Source: an optimization exercise on an open RTL-to-GDS flow (aim: small area). Production flows keep margins and buffers that such runs may drop. RTL that was checked went through simulation tests only; none was proved equivalent to the original. Not every run is shown, and edits may drop behaviour that the tests do not exercise. No functional check of the RTL was part of runs 2 to 5 and 7. Power and IR drop assume default switching activity.

$ cat flow/design.v
module bullsCows (
    input logic [15:0] guess,
    input logic confirm,
    input logic clock,
    input logic reset,
    output logic [5:0] d1,
    output logic [5:0] d2,
    output logic [5:0] d3,
    output logic [5:0] d4,
    output logic [5:0] d5,
    output logic [5:0] d6,
    output logic [5:0] d7,
    output logic [5:0] d8,
    output logic [7:0] j1_count,
    output logic [7:0] j2_count
  );
  typedef enum {
      SECRET_J1,
      SECRET_J2,
      GUESS_J1,
      GUESS_J2,
      DISPLAY,
      FIM
  } state_t;
state_t current_state;
logic [2:0] bulls, cows;
logic [7:0] aux;
logic [15:0] secret_j1, secret_j2;
logic [15:0] guess_i;
logic confirmed, jogador;
logic btn_prev, btn_tick;
  always @(posedge clock) begin
    btn_tick <= confirm & ~btn_prev;
    btn_prev <= confirm;
  end
  function automatic repetidos(input logic [15:0] arr);
    logic [3:0] num0, num1, num2, num3;
    num0 = arr[3:0];
    num1 = arr[7:4];
    num2 = arr[11:8];
    num3 = arr[15:12];
    if (num0 == num1 || num0 == num2 || num0 == num3 ||
        num1 == num2 || num1 == num3 || num2 == num3) begin
      repetidos = 1'b1;
    end else begin
      repetidos = 1'b0;
    end
  endfunction
  function automatic [2:0] count_bulls(input logic [15:0] guess, input logic [15:0] secret);
    logic [3:0] num0, num1, num2, num3;
    logic [2:0] bulls;
    num0 = guess[3:0];
    num1 = guess[7:4];
    num2 = guess[11:8];
    num3 = guess[15:12];
    bulls = 0;
    if (num0 == secret[3:0]) bulls = bulls + 1;
    if (num1 == secret[7:4]) bulls = bulls + 1;
    if (num2 == secret[11:8]) bulls = bulls + 1;
    if (num3 == secret[15:12]) bulls = bulls + 1;
    count_bulls = bulls;
  endfunction
  function automatic [2:0] count_cows(input logic [15:0] guess, input logic [15:0] secret);
    logic [3:0] g0, g1, g2, g3;
    logic [3:0] s0, s1, s2, s3;
    logic [2:0] cows;
    logic bull0, bull1, bull2, bull3;
    g0 = guess[3:0];
    g1 = guess[7:4];
    g2 = guess[11:8];
    g3 = guess[15:12];
    s0 = secret[3:0];
    s1 = secret[7:4];
    s2 = secret[11:8];
    s3 = secret[15:12];
    bull0 = (g0 == s0);
    bull1 = (g1 == s1);
    bull2 = (g2 == s2);
    bull3 = (g3 == s3);
    cows = 0;
    if (!bull0 && (g0 == s1 || g0 == s2 || g0 == s3)) cows += 1;
    if (!bull1 && (g1 == s0 || g1 == s2 || g1 == s3)) cows += 1;
    if (!bull2 && (g2 == s0 || g2 == s1 || g2 == s3)) cows += 1;
    if (!bull3 && (g3 == s0 || g3 == s1 || g3 == s2)) cows += 1;
    count_cows = cows;
  endfunction
  always @(posedge clock , posedge reset) begin
    if (reset) begin
      current_state <= SECRET_J1;
      d1 <= 6'b100001; d2 <= 6'b100001; d3 <= 6'b100001; d4 <= 6'b100001;
      d5 <= 6'b100001; d6 <= 6'b100001; d7 <= 6'b100001; d8 <= 6'b100001;
      j1_count <= 0;
      j2_count <= 0;
      bulls <= 0;
      cows <= 0;
      secret_j1 <= 0;
      secret_j2 <= 0;
      confirmed <= 0;
      jogador <= 0;
    end else begin
      case (current_state)
        SECRET_J1: begin
          d1 <= 6'b111011; d2 <= 6'b111001; d3 <= 6'b101111; d4 <= 6'b111101;
          d5 <= 6'b101011; d6 <= 6'b000001; d7 <= 6'b100011; d8 <= 6'b110111;
          if (btn_tick) begin
            if (repetidos(guess)) begin
              d1 <= 6'b100001; d2 <= 6'b100001; d3 <= 6'b100001; d4 <= 6'b100001;
              d5 <= 6'b100001; d6 <= 6'b100001; d7 <= 6'b100001; d8 <= 6'b100001;
            end else begin
              secret_j1 <= guess;
              current_state <= SECRET_J2;
            end
          end
        end
        SECRET_J2: begin
          d1 <= 6'b111011; d2 <= 6'b111001; d3 <= 6'b101111; d4 <= 6'b111101;
          d5 <= 6'b101011; d6 <= 6'b000001; d7 <= 6'b100101; d8 <= 6'b110111;
          if (btn_tick) begin
            if (repetidos(guess)) begin
              d1 <= 6'b100001; d2 <= 6'b100001; d3 <= 6'b100001; d4 <= 6'b100001;
              d5 <= 6'b100001; d6 <= 6'b100001; d7 <= 6'b100001; d8 <= 6'b100001;
            end else begin
              secret_j2 <= guess;
              current_state <= GUESS_J1;
            end
          end
        end
        GUESS_J1: begin
          d1 <= 6'b000000; d2 <= 6'b000000; d3 <= 6'b000000; d4 <= 6'b000000;
          d5 <= 6'b000000; d6 <= 6'b000000; d7 <= 6'b100011; d8 <= 6'b110111;
          if (btn_tick) begin
            logic [2:0] current_bulls, current_cows;
              current_bulls = count_bulls(guess, secret_j2);
                      current_cows = count_cows(guess, secret_j2);
            bulls <= current_bulls;
            cows <= current_cows;
            if (current_bulls == 3'b100) begin  
              j1_count <= j1_count + 1;
              current_state <= FIM;
            end else begin 
              jogador <= 0;
              current_state <= DISPLAY;
            end
          end
        end
        GUESS_J2: begin
          d1 <= 6'b000000; d2 <= 6'b000000; d3 <= 6'b000000; d4 <= 6'b000000;
          d5 <= 6'b000000; d6 <= 6'b000000; d7 <= 6'b100101; d8 <= 6'b110111;
          if (btn_tick) begin
            logic [2:0] current_bulls, current_cows;
            current_bulls = count_bulls(guess, secret_j1);
            current_cows = count_cows(guess, secret_j1);
            bulls <= current_bulls;
            cows <= current_cows;
            if (current_bulls == 3'b100) begin  
              j2_count <= j2_count + 1;
              current_state <= FIM;
            end else begin
              jogador <= 1;
              current_state <= DISPLAY;
            end
          end
        end
        DISPLAY: begin
          d1 <= 6'b110101;
          d2 <= 6'b111001;
          d3 <= 6'b000000;
          d4 <= {2'b10, cows, 1'b1};
          d5 <= 6'b100001;
          d6 <= 6'b101111;
          d7 <= 6'b000000;
          d8 <= {2'b10, bulls, 1'b1};
          if (btn_tick) begin
            bulls <= 0;
            cows <= 0;
            current_state <= !jogador ? GUESS_J2 : GUESS_J1;
          end
        end
        FIM: begin
          d1 <= 6'b111101; d2 <= 6'b101001; d3 <= 6'b111101; d4 <= 6'b101011;
          d5 <= 6'b110011; d6 <= 6'b110011; d7 <= 6'b111001; d8 <= 6'b110001;
          if (btn_tick) begin
            current_state <= SECRET_J1;
          end
        end
      endcase
    end
  end
endmodule
$ cat flow/run.sh
#!/bin/bash
# synth_recipe.tcl (not shown) runs the flow's synth.tcl, then flattens the netlist and writes it again
# the make line also repeats each setting of config.mk as NAME=value (left out here)
make -C /OpenROAD-flow-scripts/flow DESIGN_CONFIG=/design/flow/config.mk WORK_HOME=/design/flow/orfs CLKGATE_MAP_FILE= SYNTH_SCRIPT=/design/flow/synth_recipe.tcl finish
$ cat flow/config.mk
export PLATFORM = sky130hd
export DESIGN_NAME = bullsCows
export DESIGN_NICKNAME = bullsCows
export VERILOG_FILES = /design/flow/design.v
export SDC_FILE = /design/flow/constraint.sdc
export NUM_CORES = 4
export LEC_CHECK = 0
export CAP_MARGIN = 20
export CORE_MARGIN = 2
export CORE_UTILIZATION = 40
export SLEW_MARGIN = 20
$ cat flow/constraint.sdc
create_clock -name core_clock -period 5.0 [get_ports {clock}]
set_input_delay 1.0000 -clock core_clock [delete_from_list [all_inputs] [get_ports {clock}]]
set_output_delay 1.0000 -clock core_clock [all_outputs]
set_load 0.01 [all_outputs]
**Run 1: I/O nets highlighted**

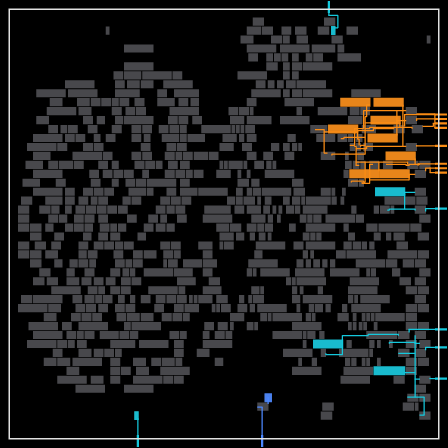
- j1_count: orange (bits 8; direction output; edge right; end cells 8; buffers 8; wire 294 um)
- d2: cyan (bits 6; direction output; edge 4 right, 1 bottom, 1 top; end cells 5; buffers 4; wire 129 um)
- reset: blue (bits 1; direction input; edge bottom; end cells 1; buffers 1; wire 12.4 um)
IO Port Bufs: 77
io pins: 83

**Run 1: wire density map**

The die is cut into 26 by 26 equal tiles; black is low, pale yellow is high, scaled to the fullest tile. Values are wire area over tile area, all layers added.
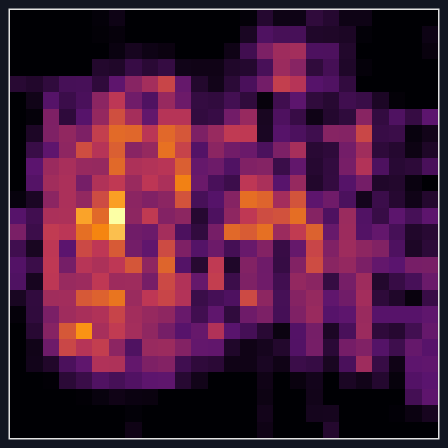
- tiles over half the peak: 9.9%
- nearly empty tiles: 22%
- mean over tiles: 0.14
- emptiest ninth of the die: top right
- fullest tile: 0.64
Total Routing Usage GR: 19.16%
DRT Wirelength: 15110 um
Vias: 4613
WL/cell: 17.19 um

**Run 1: logic cells by family**

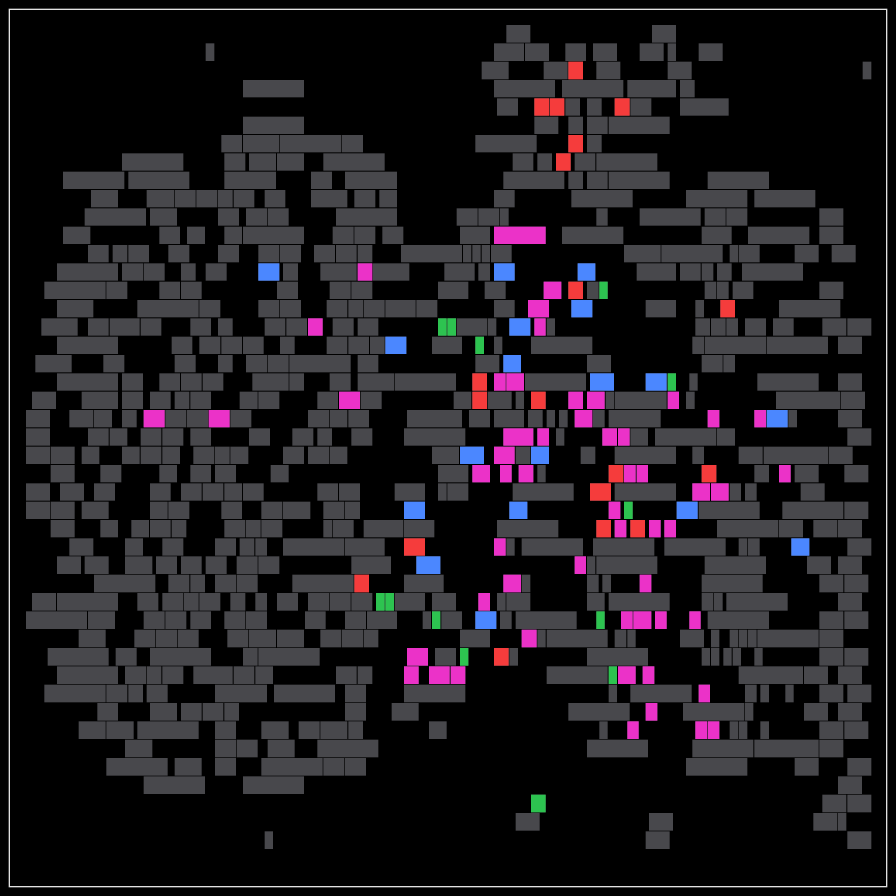
- and/or cells: red (cells 19)
- aoi and oai cells: magenta (cells 55)
- non-inverting ao/oa cells: blue (cells 18)
- inv cells: green (cells 13)
fraction of area in multi-input gates: 49.92%
commonest non-fill, non-tap cell in the layout: xnor2_1

==> results.txt, run 1 <==
run status=complete, no violations; number of synthesized flops with an enable pin=0; CP startpoint kind=input port; Root Buffer=clkbuf_16; Post-synth top cells=xnor2_1 (94), dfrtp_1 (78), xor2_1 (74); clock-pin slew on the worst setup and hold paths=0.07 ns; Layout Cells excl Fill=between 800 and 900; clock period minus worst slack=~4.2 ns; Die X=~130 um; syn avg cell area=around 10 um^2; share of layout cells above drive strength 1=15.54%; ANT cells=0; Fillers=about 1500; nets@finish=689; Layout area overhead=14.80%; number of synthesized register bits=84; Worst Path Max Fanout=9; WP data arrival=roughly 4.4 ns; largest family of logic cells by synthesized area=XOR/XNOR gates; GPL Wtd Cong=roughly 0.9; RSZ-0062 raised after global routing=false; CTS Buf Count=9; final period utilization=between 80% and 90%; relative max-transition margin=around 44%; row count=46; fraction of registers with async set/reset=97.62%; Starting Density=40.42%; count leader, synth=xnor2_1; Die Height=130.0 um; register area share after synthesis=approximately a third; PostCTS Resize Cnt=0; Max Root-Sink Buffers=2; core box area=15710 um^2; most frequent cells in the layout=xnor2_1 (94), dfrtp_1 (78), clkdlybuf4s50_1 (77); Max Clock Skew=just over 0.007 ns; Max Slew Vio Count=0; CP Data Required Time=between 5 and 6 ns; HP Class=flop to flop; Fin Setup TNS=0 ns; dominant cells by area after synthesis=dfrtp_1 (31%), xnor2_1 (13%), xor2_1 (10%), buf_4 (4.1%), mux2_2 (4.1%); fmax=240.3 MHz; Initial DRC Count=roughly 250; Die ar.=16900 um^2; vias in the first global route=4654; DRC viols=0; Synth cell types=68; antenna violations before repair=0; final hold vios=0; Top FF cell, synth=dfrtp_1; first-pass GRT wire length=24980 um; total clock sinks=84; Yosys top cell area share=a little under a third; Placement Cell Area=7008 um^2; MaxCap Viol Count=0
==> run 1: kinds of logic (layout without fill, tap and decap cells) <==
kind of cell,Yosys count,in the layout
AOI/OAI and AO/OA,73,73
xor gates and xnor gates,174,174
adders and majority gates,12,12
buffers and inverters,107,130
DFF,84,84
muxes,39,39
other,2,5
and+or+nand+nor,146,146
==> run 1: per-stage QoR <==
step | hold WS, ns | setup WS [ns] | util [%]
after floorplan | 0.3674 | 1.331 | -
after global placement | 0.3751 | 0.5782 | 44.60
after detailed placement | 0.3725 | 0.4931 | 44.60
after CTS | 0.3897 | 0.8568 | 46.39
after global routing | 0.4095 | 0.6198 | 46.40
final | 0.3884 | 0.8385 | 46.40
==> run 1: area by class of cell <==
cell class	count	area share, %
Timing Repair Buffer	101	13.04
Inverter	13	0.7036
Tap cell	216	3.707
Multi-Input combinational cell	449	49.92
Clock buffer	9	3.089
Sequential cell	84	28.76
Clock inverter	7	0.7723
==> run 1: metal layers <==
layer | routed length (um) | share of wire, % | track usage [%]
met1 | 6940 | 46 | 25.32
met2 | 7002 | 46 | 30.67
met3 | 779 | 5.2 | 4.674
met4 | 392 | 2.6 | 6.894
met5 | 0 | 0 | 0
==> run 1: path summary, 6_finish.rpt <==
kind | from | end | slack (ns) | cells after the start
worst max-delay path | guess[1] | j1_count[1] | 0.84 | 10
worst min register to register | btn_prev | btn_tick | 0.39 | 1
worst min-delay path | btn_prev | btn_tick | 0.39 | 1
worst max register to register | secret_j2[1] | j1_count[1] | 1.72 | 9
max in group asynchronous | reset | secret_j1[13] | 3.08 | 3
min in group asynchronous | reset | d7[4] | 1.12 | 2
==> run 1: worst max-delay path, stage by stage <==
cell             delay, ns
clkdlybuf4s50_1       0.62
xor2_1                0.25
nor4_1                0.60
ha_1                  0.38
xnor2_1               0.14
ha_1                  0.19
a211oi_1              0.33
o211ai_2              0.32
nor3_4                0.25
mux2_4                0.31
==> run 1: flip-flops by register name, summed over array words and instances, names as in the netlist, 2 cells and up <==
signal	flops
bulls	3
cows	3
current_state	3
d1	2
d3	4
d4	4
d6	5
d7	4
d8	4
j1_count	8
j2_count	8
secret_j1	16
secret_j2	16
==> run 1: power breakdown <==
group / internal (mW) / switching, mW
clock: 0.343 / 0.298
sequential: 0.944 / 0.434
combinational: 1.05 / 0.922
total: 2.33 / 1.65
==> run 1 -> run 2 <==
==> flow/design.v (replaced) <==
module bullsCows (
    input logic [15:0] guess,
    input logic confirm,
    input logic clock,
    input logic reset,
    output logic [5:0] d1,
    output logic [5:0] d2,
    output logic [5:0] d3,
    output logic [5:0] d4,
    output logic [5:0] d5,
    output logic [5:0] d6,
    output logic [5:0] d7,
    output logic [5:0] d8,
    output logic [7:0] j1_count,
    output logic [7:0] j2_count
  );
  localparam logic [1:0] PS = 2'b00, PG = 2'b01, PD = 2'b10, PF = 2'b11;
  logic [1:0] ph;
  logic pl;
  logic [1:0] dph;
  logic dpl;
  logic [15:0] secret_j1, secret_j2;
  logic [1:0] bulls;
  logic [2:0] cows;
  logic btn_prev, btn_tick;
  always @(posedge clock) begin
    btn_tick <= confirm & ~btn_prev;
    btn_prev <= confirm;
  end
  wire setup = (ph == PS);
  wire guessing = (ph == PG);
  wire [15:0] opb = setup ? guess : (pl ? secret_j1 : secret_j2);
  logic [15:0] eq;
  logic [3:0] bl, cw;
  genvar gi, gj;
  generate
    for (gi = 0; gi < 4; gi++) begin : g_i
      for (gj = 0; gj < 4; gj++) begin : g_j
        assign eq[4*gi+gj] = (guess[4*gi +: 4] == opb[4*gj +: 4]);
      end
      assign bl[gi] = eq[5*gi];
      assign cw[gi] = |(eq[4*gi +: 4] & ~(4'b0001 << gi));
    end
  endgenerate
  wire rep = |cw;
  wire win = &bl;
  wire [1:0] nb = bl[0] + bl[1] + bl[2] + bl[3];
  wire [2:0] nc = cw[0] + cw[1] + cw[2] + cw[3];
  always @(posedge clock) begin
    if (btn_tick) begin
      if (setup && !rep && !pl) secret_j1 <= guess;
      if (setup && !rep && pl) secret_j2 <= guess;
      if (guessing) begin
        bulls <= nb;
        cows <= nc;
      end
    end
  end
  always @(posedge clock, posedge reset) begin
    if (reset) begin
      ph <= PS;
      pl <= 1'b0;
      dph <= PF;
      dpl <= 1'b1;
      j1_count <= 0;
      j2_count <= 0;
    end else begin
      if (setup && btn_tick && rep) begin
        dph <= PF;
        dpl <= 1'b1;
      end else begin
        dph <= ph;
        dpl <= pl;
      end
      if (btn_tick) begin
        case (ph)
          PS: if (!rep) begin
                ph <= pl ? PG : PS;
                pl <= ~pl;
              end
          PG: if (win) begin
                ph <= PF;
                pl <= 1'b0;
                if (pl) j2_count <= j2_count + 1;
                else j1_count <= j1_count + 1;
              end else ph <= PD;
          PD: begin
                ph <= PG;
                pl <= ~pl;
              end
          default: ph <= PS;
        endcase
      end
    end
  end
  wire cT = (dph == PS);
  wire cG = (dph == PG);
  wire cD = (dph == PD);
  wire cF = (dph == PF) & ~dpl;
  wire cB = (dph == PF) & dpl;
  always_comb begin
    d1 = 6'b000000; d2 = 6'b000000; d3 = 6'b000000; d4 = 6'b000000;
    d5 = 6'b000000; d6 = 6'b000000; d7 = 6'b000000; d8 = 6'b000000;
    if (cB) begin
      d1 = 6'b100001; d2 = 6'b100001; d3 = 6'b100001; d4 = 6'b100001;
      d5 = 6'b100001; d6 = 6'b100001; d7 = 6'b100001; d8 = 6'b100001;
    end
    if (cT) begin
      d1 = 6'b111011; d2 = 6'b111001; d3 = 6'b101111; d4 = 6'b111101;
      d5 = 6'b101011; d6 = 6'b000001; d7 = dpl ? 6'b100101 : 6'b100011; d8 = 6'b110111;
    end
    if (cG) begin
      d7 = dpl ? 6'b100101 : 6'b100011; d8 = 6'b110111;
    end
    if (cD) begin
      d1 = 6'b110101; d2 = 6'b111001; d3 = 6'b000000; d4 = {2'b10, cows, 1'b1};
      d5 = 6'b100001; d6 = 6'b101111; d7 = 6'b000000; d8 = {3'b100, bulls, 1'b1};
    end
    if (cF) begin
      d1 = 6'b111101; d2 = 6'b101001; d3 = 6'b111101; d4 = 6'b101011;
      d5 = 6'b110011; d6 = 6'b110011; d7 = 6'b111001; d8 = 6'b110001;
    end
  end
endmodule
==> flow/flow/run.sh (new file) <==
#!/bin/bash
# Standard layout, but with the smallest buffer on each input and output port,
# and power recovery (downsizing of non-critical gates) after global routing.
set -euo pipefail
export BUFFER_PORTS_ARGS="-buffer_cell sky130_fd_sc_hd__buf_1"
export RECOVER_POWER=100
bash standard.sh > make_finish.log 2>&1
==> flow/standard.sh (new file) <==
#!/bin/bash
# synth_recipe.tcl (not shown) runs the flow's synth.tcl, then flattens the netlist and writes it again
# the make line also repeats each setting of config.mk as NAME=value (left out here)
make -C /OpenROAD-flow-scripts/flow DESIGN_CONFIG=/design/flow/config.mk WORK_HOME=/design/flow/orfs CLKGATE_MAP_FILE= SYNTH_SCRIPT=/design/flow/synth_recipe.tcl "${@:-finish}"
removed: flow/run.sh
**Run 2: finished layout with every layer on**

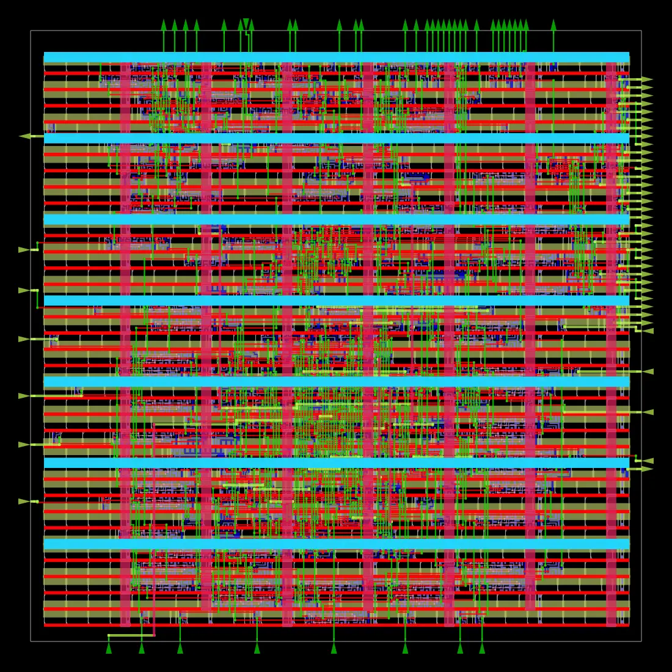
Core Util, Final: 44.79%
Die ar.: 10480 um^2
Die X: 102.4 um
DRT Wirelength: 7828 um
Layout Cells excl Fill: 526

**Run 2: logic cells by family**

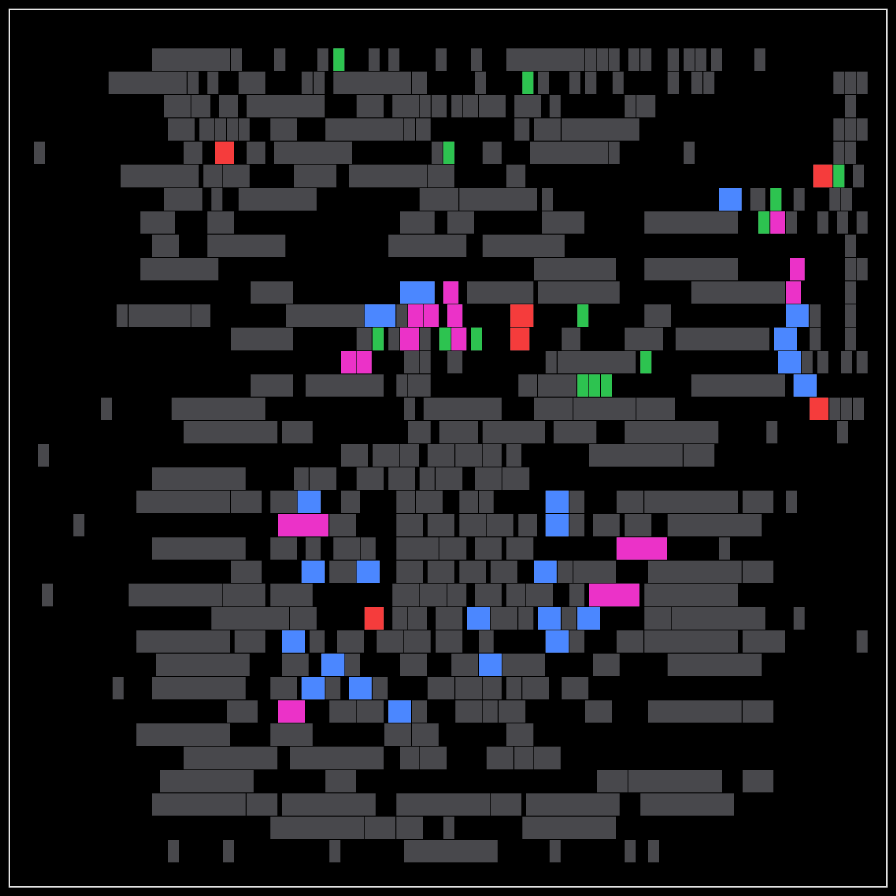
- non-inverting ao/oa cells: blue (cells 23)
- aoi and oai cells: magenta (cells 15)
- and/or cells: red (cells 6)
- inv cells: green (cells 14)
fraction of area in multi-input gates: 41.72%
commonest non-fill, non-tap cell in the layout: buf_1

**Run 2: wire density map**

The die is cut into 20 by 20 equal tiles; black is low, pale yellow is high, scaled to the fullest tile. Values are wire area over tile area, all layers added.
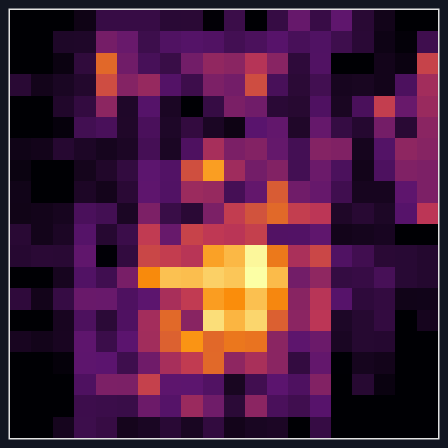
- mean over tiles: 0.12
- nearly empty tiles: 16%
- fullest tile: 0.52
- emptiest ninth of the die: bottom right
- densest ninth of the die: middle
Vias: 2604
WL/cell: 14.88 um
Total Routing Usage GR: 15.27%

==> results.txt, run 2 <==
PostCTS Resize Cnt=0; total clock sinks=around 60; run status=complete, no violations; CP Data Required Time=around 5 ns; Yosys top cell area share=between 20% and 30%; Hold Crit Depth=1; io pins=between 80 and 90; count leader, synth=xor2_1; Starting Density=roughly two fifths; HP Class=flop to flop; fraction of registers with async set/reset=36.07%; Max Root-Sink Buffers=2; Placement Cell Area=around 4000 um^2; R2R Path End=secret_j1[11]; Reg power frac=between 30 and 40%; seq pwr=between 0.7 and 0.8 mW; Comb power frac=49.5%; Fillers=roughly 900; comb pwr=between 1 and 1.5 mW; Top pwr grp=combinational cells; most frequent cells in the layout=buf_1 (60), xor2_1 (54), edfxtp_1 (37); fmax=252.8 MHz; antenna violations before repair=0; CP startpoint kind=flop; MaxCap Viol Count=0; clock-pin slew on the worst setup and hold paths=about 0.070 ns; number of synthesized flops with an enable pin=37; vias in the first global route=2342; worst r2r src=ph[1]; Largest regs=secret_j1: 16 flops, secret_j2: 16 flops; Reg2Reg Depth=9; Initial DRC Count=roughly 200; GPL Wtd Cong=between 0.9 and 1; WP data arrival=around 4.0 ns; ANT cells=0; Worst Path Max Fanout=22; clock period minus worst slack=between 3 and 4 ns; final period utilization=between 70% and 80%; nets@finish=approximately 420; IO Port Bufs=76; Synth cell types=41; sw power=about 1.1 mW; Post-synth top cells=xor2_1 (54), edfxtp_1 (37), buf_4 (30); final hold vios=0; CTS Buf Count=9; Clock Power Share=between 10% and 20%; first-pass GRT wire length=~12000 um; Fin Setup TNS=0 ns; Sw Share=43.51%; Clk. pwr=about 0.45 mW; Max Slew Vio Count=0; share of layout cells above drive strength 1=under 10%; Top FF cell, synth=edfxtp_1; Int Power=~1.4 mW; worst reg-to-reg setup slack=around 1.0 ns; Max Clock Skew=between 0.01 and 0.015 ns; Root Buffer=clkbuf_8; core box area=approximately 9300 um^2; min-delay src=btn_prev
run 2: cell types whose count changed in the layout (fill, tap and decap cells not counted), sizes merged, moves of 15 or more:
cell           previous run  this run
nor4                     19         4
xnor2                    98        25
clkbuf                    9        30
mux2                     35         2
edfxtp                    0        37
xor2                     75        54
dfrtp                    78        19
buf                      24        62
clkdlybuf4s50            77         0
a21o                      2        18
nand2                    34        10
a21oi                    17         2
run 2: worst max-delay path by stage:
stage / end / cells after the start / slack [ns]
6_report: secret_j1[11] / 9 / 1.05
5_1_grt: secret_j1[7] / 9 / 0.71
4_1_cts: secret_j1[0] / 9 / 1.36
3_5_place_dp: secret_j1[3] / 9 / 1.39
3_3_place_gp: secret_j1[3] / 9 / 1.43
2_1_floorplan: secret_j1[0] / 9 / 1.42
run 2: layout make-up:
type                            count  area (um^2)  area share, %
Multi-Input combinational cell    228         1743          41.72
Sequential cell                    61         1705          40.82
Timing Repair Buffer               78        300.3          7.188
Clock buffer                       14        205.2          4.912
Tap cell                          129        161.4          3.863
Inverter                           14        52.55          1.258
Clock inverter                      2        10.01         0.2396
run 2: critical path: stages, from the launching register on:
cell,delay [ns]
dfrtp_1,0.82
or2_0,0.99
a21o_1,0.35
xor2_1,0.10
nand4_1,0.11
nand3_1,0.14
nor4_2,0.55
nand3_1,0.17
nor2_1,0.11
buf_4,0.28
run 2: cells by family after synthesis:
group,share of synthesized area [%]
AND/OR/NAND/NOR,11.87
other,0.1941
multiplexers,4.817
flip-flops,44.07
adder cells (fa/ha/maj),2.974
buffers and inverters,10.44
XOR/XNOR,17.88
AO/OA/AOI/OAI,7.760
run 2: layer usage:
| metal | track usage (%) | share of wire (%) | vias up |
|---|---|---|---|
| met5 | 0 | 0 | - |
| li1 | - | - | 1266 |
| met3 | 2.873 | 4.7 | 13 |
| met2 | 23.48 | 46 | 88 |
| met4 | 7.487 | 2.1 | 0 |
| met1 | 20.77 | 47 | 1237 |
run 2: metrics by stage:
step,power [mW],setup slack [ns],instances,hold WS [ns]
after floorplan,1.791,1.416,360,0.3674
after global placement,1.992,1.428,510,0.3734
after detailed placement,2.007,1.389,510,0.3757
after CTS,2.470,1.358,526,0.3853
after global routing,2.641,0.7142,526,0.3964
final,2.435,1.045,526,0.3837
==> run 2 -> run 3 <==
--- a/flow/config.mk
+++ b/flow/config.mk
@@ -9,3 +9,4 @@
 export CORE_MARGIN = 2
-export CORE_UTILIZATION = 40
+export CORE_UTILIZATION = 70
+export CTS_BUF_LIST = sky130_fd_sc_hd__clkbuf_8
 export SLEW_MARGIN = 20
**Run 3: wire density map**

The die is cut into 16 by 16 equal tiles; black is low, pale yellow is high, scaled to the fullest tile. Values are wire area over tile area, all layers added.
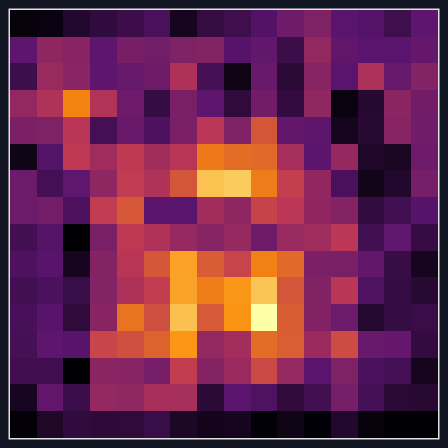
- fullest tile: 0.57
- densest ninth of the die: middle
- tiles over half the peak: 18%
Total Routing Usage GR: 24.81%
WL/cell: 14.83 um
DRT Wirelength: 6955 um
Vias: 2563

**Run 3: I/O nets highlighted**

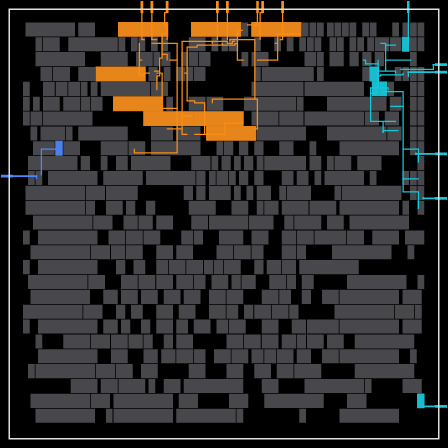
- reset: blue (bits 1; direction input; edge left; end cells 1; buffers 1; wire 12.6 um)
- j1_count: orange (bits 8; direction output; edge top; end cells 8; buffers 8; wire 235 um)
- d2: cyan (bits 6; direction output; edge 5 right, 1 top; end cells 5; buffers 4; wire 115 um)
IO Port Bufs: 76

**Run 3: clock wires, drivers and flops**

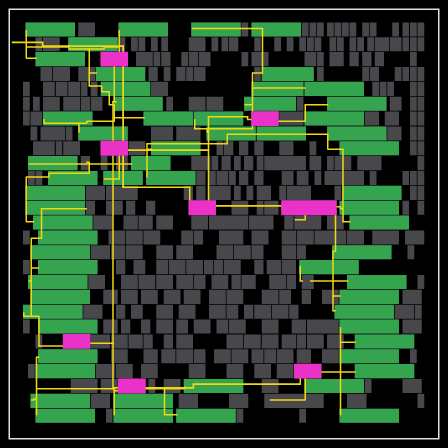
- clock drivers: magenta (count 9)
- flip-flops: green (count 61)
- clock wires: yellow (length 684 um)
- flops lie: widely spread
- routed clock nets: 10
Clk Latency, worst-skew pair: 0.34 ns
Max Clock Skew: 0.01117 ns
Clock Power Share: 18.2%

==> results.txt, run 3 <==
io pins=83; DRC viols=0; Die Height=just under 80 um; setup ws final=about 1.1 ns; CP peak stage delay=1.03 ns; Max Slew Vio Count=0; Fin Setup TNS=0 ns; relative max-transition margin=about 22%; Layout area overhead=5.755%; core box area=between 5000 and 6000 um^2; Initial DRC Count=148; worst reg-to-reg setup slack=~1.1 ns; Placed Cells incl. Taps=between 400 and 500; Post-synth top cells=xor2_1 (54), edfxtp_1 (37), buf_4 (30); Yosys top cell area share=28.71%; vias in the first global route=2364; total power=2.380 mW; MaxCap Viol Count=0; Fillers=roughly 400; CP Cell Sequence=mux2i_1 > xnor2_1 > o41ai_1 > nand2_2 > or4_1 > nor4_1 > xor2_1; Die X=78.36 um; row count=27; syn avg cell area=approximately 11 um^2; dpl ws=approximately 1.5 ns; number of synthesized flops with an enable pin=37; Max Root-Sink Buffers=2; Root Buffer=clkbuf_8; Top FF cell, synth=edfxtp_1; register area share after synthesis=between 40% and 50%; Starting Density=a little under three quarters; fraction of registers with async set/reset=between 30% and 40%; Synth cell types=slightly above 40; highest metal used=met4; share of layout cells above drive strength 1=6.801%; PostCTS Resize Cnt=0; WL met3=451 um; run status=complete, no violations; Layout Cells excl Fill=approximately 470; CP startpoint kind=flop
## run 3: cell counts after synthesis
Identical to the previous run, type by type.
## run 3: worst max-delay path: cells and delay by family (launching register included)
kind,cells,cell delay [ns]
AOI/OAI and AO/OA,1,0.87
and+or+nand+nor,3,1.27
xor gates and xnor gates,2,0.28
DFF,1,1.03
muxes,1,0.36
## run 3: final cells by class
type	instances	area (um^2)	share of cell area, %
Clock inverter	5	50.05	1.223
Sequential cell	61	1705	41.67
Tap cell	72	90.09	2.201
Inverter	14	52.55	1.284
Multi-Input combinational cell	228	1743	42.59
Clock buffer	11	151.4	3.699
Timing Repair Buffer	78	300.3	7.337
## run 3: metal layers
layer	vias up	GRT usage, %
met2	89	36.81
li1	1262	-
met5	-	0
met4	0	9.474
met3	16	5.862
met1	1196	35.75
## run 3: path summary, 6_finish.rpt
check,endpoint,cells after the start,start
max in group asynchronous,j1_count[3],2,reset
max,j1_count[7],7,pl
min reg2reg,btn_tick,1,btn_prev
min,btn_tick,1,btn_prev
min in group asynchronous,j1_count[0],2,reset
max reg2reg,j1_count[7],7,pl
## run 3: power by group
group	switching, mW	internal [mW]	total (mW)
Combinational	0.713	0.461	1.17
Sequential	0.126	0.647	0.773
Clock	0.180	0.254	0.434
## run 3: logic make-up after synthesis
kind of cell / count (synthesis) / share of synthesized area, %
simple gates: 79 / 11.87
flops: 61 / 44.07
fa+ha+maj: 8 / 2.974
buf+inv: 71 / 10.44
mux: 18 / 4.817
other cells: 2 / 0.1941
compound gates: 38 / 7.760
xor+xnor: 79 / 17.88
## run 3: metrics by stage
stage | utilization (%) | hold slack, ns
final | 75.72 | 0.3870
after global routing | 75.72 | 0.4160
after CTS | 76.32 | 0.3895
after detailed placement | 72.59 | 0.3812
after global placement | 72.59 | 0.3713
after floorplan | - | 0.3674
==> run 3 -> run 4 <==
--- a/flow/config.mk
+++ b/flow/config.mk
@@ -10,3 +10,3 @@
 export CORE_UTILIZATION = 70
-export CTS_BUF_LIST = sky130_fd_sc_hd__clkbuf_8
+export CTS_BUF_LIST = sky130_fd_sc_hd__clkbuf_4
 export SLEW_MARGIN = 20
**Run 4: wire density map**

The die is cut into 16 by 16 equal tiles; black is low, pale yellow is high, scaled to the fullest tile. Values are wire area over tile area, all layers added.
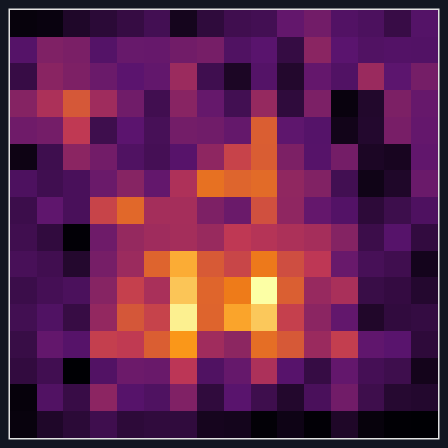
- fullest tile: 0.63
- nearly empty tiles: 3.5%
- densest ninth of the die: middle
- tiles over half the peak: 15%
- mean over tiles: 0.18
DRT Wirelength: 6985 um
Total Routing Usage GR: 24.69%
WL/cell: 14.89 um

**Run 4: finished layout with every layer on**

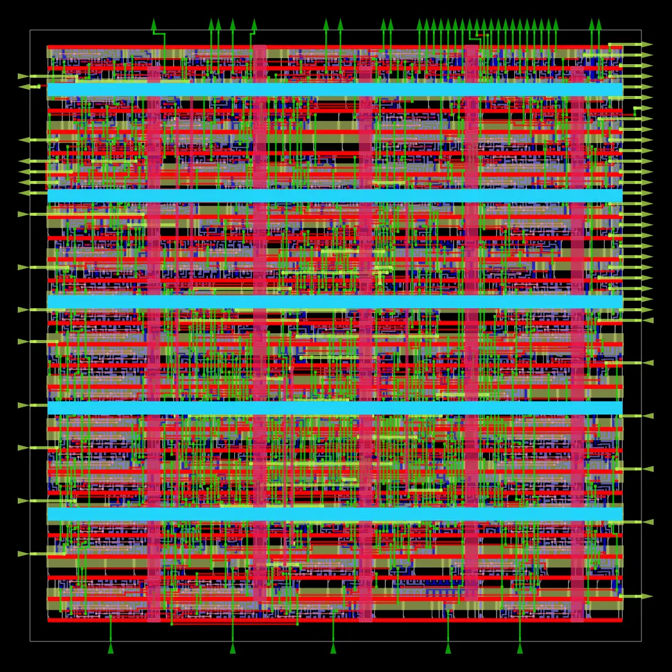
Layout Cells excl Fill: 469
Die ar.: 6140 um^2
Die X: 78.36 um

**Run 4: clock wires, drivers and flops**

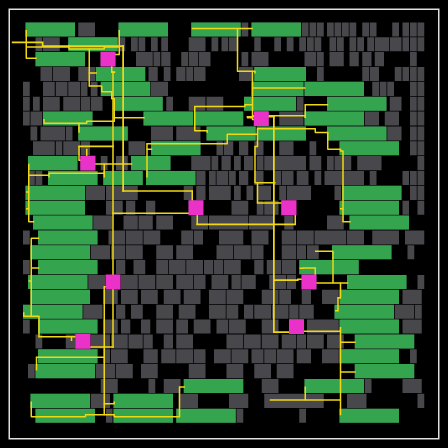
- clock wires: yellow (length 692 um)
- flip-flops: green (count 61)
- clock drivers: magenta (count 9)
- flops lie: widely spread
- routed clock nets: 10
Max Clock Skew: 0.02060 ns
Clk. pwr: 0.326 mW
Clk Latency, worst-skew pair: 0.42 ns
Clock Power Share: 14.4%

==> results.txt, run 4 <==
clock period minus worst slack=roughly 3.9 ns; Yosys top cell area share=between 20 and 30%; GPL Wtd Cong=1.010; row count=27; number of synthesized register bits=slightly above 60; Int Power=1.259 mW; worst r2r src=pl; most frequent cells in the layout=buf_1 (60), xor2_1 (54), edfxtp_1 (37); HP Class=flop to flop; WP data arrival=roughly 4.3 ns; run status=complete, no violations; Fin Setup TNS=0 ns; Top FF cell, synth=edfxtp_1; share of layout cells above drive strength 1=~7%; antenna violations before repair=0; Initial DRC Count=152; number of synthesized flops with an enable pin=37; fmax=254.6 MHz; PostCTS Resize Cnt=0; fraction of registers with async set/reset=between 30% and 40%; register area share after synthesis=between 40% and 50%; MaxCap Viol Count=0; final period utilization=between 70% and 80%; CP Data Required Time=~5.4 ns; final hold vios=0; nets@finish=419; Largest regs=secret_j1: 16 flops, secret_j2: 16 flops; Post-synth top cells=xor2_1 (54), edfxtp_1 (37), buf_4 (30); DR vias/cell=about 5.5; Worst Path Max Fanout=21; Max Root-Sink Buffers=2; Root Buffer=clkbuf_4; Layout area overhead=3.880%; min-delay src=btn_prev; Max Slew Vio Count=0; io pins=between 80 and 90; Reg power frac=between 30% and 40%; commonest non-fill, non-tap cell in the layout=buf_1; dominant cells by area after synthesis=edfxtp_1 (29%), dfrtp_1 (12%), xor2_1 (12%), buf_4 (5.8%), xnor2_1 (5.7%); core box area=about 5400 um^2; CP startpoint kind=flop; setup ws final=1.072 ns; total power=2.269 mW; dpl ws=1.452 ns; Synth cell types=41; CTS Buf Count=9; Starting Density=71.60%; syn avg cell area=10.87 um^2; Fillers=around 400; Comb power frac=about 52%; vias in the first global route=2366; DRC viols=0; IO Port Bufs=76
[run 4: power by group through the flow]
| stage | registers, mW | logic, mW | clock network, mW |
|---|---|---|---|
| 6_report | 0.774 | 1.17 | 0.326 |
| 5_1_grt | 0.792 | 1.31 | 0.354 |
| 4_1_cts | 0.776 | 1.18 | 0.329 |
| 3_5_place_dp | 0.786 | 1.17 | 0 |
| 3_3_place_gp | 0.784 | 1.17 | 0 |
| 2_1_floorplan | 0.722 | 1.07 | 0 |
[run 4: final cells by class]
cell class / count / area [um^2] / area share [%]
inverter: 14 / 52.55 / 1.307
tap: 72 / 90.09 / 2.241
clock buffer: 10 / 75.07 / 1.867
clock inverter: 6 / 53.80 / 1.338
multi-input combinational: 228 / 1743 / 43.36
timing repair buffer: 78 / 300.3 / 7.470
sequential: 61 / 1705 / 42.42
[run 4: final timing paths]
kind | to | slack (ns) | cells past startpoint
max | j1_count[7] | 1.07 | 7
min | btn_tick | 0.39 | 1
max reg2reg | j1_count[7] | 1.07 | 7
min reg2reg | btn_tick | 0.39 | 1
max in group asynchronous | j2_count[0] | 3.81 | 2
min in group asynchronous | pl | 0.69 | 2
[run 4: metal layers]
layer	GRT usage, %	part of all wire [%]
met1	35.83	47
met2	36.55	44
met3	4.483	6.2
met4	11.05	2.6
met5	0	0
[run 4: cells by family (layout without fill, tap and decap cells)]
logic type               count (synthesis)  in the layout  synth area share (%)
AO/OA/AOI/OAI                           38             38                 7.760
XOR/XNOR                                79             79                 17.88
adder cells (fa/ha/maj)                  8              8                 2.974
buffers and inverters                   71            108                 10.44
flip-flops                              61             61                 44.07
multiplexers                            18             18                 4.817
other                                    2              6                0.1941
AND/OR/NAND/NOR                         79             79                 11.87
[run 4: critical path, cell delays in order (launching register included)]
cell	delay, ns
dfrtp_1	1.05
mux2i_1	0.36
xnor2_1	0.10
o41ai_1	0.86
nand2_2	0.16
or4_1	0.69
nor4_1	0.42
xor2_1	0.18
[run 4: metrics by stage]
stage / cells / util (%) / hold slack [ns] / cell area (um^2)
final: 469 / 74.38 / 0.3909 / 4020
after global routing: 469 / 74.38 / 0.4213 / 4020
after CTS: 469 / 74.98 / 0.3939 / 4053
after detailed placement: 453 / 72.59 / 0.3812 / 3924
after global placement: 453 / 72.59 / 0.3713 / 3924
after floorplan: 360 / - / 0.3674 / 3885
==> run 4 -> run 5 <==
==> flow/flow/run.sh (replaced) <==
#!/bin/bash
# Standard layout, but with the smallest buffer on each input and output port.
set -euo pipefail
export BUFFER_PORTS_ARGS="-buffer_cell sky130_fd_sc_hd__buf_1"
bash standard.sh > make_finish.log 2>&1
--- a/flow/config.mk
+++ b/flow/config.mk
@@ -9,4 +9,3 @@
 export CORE_MARGIN = 2
-export CORE_UTILIZATION = 70
-export CTS_BUF_LIST = sky130_fd_sc_hd__clkbuf_4
+export CORE_UTILIZATION = 40
 export SLEW_MARGIN = 20
**Run 5: wire density map**

The die is cut into 20 by 20 equal tiles; black is low, pale yellow is high, scaled to the fullest tile. Values are wire area over tile area, all layers added.
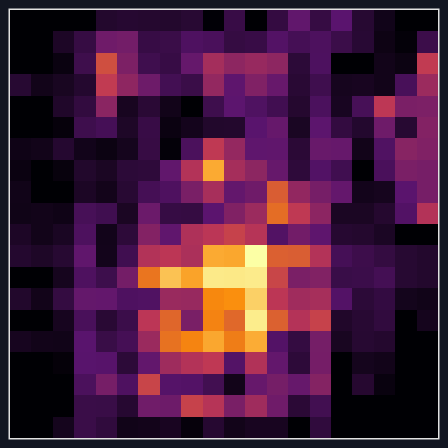
- nearly empty tiles: 16%
- densest ninth of the die: middle
- emptiest ninth of the die: bottom right
- fullest tile: 0.55
- tiles over half the peak: 9.5%
Vias: 2600
DRT Wirelength: 7772 um
WL/cell: 14.78 um
Total Routing Usage GR: 15.27%

**Run 5: I/O nets highlighted**

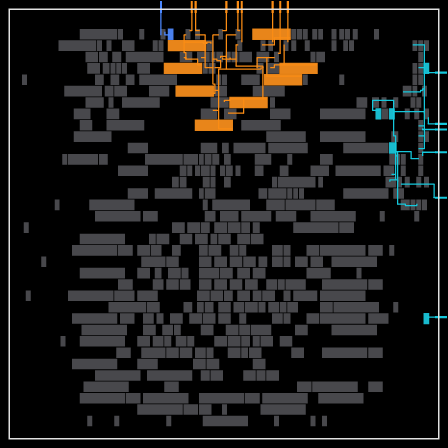

**Run 5: finished layout with every layer on**

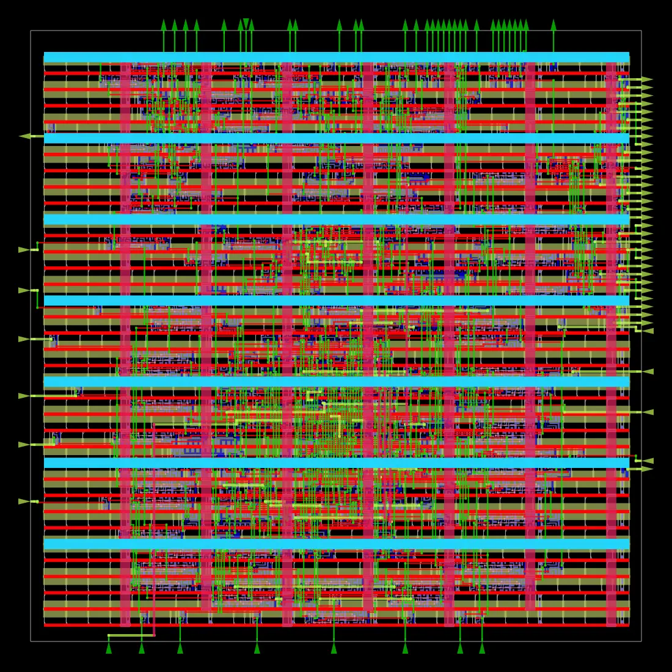
Die Height: 102.4 um
Die ar.: 10480 um^2

==> results.txt, run 5 <==
run status=complete, no violations; Worst Path Max Fanout=22; syn avg cell area=roughly 11 um^2; CP Cell Sequence=or2_1 > a21o_1 > xor2_1 > nand4_1 > nand3_1 > nor4_2 > nand3_1 > nor2_1 > buf_4; first-pass GRT wire length=12100 um; row count=35; DRC viols=0; Post-synth top cells=xor2_1 (54), edfxtp_1 (37), buf_4 (30); Layout area overhead=8.794%; Fin Setup TNS=0 ns; clock-pin slew on the worst setup and hold paths=0.07 ns; WP data arrival=about 3.7 ns; Critical-path top delay cell=dfrtp_1; Synth cell types=41; nets@finish=between 400 and 500; ANT cells=0; CTS Buf Count=9; DR vias/cell=between 4 and 5; GPL Wtd Cong=approximately 0.94; number of synthesized flops with an enable pin=37; fraction of registers with async set/reset=~36%; PostCTS Resize Cnt=0; worst r2r src=ph[1]; commonest non-fill, non-tap cell in the layout=buf_1; fmax=~270 MHz; Root Buffer=clkbuf_8; MaxCap Viol Count=0; Top FF cell, synth=edfxtp_1; kind of cell adding the most delay to the critical path=simple AND/OR/NAND/NOR gates; Clk Latency, worst-skew pair=approximately 0.33 ns; antenna violations before repair=0; most frequent cells in the layout=buf_1 (76), xor2_1 (54), edfxtp_1 (37); cell repeated most along the worst path=nand3_1; Crit path buffers/inverters=1; HP Class=flop to flop; Initial DRC Count=roughly 220; count leader, synth=xor2_1; dominant cells by area after synthesis=edfxtp_1 (29%), dfrtp_1 (12%), xor2_1 (12%), buf_4 (5.8%), xnor2_1 (5.7%); clock period minus worst slack=approximately 3.7 ns; Max Clock Skew=approximately 0.0095 ns
## run 5: where the power goes
part	switching (mW)	internal [mW]
Combinational	0.749	0.466
Sequential	0.131	0.650
Clock	0.183	0.266
## run 5: area by class of cell
cell class	count	area [um^2]
flip-flops and latches	61	1705
multi-input cells	228	1775
clock inverters	2	10.01
clock buffers	14	205.2
well taps	129	161.4
inverters	14	52.55
repair buffers	78	300.3
fillers	882	5117
## run 5: logic make-up (layout without fill, tap and decap cells)
group                      count (synthesis)  in the layout  share of synthesized area, %
AOI/OAI and AO/OA                         38             38                         7.760
xor gates and xnor gates                  79             79                         17.88
adders and majority gates                  8              8                         2.974
buffers and inverters                     71            108                         10.44
DFF                                       61             61                         44.07
muxes                                     18             18                         4.817
other                                      2              6                        0.1941
and+or+nand+nor                           79             79                         11.87
## run 5: how the worst max path moves through the flow
stage	from	end	slack (ns)	cells after the start
2_1_floorplan	guess[9]	secret_j1[0]	1.42	9
3_3_place_gp	ph[0]	secret_j1[3]	1.43	9
3_5_place_dp	ph[0]	secret_j1[3]	1.39	9
4_1_cts	ph[0]	secret_j1[0]	1.36	9
5_1_grt	ph[0]	secret_j1[7]	1.04	9
6_report	ph[1]	secret_j1[11]	1.35	9
## run 5: worst reg2reg max path, cell delays in order, from the launching register on
cell,delay [ns]
dfrtp_1,0.82
or2_1,0.69
a21o_1,0.34
xor2_1,0.10
nand4_1,0.15
nand3_1,0.16
nor4_2,0.51
nand3_1,0.17
nor2_1,0.11
buf_4,0.29
## run 5: routing by layer
layer	up-vias	track usage (%)	share of wire, %
li1	1259	-	-
met1	1234	20.77	47
met2	95	23.48	46
met3	12	2.873	5.1
met4	0	7.487	1.9
met5	-	0	0
## run 5: through the flow
step	hold slack, ns	util [%]	total power [mW]	cells	instance area (um^2)
after floorplan	0.3674	-	1.791	360	3885
after global placement	0.3734	42.83	1.992	510	3995
after detailed placement	0.3757	42.83	2.007	510	3995
after CTS	0.3853	45.14	2.470	526	4210
after global routing	0.3964	45.14	2.654	526	4210
final	0.3840	45.14	2.446	526	4210
==> run 5 -> run 6 <==
--- a/flow/design.v
+++ b/flow/design.v
@@ -16,7 +16,5 @@
   );
-  localparam logic [1:0] PS = 2'b00, PG = 2'b01, PD = 2'b10, PF = 2'b11;
-  logic [1:0] ph;
-  logic pl;
-  logic [1:0] dph;
-  logic dpl;
+  localparam logic [2:0] S1 = 3'd0, S2 = 3'd1, G1 = 3'd2, G2 = 3'd3,
+                         D1 = 3'd4, D2 = 3'd5, FM = 3'd6, BL = 3'd7;
+  logic [2:0] st, dm;
   logic [15:0] secret_j1, secret_j2;
@@ -29,5 +27,9 @@
   end
-  wire setup = (ph == PS);
-  wire guessing = (ph == PG);
-  wire [15:0] opb = setup ? guess : (pl ? secret_j1 : secret_j2);
+  wire setup = (st == S1) | (st == S2);
+  logic [15:0] opb;
+  always_comb begin
+    if (setup) opb = guess;
+    else if (st == G1) opb = secret_j2;
+    else opb = secret_j1;
+  end
   logic [15:0] eq;
@@ -50,5 +52,5 @@
     if (btn_tick) begin
-      if (setup && !rep && !pl) secret_j1 <= guess;
-      if (setup && !rep && pl) secret_j2 <= guess;
-      if (guessing) begin
+      if (st == S1 && !rep) secret_j1 <= guess;
+      if (st == S2 && !rep) secret_j2 <= guess;
+      if (st == G1 || st == G2) begin
         bulls <= nb;
@@ -60,6 +62,4 @@
     if (reset) begin
-      ph <= PS;
-      pl <= 1'b0;
-      dph <= PF;
-      dpl <= 1'b1;
+      st <= S1;
+      dm <= BL;
       j1_count <= 0;
@@ -67,26 +67,12 @@
     end else begin
-      if (setup && btn_tick && rep) begin
-        dph <= PF;
-        dpl <= 1'b1;
-      end else begin
-        dph <= ph;
-        dpl <= pl;
-      end
+      dm <= (setup && btn_tick && rep) ? BL : st;
       if (btn_tick) begin
-        case (ph)
-          PS: if (!rep) begin
-                ph <= pl ? PG : PS;
-                pl <= ~pl;
-              end
-          PG: if (win) begin
-                ph <= PF;
-                pl <= 1'b0;
-                if (pl) j2_count <= j2_count + 1;
-                else j1_count <= j1_count + 1;
-              end else ph <= PD;
-          PD: begin
-                ph <= PG;
-                pl <= ~pl;
-              end
-          default: ph <= PS;
+        case (st)
+          S1: if (!rep) st <= S2;
+          S2: if (!rep) st <= G1;
+          G1: if (win) begin st <= FM; j1_count <= j1_count + 1; end else st <= D1;
+          G2: if (win) begin st <= FM; j2_count <= j2_count + 1; end else st <= D2;
+          D1: st <= G2;
+          D2: st <= G1;
+          default: st <= S1;
         endcase
@@ -95,7 +81,8 @@
   end
-  wire cT = (dph == PS);
-  wire cG = (dph == PG);
-  wire cD = (dph == PD);
-  wire cF = (dph == PF) & ~dpl;
-  wire cB = (dph == PF) & dpl;
+  wire cB = (dm == BL);
+  wire cT = (dm == S1) | (dm == S2);
+  wire cG = (dm == G1) | (dm == G2);
+  wire cD = (dm == D1) | (dm == D2);
+  wire cF = (dm == FM);
+  wire p = dm[0];
   always_comb begin
@@ -109,6 +96,6 @@
       d1 = 6'b111011; d2 = 6'b111001; d3 = 6'b101111; d4 = 6'b111101;
-      d5 = 6'b101011; d6 = 6'b000001; d7 = dpl ? 6'b100101 : 6'b100011; d8 = 6'b110111;
+      d5 = 6'b101011; d6 = 6'b000001; d7 = p ? 6'b100101 : 6'b100011; d8 = 6'b110111;
     end
     if (cG) begin
-      d7 = dpl ? 6'b100101 : 6'b100011; d8 = 6'b110111;
+      d7 = p ? 6'b100101 : 6'b100011; d8 = 6'b110111;
     end
==> flow/run.sh (new file) <==
#!/bin/bash
# synth_recipe.tcl (not shown) runs the flow's synth.tcl, then flattens the netlist and writes it again
# the make line also repeats each setting of config.mk as NAME=value (left out here)
make -C /OpenROAD-flow-scripts/flow DESIGN_CONFIG=/design/flow/config.mk WORK_HOME=/design/flow/orfs CLKGATE_MAP_FILE= SYNTH_SCRIPT=/design/flow/synth_recipe.tcl finish
removed: flow/flow/run.sh
removed: flow/standard.sh
**Run 6: I/O nets highlighted**

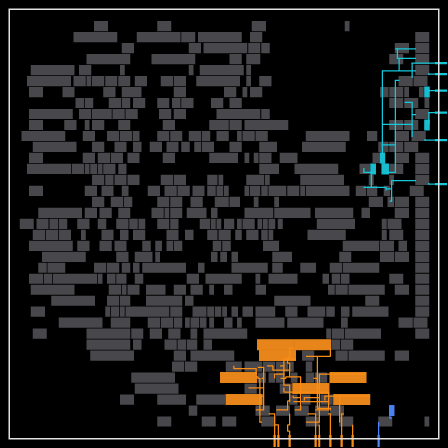
- reset: blue (bits 1; direction input; edge bottom; end cells 1; buffers 1; wire 6.20 um)
- j1_count: orange (bits 8; direction output; edge bottom; end cells 8; buffers 8; wire 242 um)
- d2: cyan (bits 6; direction output; edge right; end cells 5; buffers 4; wire 141 um)

**Run 6: logic cells by family**

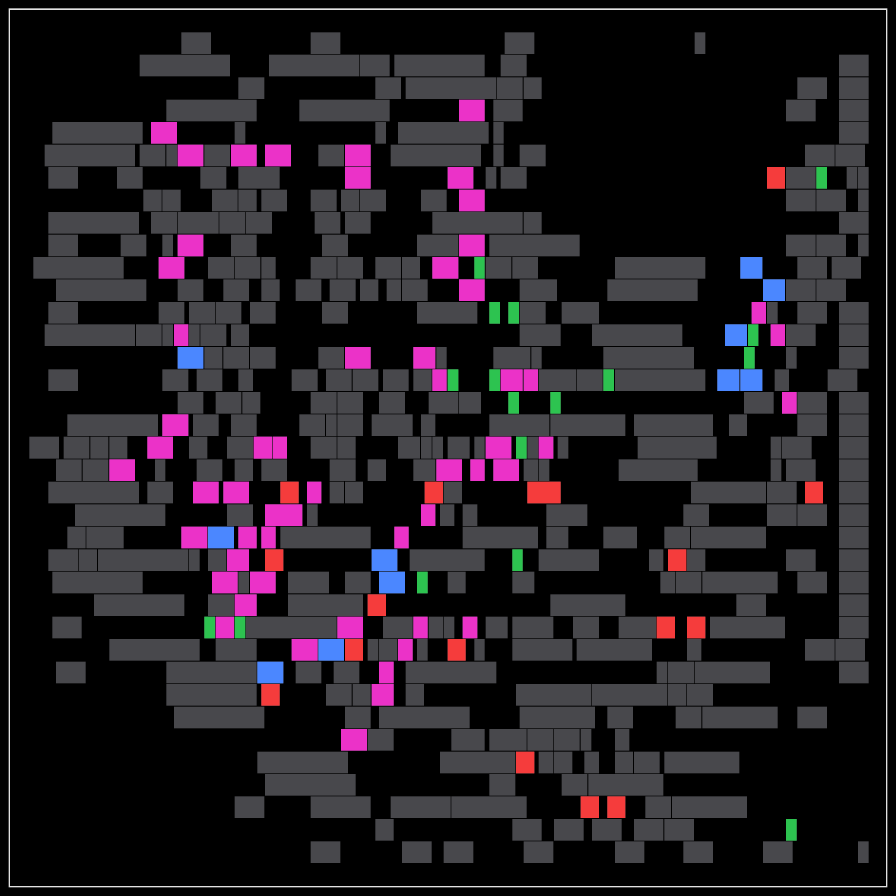
- aoi and oai cells: magenta (cells 55)
- and/or cells: red (cells 16)
- inv cells: green (cells 17)
- non-inverting ao/oa cells: blue (cells 11)
commonest non-fill, non-tap cell in the layout: clkdlybuf4s50_1
Layout Cells excl Fill: 586
fraction of area in multi-input gates: 41.08%

**Run 6: finished layout with every layer on**

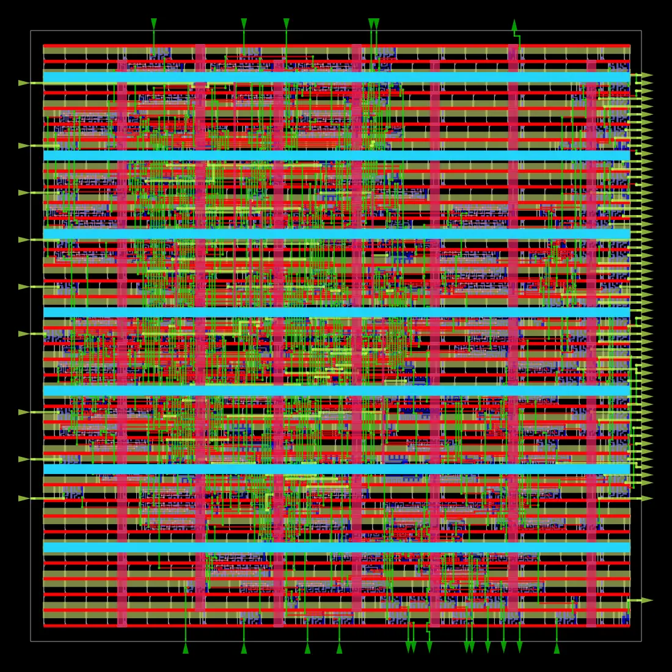
row count: 37
Die Height: 106 um
DRT Wirelength: 9708 um
Core Util, Final: 48.61%

==> results.txt, run 6 <==
PostCTS Resize Cnt=0; vias in the first global route=approximately 3000; DR vias/cell=5.312; WP data arrival=between 4 and 5 ns; share of layout cells above drive strength 1=~8.0%; DRC viols=0; Max Slew Vio Count=0; Multi-input gate area=between 2000 and 2500 um^2; count leader, synth=xnor2_1; run status=complete, no violations; Fin Setup TNS=0 ns; io pins=a little over 80; CTS Buf Count=9; Worst Path Max Fanout=16; Reg2Reg Depth=10; ANT cells=0; antenna violations before repair=0; nets@finish=472; final instance area=between 4000 and 5000 um^2; total power=about 2.6 mW; Placed Cells incl. Taps=570; final hold vios=0; core box area=between 10000 and 15000 um^2; Placement Cell Area=between 4000 and 5000 um^2; Synth cell types=58
run 6: cell type report:
| cell class | instances | share of cell area, % |
|---|---|---|
| clock buffer | 10 | 2.994 |
| timing repair buffer | 80 | 15.90 |
| clock inverter | 6 | 1.031 |
| sequential | 61 | 34.29 |
| inverter | 17 | 1.283 |
| multi-input combinational | 276 | 41.08 |
| tap | 136 | 3.421 |
run 6: power breakdown:
part           switching (mW)  internal (mW)
logic                   0.764          0.653
registers              0.0815          0.646
clock network           0.218          0.217
run 6: per-layer routing:
layer / GRT usage (%) / vias to the layer above / wire length [um]
met5: 0 / - / 0
met4: 6.015 / 0 / 154
met3: 4.169 / 17 / 680
met2: 29.91 / 140 / 4649
met1: 22.76 / 1479 / 4223
li1: - / 1477 / -
run 6: per-stage QoR:
stage	worst slack [ns]	utilization [%]
after floorplan	0.9967	-
after global placement	0.5203	46.66
after detailed placement	0.5095	46.66
after CTS	0.8654	48.61
after global routing	0.6849	48.61
final	0.8548	48.61
run 6: cell families after synthesis:
| family | Yosys count | share of synthesized area, % |
|---|---|---|
| mux | 2 | 0.5412 |
| xor+xnor | 89 | 18.73 |
| other cells | 2 | 0.1805 |
| compound gates | 66 | 11.97 |
| flops | 61 | 40.98 |
| simple gates | 105 | 14.43 |
| fa+ha+maj | 8 | 2.766 |
| buf+inv | 75 | 10.40 |
run 6: worst max-delay path by stage:
stage,startpoint,to,slack [ns],depth (start not counted)
after floorplan,guess[10],secret_j1[0],1.0,7
after global placement,guess[11],secret_j2[0],0.52,9
after detailed placement,guess[11],secret_j2[0],0.51,9
after CTS,guess[11],secret_j2[5],0.87,9
after global routing,st[1],secret_j2[7],0.68,10
final,guess[11],secret_j2[5],0.85,9
--- run 7 (changed files replaced; the others as in run 6) ---
removed: flow/run.sh
==> flow/design.v <==
module bullsCows (
    input logic [15:0] guess,
    input logic confirm,
    input logic clock,
    input logic reset,
    output logic [5:0] d1,
    output logic [5:0] d2,
    output logic [5:0] d3,
    output logic [5:0] d4,
    output logic [5:0] d5,
    output logic [5:0] d6,
    output logic [5:0] d7,
    output logic [5:0] d8,
    output logic [7:0] j1_count,
    output logic [7:0] j2_count
  );
  localparam logic [1:0] PS = 2'b00, PG = 2'b01, PD = 2'b10, PF = 2'b11;
  logic [1:0] ph;
  logic pl;
  logic [1:0] dph;
  logic dpl;
  logic [15:0] secret_j1, secret_j2;
  logic [1:0] bulls;
  logic [2:0] cows;
  logic btn_prev, btn_tick;
  always @(posedge clock) begin
    btn_tick <= confirm & ~btn_prev;
    btn_prev <= confirm;
  end
  wire setup = (ph == PS);
  wire guessing = (ph == PG);
  wire selg = setup, sel1 = ~setup & pl, sel2 = ~setup & ~pl;
  wire [15:0] opb = (guess & {16{selg}}) | (secret_j1 & {16{sel1}}) | (secret_j2 & {16{sel2}});
  logic [15:0] eq;
  logic [3:0] bl, cw;
  genvar gi, gj;
  generate
    for (gi = 0; gi < 4; gi++) begin : g_i
      for (gj = 0; gj < 4; gj++) begin : g_j
        assign eq[4*gi+gj] = (guess[4*gi +: 4] == opb[4*gj +: 4]);
      end
      assign bl[gi] = eq[5*gi];
      assign cw[gi] = |(eq[4*gi +: 4] & ~(4'b0001 << gi));
    end
  endgenerate
  wire rep = |cw;
  wire win = &bl;
  wire [1:0] nb = bl[0] + bl[1] + bl[2] + bl[3];
  wire [2:0] nc = cw[0] + cw[1] + cw[2] + cw[3];
  always @(posedge clock) begin
    if (btn_tick) begin
      if (setup && !rep && !pl) secret_j1 <= guess;
      if (setup && !rep && pl) secret_j2 <= guess;
      if (guessing) begin
        bulls <= nb;
        cows <= nc;
      end
    end
  end
  logic [7:0] t1, t2;
  always_comb begin
    t1[0] = btn_tick & guessing & win & ~pl;
    t2[0] = btn_tick & guessing & win & pl;
    for (int k = 1; k < 8; k++) begin
      t1[k] = t1[k-1] & j1_count[k-1];
      t2[k] = t2[k-1] & j2_count[k-1];
    end
  end
  always @(posedge clock, posedge reset) begin
    if (reset) begin
      j1_count <= 0;
      j2_count <= 0;
    end else begin
      j1_count <= j1_count ^ t1;
      j2_count <= j2_count ^ t2;
    end
  end
  always @(posedge clock, posedge reset) begin
    if (reset) begin
      ph <= PS;
      pl <= 1'b0;
      dph <= PF;
      dpl <= 1'b1;
    end else begin
      if (setup && btn_tick && rep) begin
        dph <= PF;
        dpl <= 1'b1;
      end else begin
        dph <= ph;
        dpl <= pl;
      end
      if (btn_tick) begin
        case (ph)
          PS: if (!rep) begin
                ph <= pl ? PG : PS;
                pl <= ~pl;
              end
          PG: if (win) begin
                ph <= PF;
                pl <= 1'b0;
              end else ph <= PD;
          PD: begin
                ph <= PG;
                pl <= ~pl;
              end
          default: ph <= PS;
        endcase
      end
    end
  end
  wire cT = (dph == PS);
  wire cG = (dph == PG);
  wire cD = (dph == PD);
  wire cF = (dph == PF) & ~dpl;
  wire cB = (dph == PF) & dpl;
  always_comb begin
    d1 = 6'b000000; d2 = 6'b000000; d3 = 6'b000000; d4 = 6'b000000;
    d5 = 6'b000000; d6 = 6'b000000; d7 = 6'b000000; d8 = 6'b000000;
    if (cB) begin
      d1 = 6'b100001; d2 = 6'b100001; d3 = 6'b100001; d4 = 6'b100001;
      d5 = 6'b100001; d6 = 6'b100001; d7 = 6'b100001; d8 = 6'b100001;
    end
    if (cT) begin
      d1 = 6'b111011; d2 = 6'b111001; d3 = 6'b101111; d4 = 6'b111101;
      d5 = 6'b101011; d6 = 6'b000001; d7 = dpl ? 6'b100101 : 6'b100011; d8 = 6'b110111;
    end
    if (cG) begin
      d7 = dpl ? 6'b100101 : 6'b100011; d8 = 6'b110111;
    end
    if (cD) begin
      d1 = 6'b110101; d2 = 6'b111001; d3 = 6'b000000; d4 = {2'b10, cows, 1'b1};
      d5 = 6'b100001; d6 = 6'b101111; d7 = 6'b000000; d8 = {3'b100, bulls, 1'b1};
    end
    if (cF) begin
      d1 = 6'b111101; d2 = 6'b101001; d3 = 6'b111101; d4 = 6'b101011;
      d5 = 6'b110011; d6 = 6'b110011; d7 = 6'b111001; d8 = 6'b110001;
    end
  end
endmodule
==> flow/flow/run.sh <==
#!/bin/bash
# Own layout flow: the standard synthesis, its combinational logic re-mapped
# for area (registers untouched), then the standard layout steps with the
# smallest buffer on each port and a smaller clock tree.
set -euo pipefail
work=$(pwd)
res=$work/orfs/results/$FLOW_PLATFORM/bullsCows/base
export LIB=$FLOW_HOME/platforms/sky130hd/lib/sky130_fd_sc_hd__tt_025C_1v80.lib
export BUFFER_PORTS_ARGS="-buffer_cell sky130_fd_sc_hd__buf_1"
if [[ -f flow/cts_args ]]; then export CTS_ARGS="$(cat flow/cts_args)"; fi

bash standard.sh "$res/1_2_yosys.v" > make_synth.log 2>&1
cp "$res/1_2_yosys.v" standard_synth.v
NETLIST_IN=$work/standard_synth.v NETLIST_OUT=$res/1_2_yosys.v ABC_SCRIPT=$work/flow/resynth.abc \
  yosys -c flow/resynth.tcl > yosys_resynth.log 2>&1
bash standard.sh > make_finish.log 2>&1
==> flow/flow/cts_args <==
-sink_clustering_enable -repair_clock_nets -buf_list sky130_fd_sc_hd__clkbuf_4 -dont_use_dummy_load -sink_clustering_size 32 -sink_clustering_max_diameter 300
==> flow/flow/resynth.abc <==
strash
&get -n
&fraig -x
&put
scorr
dc2
strash
dc2
dch -f
amap
topo
stime -c
==> flow/flow/resynth.tcl <==
# Re-map the combinational logic of the standard synthesis for area.
# Registers (and tie cells) are kept as they are: same cells, same names.
yosys read_liberty -ignore_miss_func $::env(LIB)
yosys read_verilog $::env(NETLIST_IN)
yosys hierarchy -top $::env(FLOW_TOP)
yosys setattr -mod -set keep_hierarchy 1 sky130_fd_sc_hd__df* sky130_fd_sc_hd__edf* sky130_fd_sc_hd__conb*
yosys flatten
yosys delete t:\$scopeinfo
yosys blackbox sky130_fd_sc_hd__*
yosys rename -hide w:*.*
yosys opt_clean -purge
yosys abc -liberty $::env(LIB) -dont_use sky130_fd_sc_hd__fill_1 -dont_use sky130_fd_sc_hd__fill_2 -dont_use sky130_fd_sc_hd__fill_4 -dont_use sky130_fd_sc_hd__fill_8 -dont_use sky130_fd_sc_hd__lpflow_bleeder_1 -dont_use sky130_fd_sc_hd__lpflow_clkbufkapwr_1 -dont_use sky130_fd_sc_hd__lpflow_clkbufkapwr_16 -dont_use sky130_fd_sc_hd__lpflow_clkbufkapwr_2 -dont_use sky130_fd_sc_hd__lpflow_clkbufkapwr_4 -dont_use sky130_fd_sc_hd__lpflow_clkbufkapwr_8 -dont_use sky130_fd_sc_hd__lpflow_clkinvkapwr_1 -dont_use sky130_fd_sc_hd__lpflow_clkinvkapwr_16 -dont_use sky130_fd_sc_hd__lpflow_clkinvkapwr_2 -dont_use sky130_fd_sc_hd__lpflow_clkinvkapwr_4 -dont_use sky130_fd_sc_hd__lpflow_clkinvkapwr_8 -dont_use sky130_fd_sc_hd__lpflow_decapkapwr_12 -dont_use sky130_fd_sc_hd__lpflow_decapkapwr_3 -dont_use sky130_fd_sc_hd__lpflow_decapkapwr_4 -dont_use sky130_fd_sc_hd__lpflow_decapkapwr_6 -dont_use sky130_fd_sc_hd__lpflow_decapkapwr_8 -dont_use sky130_fd_sc_hd__lpflow_inputiso0n_1 -dont_use sky130_fd_sc_hd__lpflow_inputiso0p_1 -dont_use sky130_fd_sc_hd__lpflow_inputiso1n_1 -dont_use sky130_fd_sc_hd__lpflow_inputiso1p_1 -dont_use sky130_fd_sc_hd__lpflow_inputisolatch_1 -dont_use sky130_fd_sc_hd__lpflow_isobufsrc_1 -dont_use sky130_fd_sc_hd__lpflow_isobufsrc_16 -dont_use sky130_fd_sc_hd__lpflow_isobufsrc_2 -dont_use sky130_fd_sc_hd__lpflow_isobufsrc_4 -dont_use sky130_fd_sc_hd__lpflow_isobufsrc_8 -dont_use sky130_fd_sc_hd__lpflow_isobufsrckapwr_16 -dont_use sky130_fd_sc_hd__lpflow_lsbuf_lh_hl_isowell_tap_1 -dont_use sky130_fd_sc_hd__lpflow_lsbuf_lh_hl_isowell_tap_2 -dont_use sky130_fd_sc_hd__lpflow_lsbuf_lh_hl_isowell_tap_4 -dont_use sky130_fd_sc_hd__lpflow_lsbuf_lh_isowell_4 -dont_use sky130_fd_sc_hd__lpflow_lsbuf_lh_isowell_tap_1 -dont_use sky130_fd_sc_hd__lpflow_lsbuf_lh_isowell_tap_2 -dont_use sky130_fd_sc_hd__lpflow_lsbuf_lh_isowell_tap_4 -dont_use sky130_fd_sc_hd__probe_p_8 -dont_use sky130_fd_sc_hd__probec_p_8  -script $::env(ABC_SCRIPT)
yosys read_liberty -lib -overwrite -ignore_miss_func $::env(LIB)
yosys splitnets
yosys rename -hide w:*.*
yosys opt_clean -purge
yosys hilomap -singleton -hicell sky130_fd_sc_hd__conb_1 HI -locell sky130_fd_sc_hd__conb_1 LO
yosys insbuf -buf sky130_fd_sc_hd__buf_1 A X
yosys check -assert
yosys stat -liberty $::env(LIB)
yosys write_verilog -noattr -nohex -nodec $::env(NETLIST_OUT)
==> flow/standard.sh <==
#!/bin/bash
# synth_recipe.tcl (not shown) runs the flow's synth.tcl, then flattens the netlist and writes it again
# the make line also repeats each setting of config.mk as NAME=value (left out here)
make -C /OpenROAD-flow-scripts/flow DESIGN_CONFIG=/design/flow/config.mk WORK_HOME=/design/flow/orfs CLKGATE_MAP_FILE= SYNTH_SCRIPT=/design/flow/synth_recipe.tcl "${@:-finish}"
==> flow/config.mk <==
export PLATFORM = sky130hd
export DESIGN_NAME = bullsCows
export DESIGN_NICKNAME = bullsCows
export VERILOG_FILES = /design/flow/design.v
export SDC_FILE = /design/flow/constraint.sdc
export NUM_CORES = 4
export LEC_CHECK = 0
export CAP_MARGIN = 20
export CORE_MARGIN = 2
export CORE_UTILIZATION = 70
export SLEW_MARGIN = 20
**Run 7: wire density map**

The die is cut into 15 by 15 equal tiles; black is low, pale yellow is high, scaled to the fullest tile. Values are wire area over tile area, all layers added.
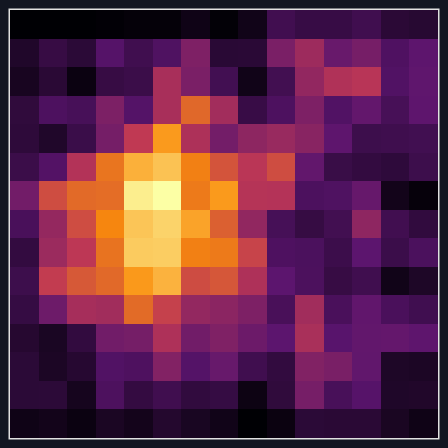
- mean over tiles: 0.28
- densest ninth of the die: middle
- fullest tile: 0.96
- tiles over half the peak: 16%
WL/cell: 16.76 um
DRT Wirelength: 8296 um
Vias: 3308

**Run 7: I/O nets highlighted**

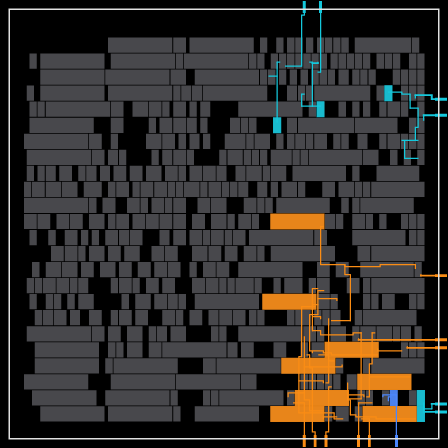
- j1_count: orange (bits 8; direction output; edge 5 bottom, 3 right; end cells 8; buffers 8; wire 286 um)
- d2: cyan (bits 6; direction output; edge 4 right, 2 top; end cells 5; buffers 4; wire 86.1 um)
- reset: blue (bits 1; direction input; edge bottom; end cells 1; buffers 1; wire 10.8 um)

**Run 7: finished layout with every layer on**

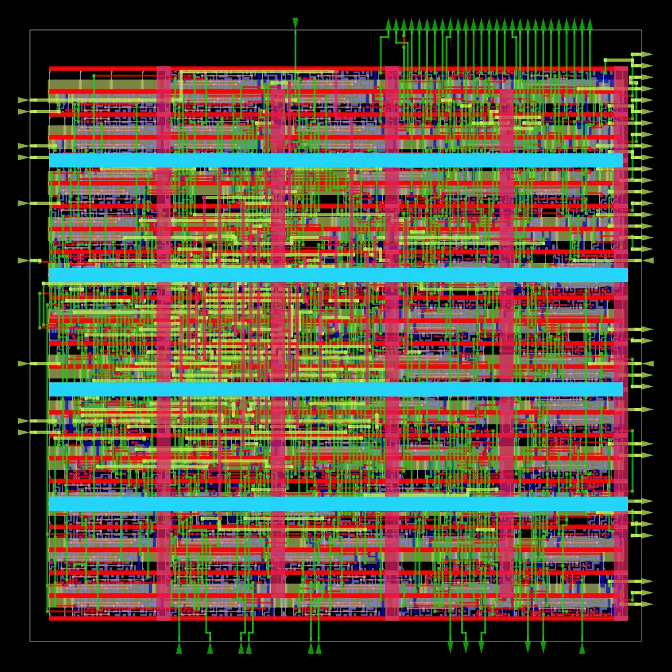
Die X: 72.59 um
Die Height: 72.59 um

==> results.txt, run 7 <==
Max Root-Sink Buffers=2; final period utilization=a little over four fifths; RSZ-0062 raised after global routing=false; syn avg cell area=around 8.6 um^2; final hold vios=0; Die ar.=approximately 5300 um^2; relative max-transition margin=around 50%; Total Routing Usage GR=~34%; Largest regs=secret_j1: 16 flops, secret_j2: 16 flops; GPL Wtd Cong=~1.1; WP data arrival=between 4 and 5 ns; CP Data Required Time=a little over 5 ns; first-pass GRT wire length=about 13000 um; Worst Path Max Fanout=23; final instance area=3645 um^2; Max Slew Vio Count=0; most frequent cells in the layout=buf_1 (76), o22ai_1 (68), nor2_1 (63); HP Class=flop to flop; run status=complete, no violations; Layout area overhead=10.68%; DRC viols=0; PostCTS Resize Cnt=0; DR vias/cell=roughly 6.7; io pins=83; Max Clock Skew=0.02553 ns; Fillers=between 200 and 300; core box area=between 4000 and 5000 um^2; fmax=between 200 and 250 MHz; Fin Setup TNS=0 ns; total clock sinks=between 60 and 70; Initial DRC Count=approximately 360; commonest non-fill, non-tap cell in the layout=buf_1; dpl ws=approximately 1.0 ns; MaxCap Viol Count=0; nets@finish=roughly 460; share of layout cells above drive strength 1=approximately 3.8%; Starting Density=between 70% and 80%; Placement Cell Area=~3600 um^2; ANT cells=0; CP startpoint kind=flop; row count=24; final hold slack=0.3989 ns; setup ws final=slightly above 0.8 ns
-- run 7: cell type report --
type                       instances  area (um^2)  share of cell area (%)
sequential                        61         1705                   46.79
timing repair buffer              80        315.3                   8.651
clock buffer                       9        67.56                   1.854
multi-input combinational        245         1311                   35.98
inverter                          48        180.2                   4.943
tap                               52        65.06                   1.785
-- run 7: metrics by stage --
stage / util, % / cells
after floorplan: - / 385
after global placement: 80.49 / 486
after detailed placement: 80.49 / 486
after CTS: 82.01 / 495
after global routing: 82.01 / 495
final: 82.01 / 495
-- run 7: power by group --
| part | total, mW | internal (mW) | switching (mW) |
|---|---|---|---|
| registers | 0.681 | 0.620 | 0.0611 |
| clock network | 0.226 | 0.0833 | 0.143 |
| logic | 1.12 | 0.345 | 0.780 |
| total | 2.03 | 1.05 | 0.984 |
-- run 7: worst paths after layout --
check | start | end | slack (ns) | cells after the start
setup / recovery | ph[1] | secret_j2[5] | 0.82 | 13
hold / removal | btn_prev | btn_tick | 0.40 | 1
setup reg to reg | ph[1] | secret_j2[5] | 0.82 | 13
hold reg to reg | btn_prev | btn_tick | 0.40 | 1
max in group asynchronous | reset | dph[0] | 4.03 | 2
min in group asynchronous | reset | j1_count[7] | 0.59 | 2
-- run 7: worst max-delay path, cell delays in order (launching register included) --
cell and delay, ns:
dfrtp_1 0.44, nor2_1 0.12, buf_4 0.28, clkinv_1 0.47
o22ai_1 0.49, clkinv_1 0.21, o22ai_1 0.24, nor4_1 0.09
nor3_1 0.63, nand3_1 0.24, clkinv_1 0.15, nand2_1 0.08
nor2_1 0.13, buf_4 0.26
-- run 7: routing by layer --
layer | global-route usage [%] | wire length (um) | vias to the layer above | share of wire [%]
met5 | 0 | 0 | - | 0
met4 | 16.26 | 349 | 0 | 4.2
met3 | 10.22 | 1019 | 50 | 12
met2 | 55.25 | 4044 | 256 | 49
met1 | 40.45 | 2883 | 1491 | 35
li1 | - | - | 1511 | -
==> run 7 -> run 8 <==
--- a/flow/design.v
+++ b/flow/design.v
@@ -31,4 +31,3 @@
   wire guessing = (ph == PG);
-  wire selg = setup, sel1 = ~setup & pl, sel2 = ~setup & ~pl;
-  wire [15:0] opb = (guess & {16{selg}}) | (secret_j1 & {16{sel1}}) | (secret_j2 & {16{sel2}});
+  wire [15:0] opb = setup ? guess : (pl ? secret_j1 : secret_j2);
   logic [15:0] eq;
==> flow/flow/cts_args (replaced) <==
-sink_clustering_enable -repair_clock_nets -buf_list sky130_fd_sc_hd__clkbuf_4 -dont_use_dummy_load
==> flow/flow/resynth.abc (replaced) <==
strash
&get -n
&fraig -x
&put
scorr
dc2
strash
&get -n
&dch -f
&nf -R 1000
&put
strash
&get -n
&dch -f
&nf -R 1000
&put
topo
stime -c
**Run 8: I/O nets highlighted**

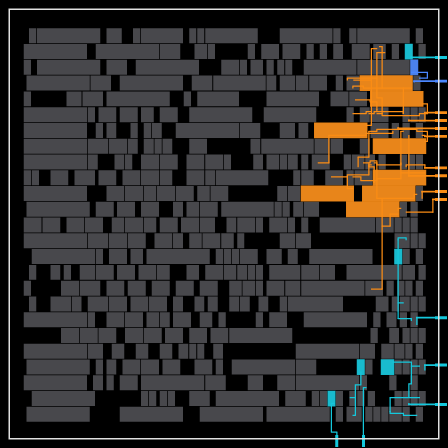

**Run 8: logic cells by family**

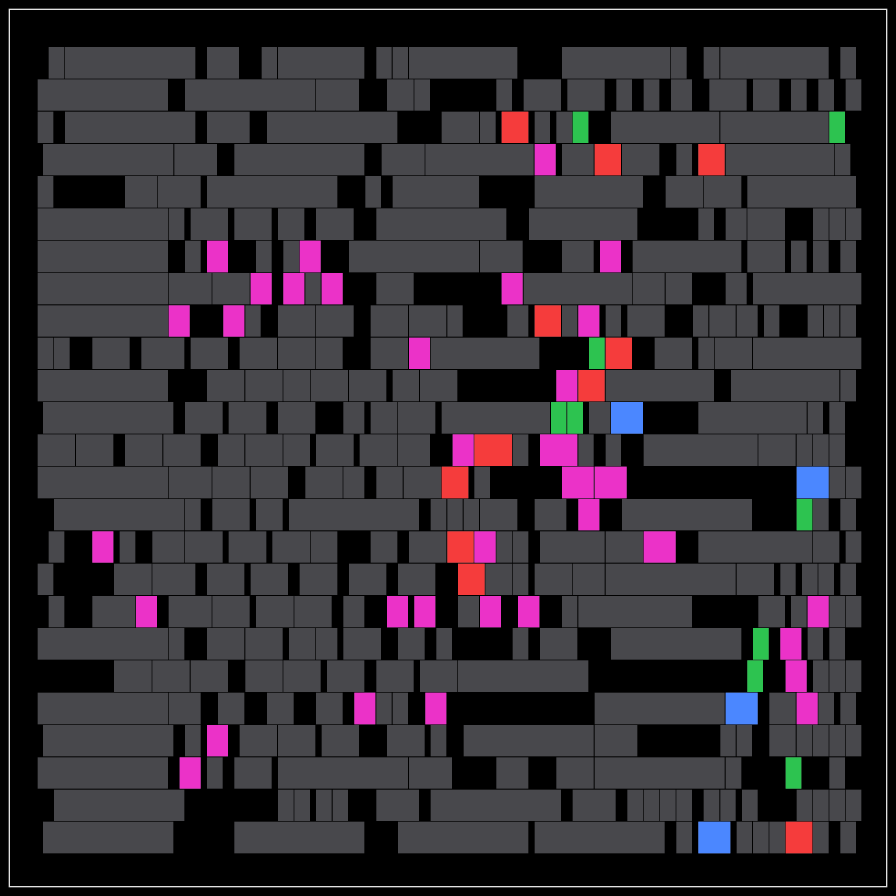
- and/or cells: red (cells 11)
- inv cells: green (cells 9)
- non-inverting ao/oa cells: blue (cells 4)
- aoi and oai cells: magenta (cells 34)
commonest non-fill, non-tap cell in the layout: buf_1
fraction of area in multi-input gates: 41.85%
Layout Cells excl Fill: 457

**Run 8: finished layout with every layer on**

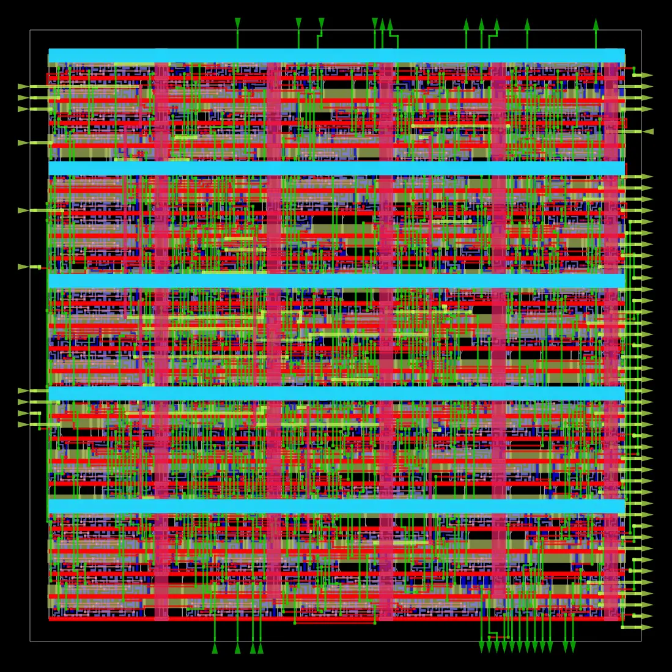
Core Util, Final: 79.76%
DRT Wirelength: 6977 um
Die ar.: 5447 um^2
row count: 25
Die Height: 73.81 um

==> results.txt, run 8 <==
Reg power frac=between 30% and 40%; final hold vios=0; worst r2r src=pl; Max Slew Vio Count=0; syn avg cell area=10.34 um^2; Root Buffer=clkbuf_4; PostCTS Resize Cnt=0; clock-pin slew on the worst setup and hold paths=roughly 0.1 ns; Critical-path top delay cell=dfrtp_1; IO Port Bufs=76; Clock Power Share=11.3%; CP Data Required Time=roughly 5.4 ns; Starting Density=just over 70%; GPL Wtd Cong=0.8460; Worst Path Max Fanout=22; cell repeated most along the worst path=and3_1; Total Routing Usage GR=27.42%; run status=complete, no violations; total power=2.068 mW; Max Root-Sink Buffers=2; final instance area=roughly 3800 um^2; share of layout cells above drive strength 1=under 10%; Clk Latency, worst-skew pair=0.41 ns; total clock sinks=between 60 and 70; core box area=around 4700 um^2; R2R Path End=j2_count[7]; final hold slack=0.3879 ns; Placed Cells incl. Taps=448; most frequent cells in the layout=buf_1 (76), xnor2_1 (46), edfxtp_1 (37); clock period minus worst slack=4.100 ns; Int Power=between 1 and 1.5 mW; HP Class=flop to flop; dpl ws=about 0.95 ns; final period utilization=between 80% and 90%; fmax=between 200 and 250 MHz; Initial DRC Count=around 180; Reg2Reg Depth=11; nets@finish=about 410; WP data arrival=around 4.5 ns; MaxCap Viol Count=0; relative max-transition margin=between 20% and 30%; DRC viols=0; Fin Setup TNS=0 ns; WL/cell=~15 um; Comb power frac=between 50% and 60%; worst reg-to-reg setup slack=approximately 0.9 ns; first-pass GRT wire length=around 11000 um
## run 8: worst min path at each step
stage,start,cells after the start,slack (ns),end
global placement,btn_prev,1,0.38,btn_tick
floorplan,btn_prev,1,0.37,btn_tick
CTS,btn_prev,1,0.39,btn_tick
global route,btn_prev,1,0.39,btn_tick
finish,btn_prev,1,0.39,btn_tick
detailed placement,btn_prev,1,0.38,btn_tick
## run 8: layout make-up
cell class              count  area (um^2)
inverters                   9        33.78
multi-input cells         233         1577
flip-flops and latches     61         1705
clock buffers               9        67.56
well taps                  67        83.83
fillers                   312        955.9
repair buffers             78        300.3
## run 8: worst register-to-register path, cell delays in order, from the launching register on
cell and delay, ns:
dfrtp_1 1.07, mux2i_1 0.38, xnor2_1 0.14, nor4_1 0.46, a21oi_1 0.18, nor4b_1 0.50, and3_1 0.27, and3_1 0.27
nand4_1 0.20, nor2_1 0.22, and3_1 0.23, xor2_1 0.15
## run 8: power by group through the flow
stage          registers [mW]  logic, mW  clock network (mW)
6_report                0.719       1.12               0.233
3_3_place_gp            0.725       1.08                   0
5_1_grt                 0.730       1.23               0.258
4_1_cts                 0.718       1.11               0.238
2_1_floorplan           0.707      0.867                   0
3_5_place_dp            0.729       1.11                   0
## run 8: layer usage
metal  global-route usage (%)  routed length [um]  share of wire [%]  vias to the layer above
met5                        0                   0                  0                        -
met4                    13.74                 156                2.2                        0
li1                         -                   -                  -                     1239
met2                    46.92                3595                 52                       90
met1                    32.07                2877                 41                     1193
met3                    6.447                 347                5.0                       15
==> run 8 -> run 9 <==
--- a/flow/design.v
+++ b/flow/design.v
@@ -19,4 +19,5 @@
   logic pl;
-  logic [1:0] dph;
-  logic dpl;
+  logic [2:0] ndm;
+  wire [1:0] dph = ~ndm[2:1];
+  wire dpl = ~ndm[0];
   logic [15:0] secret_j1, secret_j2;
@@ -31,3 +32,4 @@
   wire guessing = (ph == PG);
-  wire [15:0] opb = setup ? guess : (pl ? secret_j1 : secret_j2);
+  wire selg = setup, sel1 = ~setup & pl, sel2 = ~setup & ~pl;
+  wire [15:0] opb = (guess & {16{selg}}) | (secret_j1 & {16{sel1}}) | (secret_j2 & {16{sel2}});
   logic [15:0] eq;
@@ -49,9 +51,7 @@
   always @(posedge clock) begin
-    if (btn_tick) begin
-      if (setup && !rep && !pl) secret_j1 <= guess;
-      if (setup && !rep && pl) secret_j2 <= guess;
-      if (guessing) begin
-        bulls <= nb;
-        cows <= nc;
-      end
+    if (setup && !pl) secret_j1 <= guess;
+    if (setup && pl) secret_j2 <= guess;
+    if (!ph[1]) begin
+      bulls <= nb;
+      cows <= nc;
     end
@@ -80,12 +80,6 @@
       pl <= 1'b0;
-      dph <= PF;
-      dpl <= 1'b1;
+      ndm <= 3'b000;
     end else begin
-      if (setup && btn_tick && rep) begin
-        dph <= PF;
-        dpl <= 1'b1;
-      end else begin
-        dph <= ph;
-        dpl <= pl;
-      end
+      if (setup && btn_tick && rep) ndm <= 3'b000;
+      else ndm <= ~{ph, pl};
       if (btn_tick) begin
==> flow/flow/cts_args (replaced) <==
-sink_clustering_enable -repair_clock_nets -buf_list sky130_fd_sc_hd__clkbuf_4 -dont_use_dummy_load -sink_clustering_size 32 -sink_clustering_max_diameter 300
==> flow/flow/resynth.abc (replaced) <==
strash
&get -n
&fraig -x
&put
scorr
dc2
strash
dc2
dch -f
amap
topo
stime -c
--- a/flow/config.mk
+++ b/flow/config.mk
@@ -7,5 +7,5 @@
 export LEC_CHECK = 0
-export CAP_MARGIN = 20
+export CAP_MARGIN = 0
 export CORE_MARGIN = 2
 export CORE_UTILIZATION = 70
-export SLEW_MARGIN = 20
+export SLEW_MARGIN = 0
**Run 9: clock wires, drivers and flops**

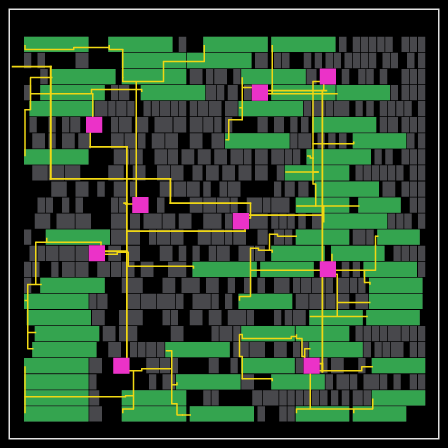
Clk. pwr: 0.235 mW
Max Clock Skew: 0.03580 ns
Clock Power Share: 11.0%

**Run 9: logic cells by family**

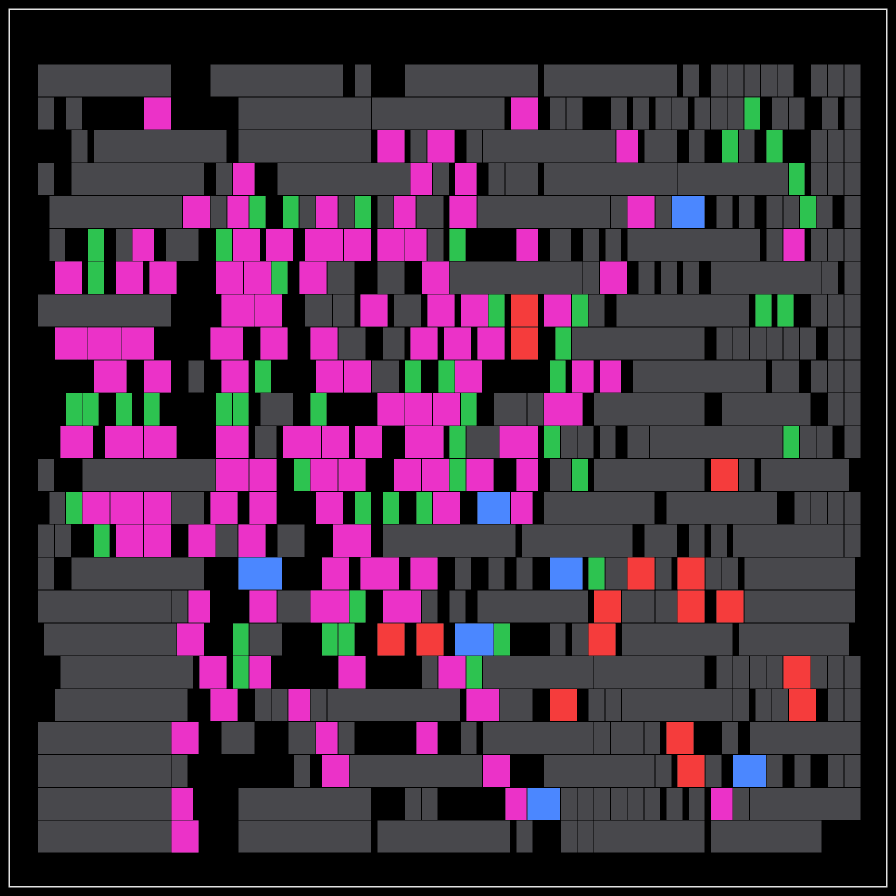
- aoi and oai cells: magenta (cells 112)
- inv cells: green (cells 49)
- non-inverting ao/oa cells: blue (cells 7)
- and/or cells: red (cells 16)
Layout Cells excl Fill: 491
fraction of area in multi-input gates: 35.62%

**Run 9: finished layout with every layer on**

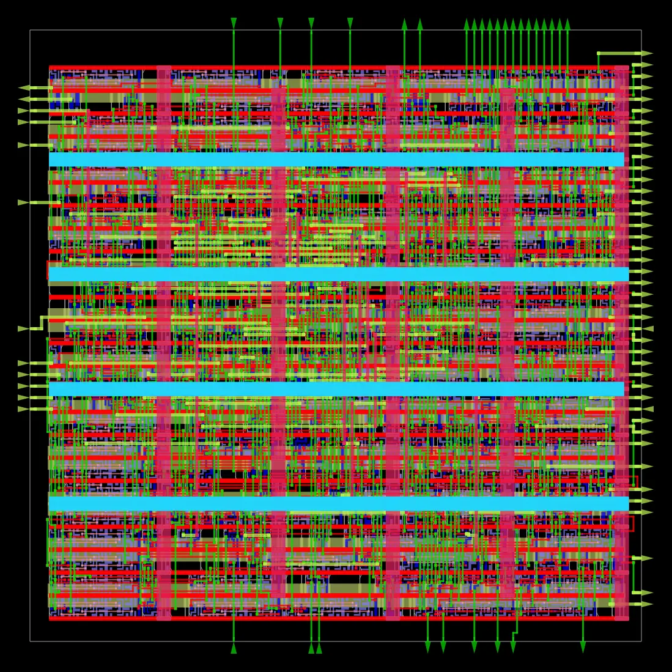
row count: 24
Die Height: 72.47 um

==> results.txt, run 9 <==
run status=complete, no violations; Clk Latency, worst-skew pair=0.42 ns; first-pass GRT wire length=~13000 um; vias in the first global route=around 2800; total power=2.127 mW; total clock sinks=61; nets@finish=between 400 and 500; DRT Wirelength=between 8000 and 9000 um; Total Routing Usage GR=between 30% and 40%; Hold Crit Depth=1; WL/cell=approximately 16 um; CP startpoint kind=flop; syn avg cell area=around 8.7 um^2; PostCTS Resize Cnt=0; final hold vios=0; M2 GR Usage=55.86%; share of layout cells above drive strength 1=around 3.2%; Die ar.=between 5000 and 6000 um^2; final period utilization=between 80% and 90%; MaxCap Viol Count=0; DR vias/cell=about 6.3; RSZ-0062 raised after global routing=false; setup ws final=just under 0.9 ns; CP Cell Sequence=nor2_1 > buf_4 > clkinv_1 > o22ai_1 > clkinv_1 > o22ai_1 > o221ai_1 > o311a_1 > o21ai_0 > clkinv_1 > o21ai_0 > nor2_1 > nor2_1 > nor2_1; Die X=roughly 72 um; CP Data Required Time=a little over 5 ns; HP Class=flop to flop; most frequent cells in the layout=buf_1 (76), o22ai_1 (65), nor2_1 (56); Initial DRC Count=339; relative max-transition margin=approximately half; Starting Density=around three quarters; GR Util met1=between 30% and 40%; io pins=83; Largest regs=secret_j1: 16 flops, secret_j2: 16 flops; commonest non-fill, non-tap cell in the layout=buf_1; worst reg-to-reg setup slack=~0.88 ns
-- run 9: cell types whose count changed in the layout (fill, tap and decap cells not counted), moves of 11 or more --
cell / previous run / this run
clkinv_1: 9 / 49
mux2i_1: 16 / 0
xor2_1: 36 / 0
o22ai_1: 0 / 65
nor2_1: 18 / 56
a22oi_1: 0 / 11
xnor2_1: 46 / 0
-- run 9: metal layers --
metal  share of wire, %  up-vias
li1                   -     1492
met5                  0        -
met1                 37     1402
met2                 50      170
met4                3.2        0
met3                 10       34
-- run 9: layout make-up --
class	count	area [um^2]	share of cell area [%]
flip-flops and latches	61	1702	46.80
clock buffers	9	67.56	1.858
repair buffers	81	322.8	8.878
well taps	52	65.06	1.789
multi-input cells	239	1295	35.62
inverters	49	183.9	5.058
-- run 9: power breakdown --
group	switching [mW]	internal, mW
clock	0.152	0.0834
combinational	0.758	0.337
sequential	0.0627	0.734
total	0.972	1.15
-- run 9: worst max-delay path: cells and delay by family, from the launching register on --
kind            cells  cell delay (ns)
buf+inv             4             1.07
compound gates      6             1.93
flops               1             0.45
simple gates        4             0.40
-- run 9: final timing paths --
check                           startpoint  endpoint
min in group asynchronous            reset    ndm[1]
max in group asynchronous            reset    ndm[2]
worst max-delay path                 ph[0]   cows[1]
worst max register to register       ph[0]   cows[1]
worst min register to register    btn_prev  btn_tick
worst min-delay path              btn_prev  btn_tick
-- run 9: metrics by stage --
stage | hold WS, ns | utilization (%) | area, um^2 | std cells
3_3_place_gp | 0.3747 | 80.29 | 3568 | 482
3_5_place_dp | 0.3813 | 80.29 | 3568 | 482
5_1_grt | 0.3815 | 81.81 | 3636 | 491
2_1_floorplan | 0.3674 | - | 3297 | 380
6_report | 0.3693 | 81.81 | 3636 | 491
4_1_cts | 0.3729 | 81.81 | 3636 | 491
==> run 9 -> run 10 <==
--- a/flow/config.mk
+++ b/flow/config.mk
@@ -7,5 +7,5 @@
 export LEC_CHECK = 0
-export CAP_MARGIN = 0
+export CAP_MARGIN = 20
 export CORE_MARGIN = 2
 export CORE_UTILIZATION = 70
-export SLEW_MARGIN = 0
+export SLEW_MARGIN = 20
**Run 10: I/O nets highlighted**

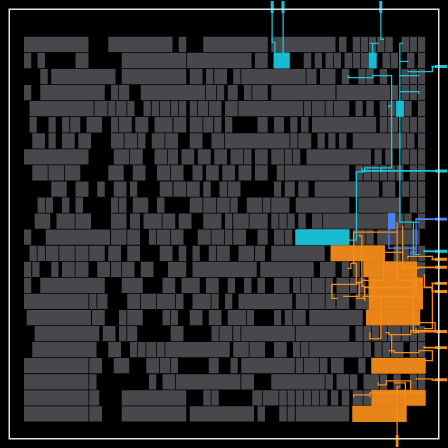
- j1_count: orange (bits 8; direction output; edge 7 right, 1 bottom; end cells 8; buffers 8; wire 223 um)
- d2: cyan (bits 6; direction output; edge 3 right, 3 top; end cells 5; buffers 4; wire 140 um)
- reset: blue (bits 1; direction input; edge right; end cells 1; buffers 1; wire 18.7 um)

**Run 10: wire density map**

The die is cut into 14 by 14 equal tiles; black is low, pale yellow is high, scaled to the fullest tile. Values are wire area over tile area, all layers added.
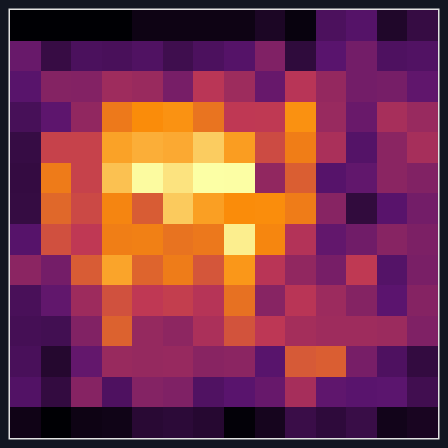
- mean over tiles: 0.26
- tiles over half the peak: 29%
- fullest tile: 0.67
- densest ninth of the die: middle
- emptiest ninth of the die: bottom left
- nearly empty tiles: 3.1%
Vias: 3098
Total Routing Usage GR: 32.59%
DRT Wirelength: 8061 um
WL/cell: 16.42 um

==> results.txt, run 10 <==
run status=complete, no violations; Layout area overhead=10.79%; Max Root-Sink Buffers=2; PostCTS Resize Cnt=0; CTS Buf Count=9; ANT cells=0; WP data arrival=approximately 4.3 ns; io pins=83; CP startpoint kind=flop; R2R Path End=cows[1]; CP Data Required Time=~5.2 ns; Initial DRC Count=roughly 340; Root Buffer=clkbuf_4; Largest regs=secret_j1: 16 flops, secret_j2: 16 flops; syn avg cell area=about 8.7 um^2; total power=approximately 2.1 mW; final hold slack=about 0.37 ns; Die X=72.47 um; DR vias/cell=roughly 6.3; relative max-transition margin=between 40 and 50%; vias in the first global route=roughly 2800; Core Util, Final=between 80% and 90%; CP startpoint=ph[0]; MaxCap Viol Count=0; clock period minus worst slack=4.123 ns; Max Clock Skew=~0.036 ns
## run 10: how the worst min path moves through the flow
| stage | start | end | slack [ns] | cells past startpoint |
|---|---|---|---|---|
| after floorplan | btn_prev | btn_tick | 0.37 | 1 |
| after global routing | btn_prev | btn_tick | 0.38 | 1 |
| after CTS | btn_prev | btn_tick | 0.37 | 1 |
| after detailed placement | btn_prev | btn_tick | 0.38 | 1 |
| after global placement | btn_prev | btn_tick | 0.37 | 1 |
| final | btn_prev | btn_tick | 0.37 | 1 |
## run 10: final cells by class
| class | instances | area share, % |
|---|---|---|
| clock buffer | 9 | 1.858 |
| inverter | 49 | 5.058 |
| multi-input combinational | 239 | 35.62 |
| sequential | 61 | 46.80 |
| tap | 52 | 1.789 |
| timing repair buffer | 81 | 8.878 |
## run 10: metal layers
metal	part of all wire (%)	track usage, %
met3	10	7.500
met4	3.2	15.84
met2	50	55.86
met5	0	0
met1	37	38.78
## run 10: worst max-delay path, stage by stage, from the launching register on
cell and delay (ns):
dfrtp_1 0.45, nor2_1 0.12, buf_4 0.24, clkinv_1 0.50, o22ai_1 0.52, clkinv_1 0.23, o22ai_1 0.21, o221ai_1 0.14
o311a_1 0.47, o21ai_0 0.30, clkinv_1 0.10, o21ai_0 0.29, nor2_1 0.11, nor2_1 0.12, nor2_1 0.05
## run 10: through the flow
stage          instance area [um^2]  std cells
3_3_place_gp                   3568        482
4_1_cts                        3636        491
3_5_place_dp                   3568        482
5_1_grt                        3636        491
2_1_floorplan                  3297        380
6_report                       3636        491
## run 10: power by group
part,internal [mW],switching [mW]
Sequential,0.734,0.0627
Combinational,0.337,0.758
Clock,0.0834,0.152
Total,1.15,0.972
==> run 10 -> run 11 <==
--- a/flow/design.v
+++ b/flow/design.v
@@ -33,3 +33,4 @@
   wire selg = setup, sel1 = ~setup & pl, sel2 = ~setup & ~pl;
-  wire [15:0] opb = (guess & {16{selg}}) | (secret_j1 & {16{sel1}}) | (secret_j2 & {16{sel2}});
+  wire [15:0] opb = (guess & {{12{selg}}, 4'b0000}) | (secret_j1 & {{12{sel1}}, {4{pl}}}) |
+                    (secret_j2 & {{12{sel2}}, {4{~pl}}});
   logic [15:0] eq;
@@ -46,3 +47,3 @@
   endgenerate
-  wire rep = |cw;
+  wire rep = |(eq & 16'b0111_1011_1101_1110 & 16'hEEEE);
   wire win = &bl;
**Run 11: wire density map**

The die is cut into 14 by 14 equal tiles; black is low, pale yellow is high, scaled to the fullest tile. Values are wire area over tile area, all layers added.
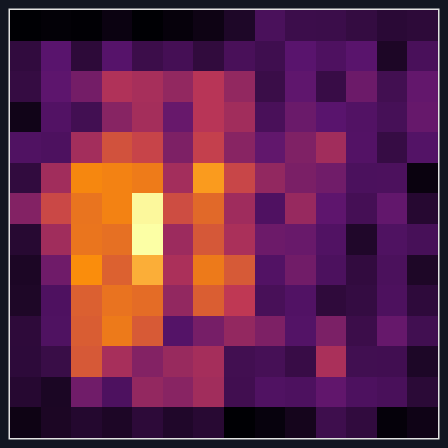
Vias: 3159
WL/cell: 16.71 um

**Run 11: clock wires, drivers and flops**

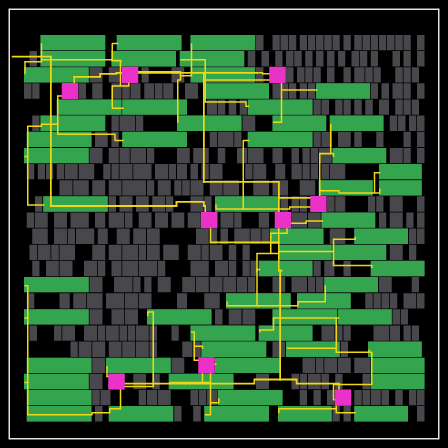
- clock drivers: magenta (count 9)
- flip-flops: green (count 61)
- clock wires: yellow (length 681 um)
- routed clock nets: 10
- flops lie: widely spread
Clk Latency, worst-skew pair: 0.40 ns
Max Clock Skew: 0.02934 ns
Clk. pwr: 0.231 mW
Clock Power Share: 10.1%

**Run 11: logic cells by family**

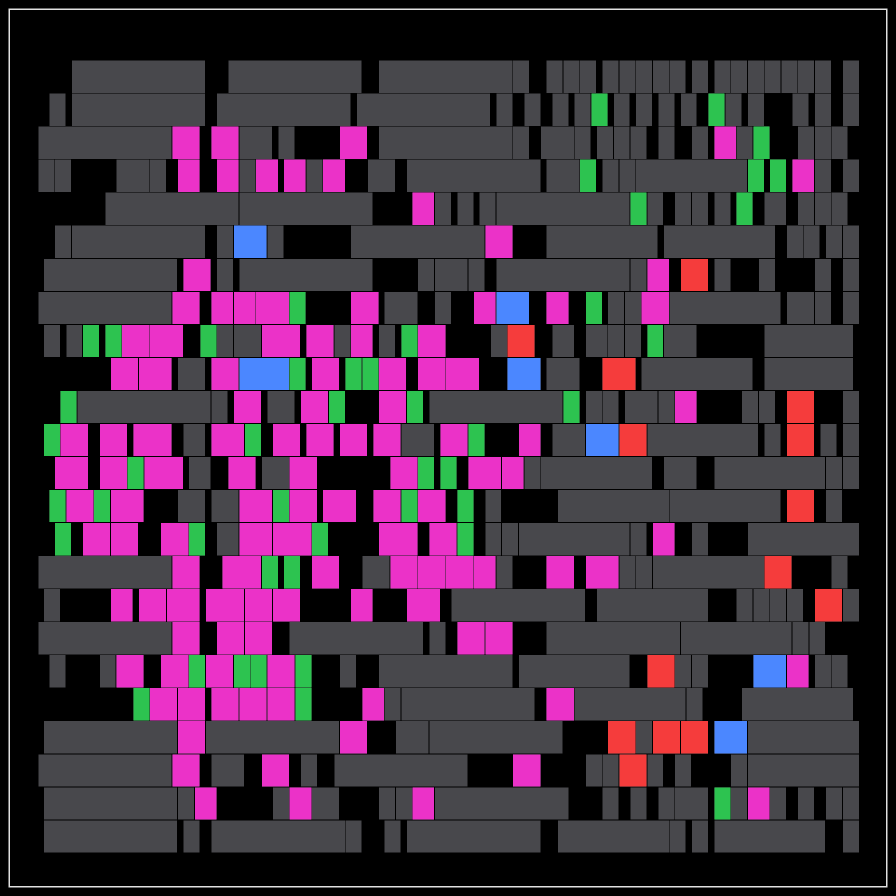
- non-inverting ao/oa cells: blue (cells 7)
- aoi and oai cells: magenta (cells 115)
- inv cells: green (cells 46)
- and/or cells: red (cells 14)
fraction of area in multi-input gates: 35.28%
Layout Cells excl Fill: 483

==> results.txt, run 11 <==
first-pass GRT wire length=around 13000 um; Fin Setup TNS=0 ns; WP data arrival=4.17 ns; Starting Density=73.61%; Largest regs=secret_j1: 16 flops, secret_j2: 16 flops; PostCTS Resize Cnt=0; clock period minus worst slack=around 3.9 ns; HP Class=flop to flop; nets@finish=between 400 and 500; Root Buffer=clkbuf_4; run status=complete, no violations; syn avg cell area=8.806 um^2; CTS Buf Count=9; Register Area=around 1700 um^2; commonest non-fill, non-tap cell in the layout=buf_1; vias in the first global route=approximately 2800; IO Port Bufs=between 70 and 80; CP Cell Sequence=clkinv_1 > buf_4 > o22ai_1 > nand2_1 > o21ai_0 > nor4_1 > nor2_1 > nor2_1 > o21ai_0 > nor3b_1 > and3_1 > and2_0 > and3_1 > and3_1 > nand2_1 > nand2_1 > o21ai_0; GPL Wtd Cong=1.143; final period utilization=between 70% and 80%; share of layout cells above drive strength 1=under 10%; DRC viols=0; total clock sinks=61; Total Routing Usage GR=between 30% and 40%; Die ar.=5203 um^2; ANT cells=0; Layout area overhead=10.78%; Placement Cell Area=roughly 3500 um^2; DR vias/cell=6.540; Core Util, Final=81.55%; core box area=between 4000 and 5000 um^2; clock-pin slew on the worst setup and hold paths=~0.10 ns; final instance area=~3600 um^2; Multi-input gate area=roughly 1300 um^2; relative max-transition margin=49.66%; CP Data Required Time=approximately 5.3 ns; Die X=~72 um; fmax=257.7 MHz; Die Height=roughly 72 um; row count=24; DRT Wirelength=approximately 8000 um; io pins=between 80 and 90; Worst Path Max Fanout=20; RSZ-0062 raised after global routing=false; final hold vios=0; Max Slew Vio Count=0; most frequent cells in the layout=buf_1 (76), o22ai_1 (63), clkinv_1 (46), nor2_1 (46), edfxtp_1 (37); CP peak stage delay=between 0.5 and 0.6 ns
==> run 11: changes by cell type in the layout (fill, tap and decap cells not counted), moves of 2 or more <==
| cell | delta |
|---|---|
| nor3_1 | -2 |
| o22ai_1 | -2 |
| clkinv_1 | -3 |
| o21ai_0 | +3 |
| a31oi_1 | +2 |
| and2_0 | -2 |
| nand2_1 | +6 |
| nor2_1 | -10 |
==> run 11: path summary, 6_finish.rpt <==
kind	start	to	slack, ns	cells after the start
hold reg to reg	btn_prev	btn_tick	0.39	1
max in group asynchronous	reset	ph[1]	4.01	2
min in group asynchronous	reset	j2_count[4]	0.60	2
setup reg to reg	pl	j2_count[7]	1.12	17
setup / recovery	pl	j2_count[7]	1.12	17
hold / removal	btn_prev	btn_tick	0.39	1
==> run 11: metal layers <==
metal	GRT usage (%)	share of wire [%]
met5	0	0
met4	17.82	4.7
met3	9.306	10
met2	52.91	48
met1	41.38	37
==> run 11: power by group <==
group / switching [mW] / internal (mW) / total (mW) / leakage (nW)
Combinational: 0.890 / 0.400 / 1.29 / 0.631
Sequential: 0.0559 / 0.713 / 0.769 / 0.667
Clock: 0.148 / 0.0834 / 0.231 / 0.0414
==> run 11: cell type report <==
type,instances,area share [%]
clock buffer,9,1.877
inverter,46,4.797
multi-input combinational,234,35.28
sequential,61,47.27
tap,52,1.807
timing repair buffer,81,8.968
==> run 11: metrics by stage <==
| stage | power (mW) | cells | worst slack [ns] |
|---|---|---|---|
| finish | 2.291 | 483 | 1.119 |
| CTS | 2.263 | 483 | 1.164 |
| global placement | 1.988 | 474 | 1.019 |
| detailed placement | 2.030 | 474 | 0.8043 |
| global route | 2.451 | 483 | 0.6662 |
| floorplan | 1.680 | 373 | 1.272 |
==> run 11: worst max-delay path, delay by kind of cell, from the launching register on <==
kind            cells  cell delay (ns)
simple gates       11             2.55
compound gates      4             0.52
flops               1             0.40
buf+inv             2             0.30
==> run 11 -> run 12 <==
==> flow/flow/resynth.abc (replaced) <==
strash
balance -l
resub -K 6 -l
rewrite -l
resub -K 6 -N 2 -l
refactor -l
resub -K 8 -l
balance -l
resub -K 8 -N 2 -l
rewrite -l
resub -K 10 -l
rewrite -z -l
resub -K 10 -N 2 -l
balance -l
resub -K 12 -l
refactor -z -l
resub -K 12 -N 2 -l
rewrite -z -l
balance -l
dch -f
amap
topo
stime -c
**Run 12: logic cells by family**

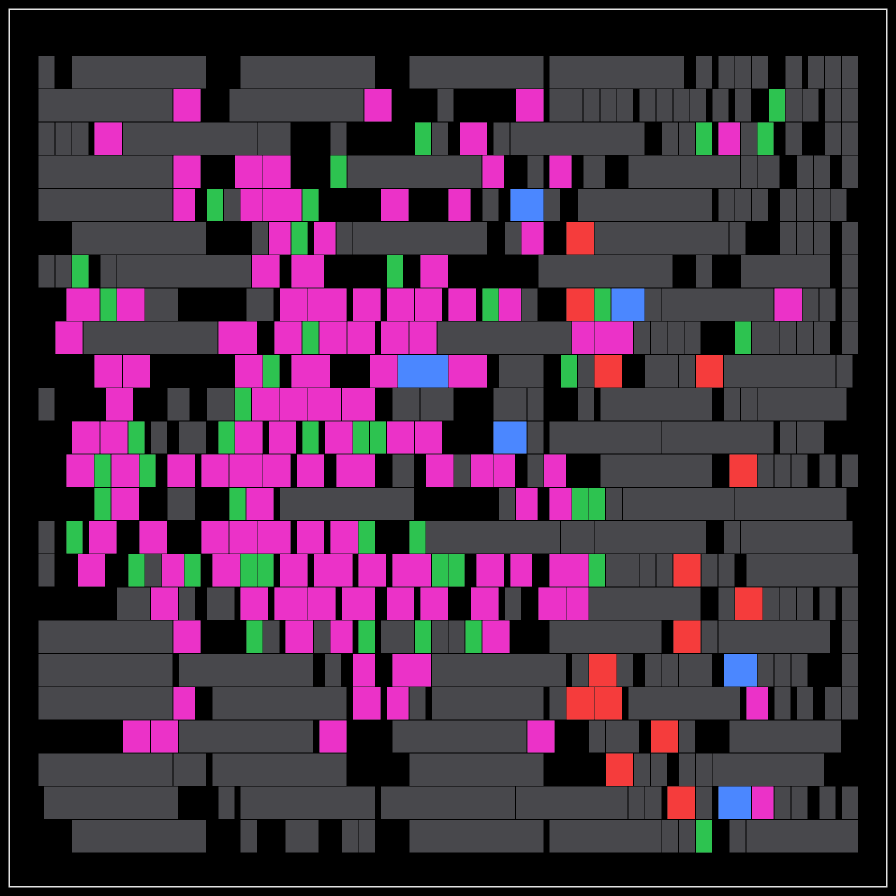
fraction of area in multi-input gates: 34.88%
Layout Cells excl Fill: 474

**Run 12: clock wires, drivers and flops**

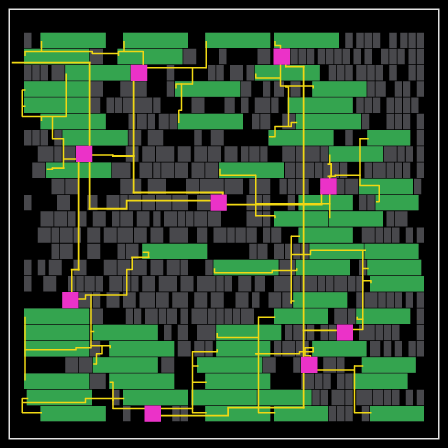
Max Clock Skew: 0.02143 ns
Clk Latency, worst-skew pair: 0.41 ns
Clk. pwr: 0.236 mW

**Run 12: wire density map**

The die is cut into 14 by 14 equal tiles; black is low, pale yellow is high, scaled to the fullest tile. Values are wire area over tile area, all layers added.
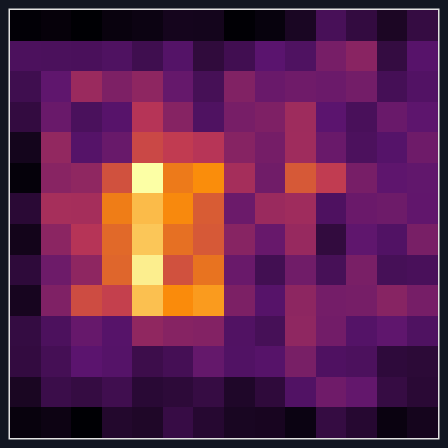
- fullest tile: 1.0
- mean over tiles: 0.29
- densest ninth of the die: middle
- tiles over half the peak: 13%
- nearly empty tiles: 3.1%
DRT Wirelength: 8521 um
Total Routing Usage GR: 35.42%
WL/cell: 17.98 um
Vias: 3093

==> results.txt, run 12 <==
run status=complete, no violations; row count=24; dpl ws=0.4287 ns; Clock Power Share=roughly a tenth; commonest non-fill, non-tap cell in the layout=buf_1; highest metal used=met4; Layout area overhead=11.07%; Largest regs=secret_j1: 16 flops, secret_j2: 16 flops; antenna violations before repair=0; Die Height=approximately 72 um; nets@finish=between 400 and 500; syn avg cell area=just under 9 um^2; CP startpoint=pl; Die ar.=~5100 um^2; Critical Path End=j2_count[7]; Fillers=286; clock-pin slew on the worst setup and hold paths=~0.090 ns; first-pass GRT wire length=approximately 13000 um; HP Class=flop to flop; Starting Density=between 70% and 80%; CP startpoint kind=flop; final hold slack=0.4083 ns; worst r2r src=pl; final hold vios=0; Comb power frac=~58%; Worst Path Max Fanout=14; DR vias/cell=6.525; Initial DRC Count=374; Yosys Warn Count=1; Root Buffer=clkbuf_4; total clock sinks=approximately 60; R2R Path End=j2_count[7]; GPL Wtd Cong=about 1.1; MaxCap Viol Count=0; Max Slew Vio Count=0; clock period minus worst slack=around 4.3 ns; Reg power frac=32.8%; setup ws final=0.6742 ns; Core Util, Final=a little over 80%; Metal-1 WL=~3000 um; WL met3=888 um; Fin Setup TNS=0 ns; vias in the first global route=approximately 2800; Reg2Reg Depth=19; RSZ-0062 raised after global routing=false; WP data arrival=between 4 and 5 ns; final period utilization=between 80% and 90%; met2 routed WL=roughly 4200 um; worst reg-to-reg setup slack=a little under 0.7 ns; fmax=around 230 MHz; DRC viols=0; sw power=~1.2 mW
==> run 12: worst min-delay path by stage <==
stage               startpoint       end  slack, ns  cells past startpoint
finish                btn_prev  btn_tick       0.41                      1
detailed placement    btn_prev  btn_tick       0.39                      1
CTS                   btn_prev  btn_tick       0.41                      1
floorplan             btn_prev  btn_tick       0.37                      1
global placement      btn_prev  btn_tick       0.38                      1
global route          btn_prev  btn_tick       0.43                      1
==> run 12: per-layer routing <==
layer,GRT usage [%],up-vias
li1,-,1429
met1,41.96,1368
met2,59.05,233
met3,9.986,63
met4,18.24,0
met5,0,-
==> run 12: per-stage QoR <==
stage,area (um^2),power [mW]
2_1_floorplan,3226,1.804
3_3_place_gp,3493,2.172
3_5_place_dp,3493,2.206
4_1_cts,3561,2.439
5_1_grt,3566,2.652
6_report,3566,2.488
==> run 12: layout make-up <==
class | instances | area, um^2 | share of cell area [%]
multi-input cells | 227 | 1244 | 34.88
clock buffers | 9 | 67.56 | 1.895
repair buffers | 81 | 322.8 | 9.053
well taps | 52 | 65.06 | 1.825
flip-flops and latches | 61 | 1702 | 47.72
inverters | 44 | 165.2 | 4.632
==> run 12: repair_timing <==
action,in CTS,in global routing
resized for setup,0,1
hold endpoints to repair,0,0
endpoints found under the setup margin,0,1
setup buffers,0,0
==> run 12: worst max-delay path, stage by stage (launching register included) <==
cell and delay [ns]:
dfrtp_1 0.37, clkinv_1 0.33, o22ai_1 0.46, clkinv_1 0.23
o22ai_1 0.16, o221ai_1 0.14, nor3_1 0.32, nor2_1 0.07
a21oi_1 0.17, nand2_1 0.08, o21ai_0 0.11, nand2_1 0.15
nor3_2 0.42, and3_1 0.30, and2_0 0.23, and3_1 0.24
and3_1 0.21, nand2_1 0.09, nand2_1 0.07, o21ai_0 0.08
==> run 12: power groups by stage <==
stage | logic [mW] | clock network, mW | registers, mW
6_report | 1.44 | 0.236 | 0.816
5_1_grt | 1.57 | 0.258 | 0.828
4_1_cts | 1.39 | 0.239 | 0.813
3_5_place_dp | 1.38 | 0 | 0.824
3_3_place_gp | 1.36 | 0 | 0.811
2_1_floorplan | 0.984 | 0 | 0.820

==> notes/layouts.md <==
Pictures saved along the way, in no particular order.

Finished layout with every layer on.
panel A
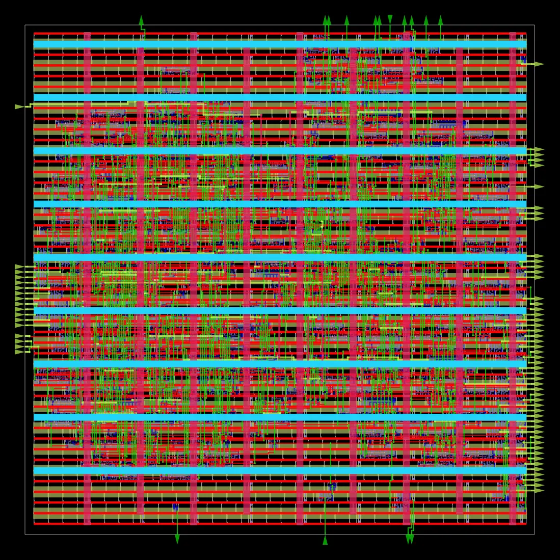
panel B
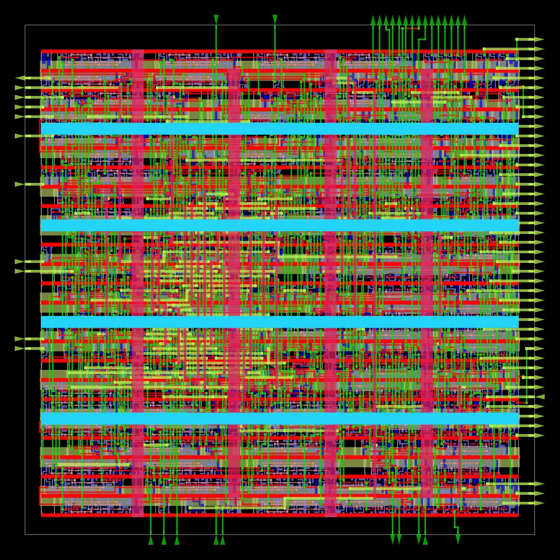
panel C
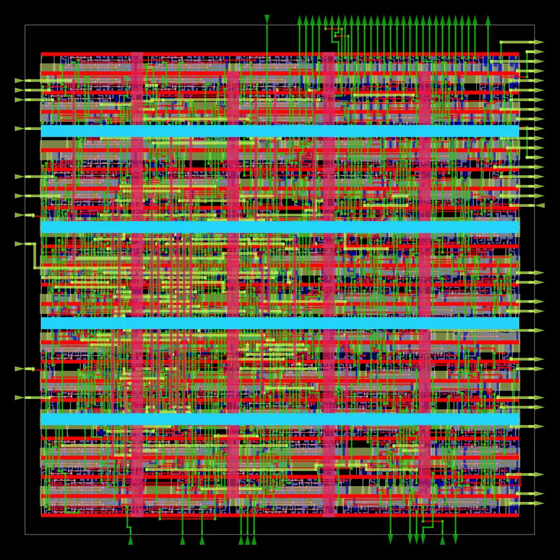
panel D
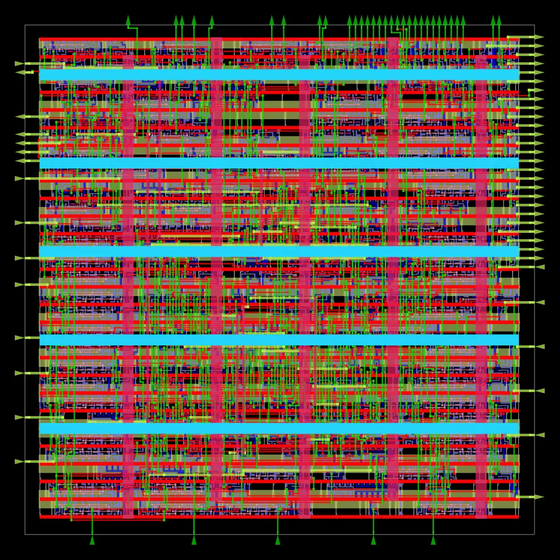
run 1 -> panel A
run 12 -> panel B
run 3 -> panel D
run 11 -> panel C
- largest die: panel A
- lowest utilization: panel A


==> layout pictures side by side <==
Logic cells by family.
(a)
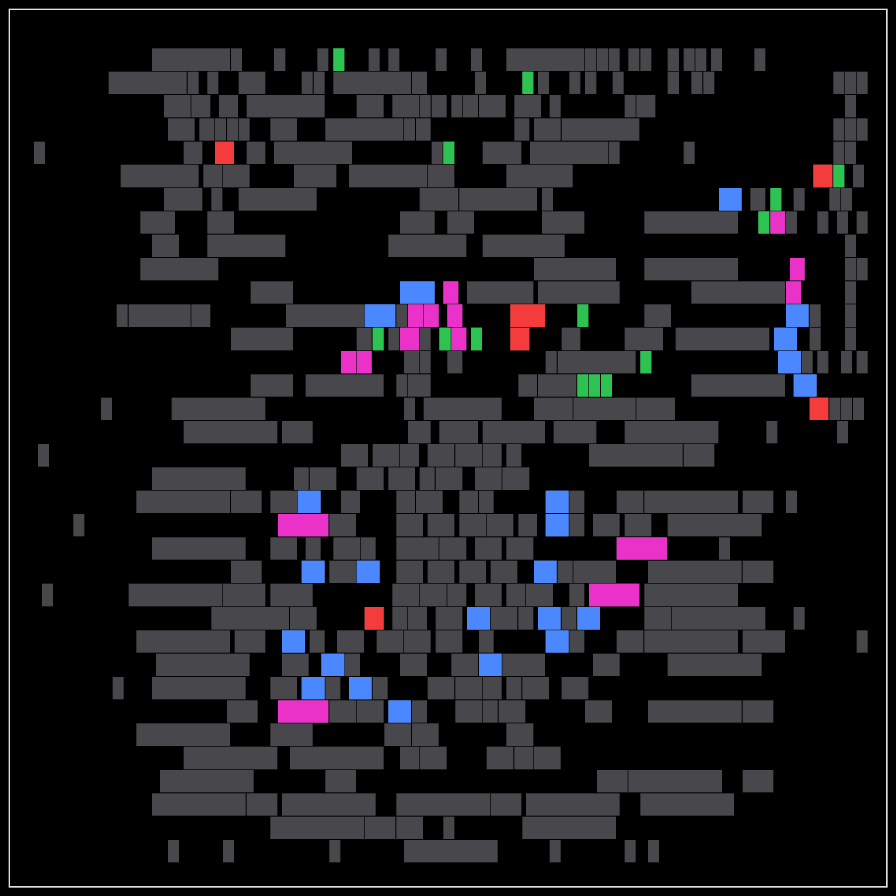
(b)
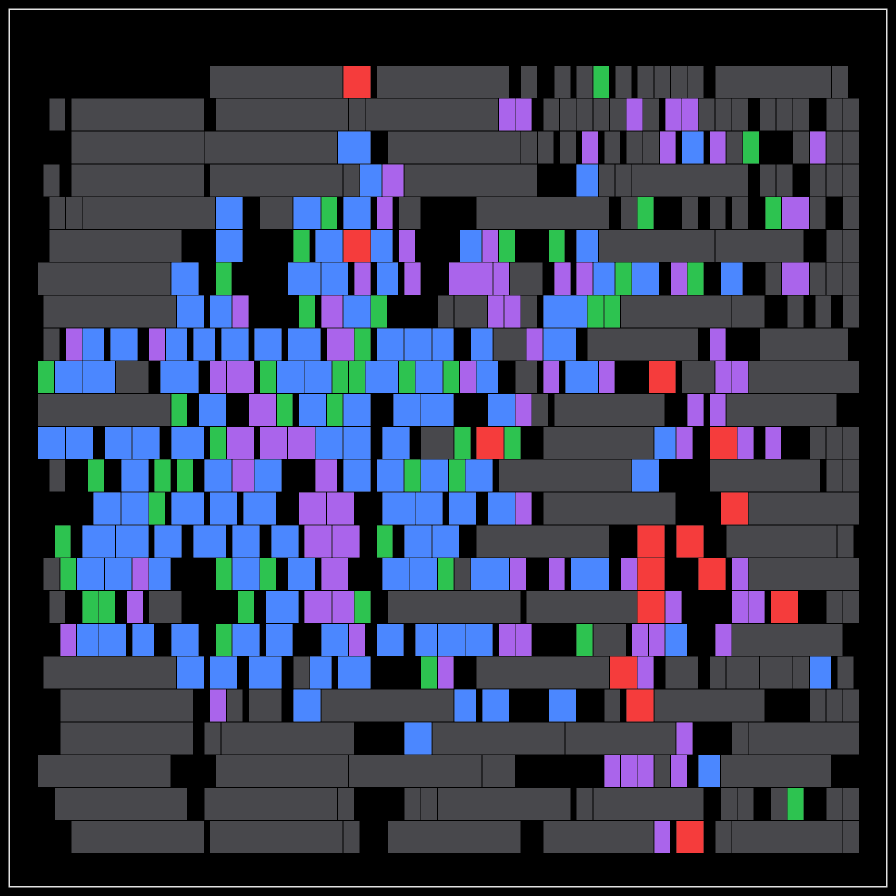
(c)
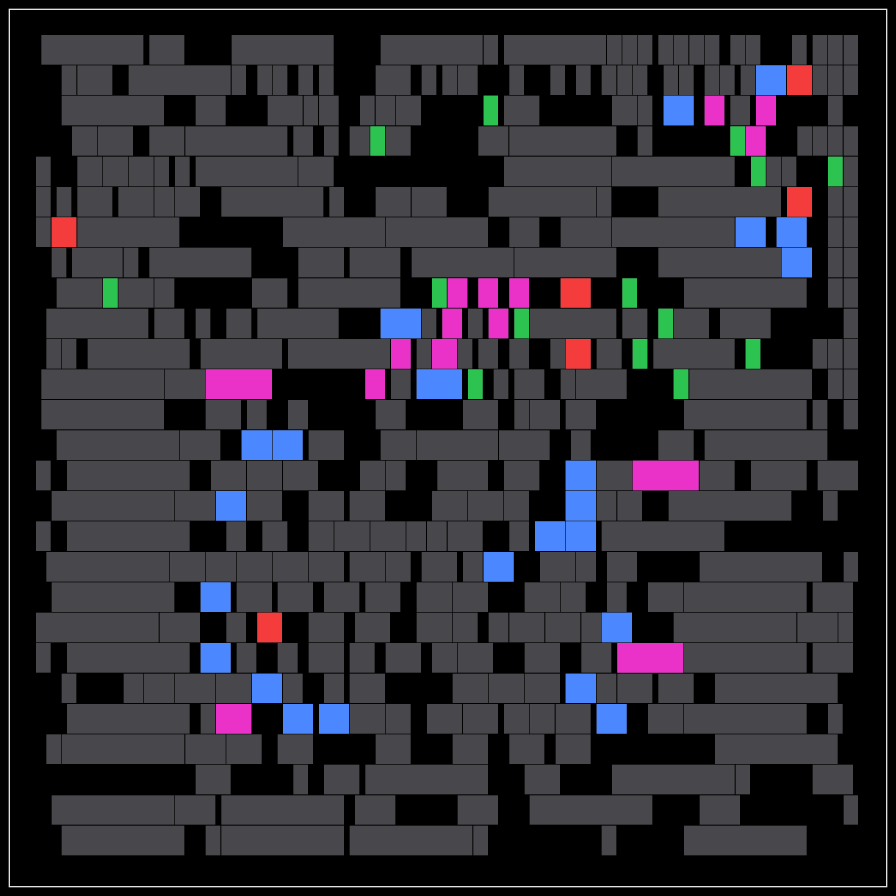
(c) is run 4.
(b) is run 7.
(a) is run 5.

==> port drivers added, routing unchanged <==
In the flow no input, the clock included, has a driving cell. The finished layouts below were timed again as built, in two steps.
Step 1, drivers: a clkbuf_16 drives clock and a buf_2 each remaining input, both assumed.
Step 2 adds t to the input delays and takes it off the output delays; t is the mean of the earliest and latest rising clock arrival at the registers after step 1. Input paths then give back, and output paths get back, about the clock's delay inside the block.
a / b / c = ideal / step 1 / step 2; a / b = the first two.
run	shift t [ns]	slack for setup (ns)	hold slack, ns	worst setup path at the end
run 1	0.389	0.839 / 0.853 / 0.464	0.388 / 0.388 / 0.388	input to register
run 2	0.360	1.045 / 1.045 / 1.045	0.384 / 0.384 / 0.384	register to register
run 3	0.365	1.095 / 1.095 / 1.095	0.387 / 0.387 / 0.387	register to register
run 4	0.432	1.072 / 1.072 / 1.072	0.391 / 0.391 / 0.391	register to register
run 5	0.354	1.345 / 1.345 / 1.345	0.384 / 0.384 / 0.384	register to register
run 6	0.377	0.855 / 0.864 / 0.487	0.387 / 0.387 / 0.387	input to register
run 7	0.419	0.819 / 0.819 / 0.800	0.399 / 0.399 / 0.399	input to register
run 8	0.424	0.900 / 0.900 / 0.900	0.388 / 0.388 / 0.388	register to register
run 9	0.425	0.877 / 0.877 / 0.607	0.369 / 0.369 / 0.369	input to register
run 10	0.425	0.877 / 0.877 / 0.607	0.369 / 0.369 / 0.369	input to register
run 11	0.415	1.119 / 1.119 / 0.773	0.394 / 0.394 / 0.394	input to register
run 12	0.429	0.674 / 0.674 / 0.523	0.408 / 0.408 / 0.408	input to register
After both steps every run listed still meets setup and hold. The setup slack of run 1, which loses most, moves by +0.014 ns with the drivers and by -0.375 ns with both steps.
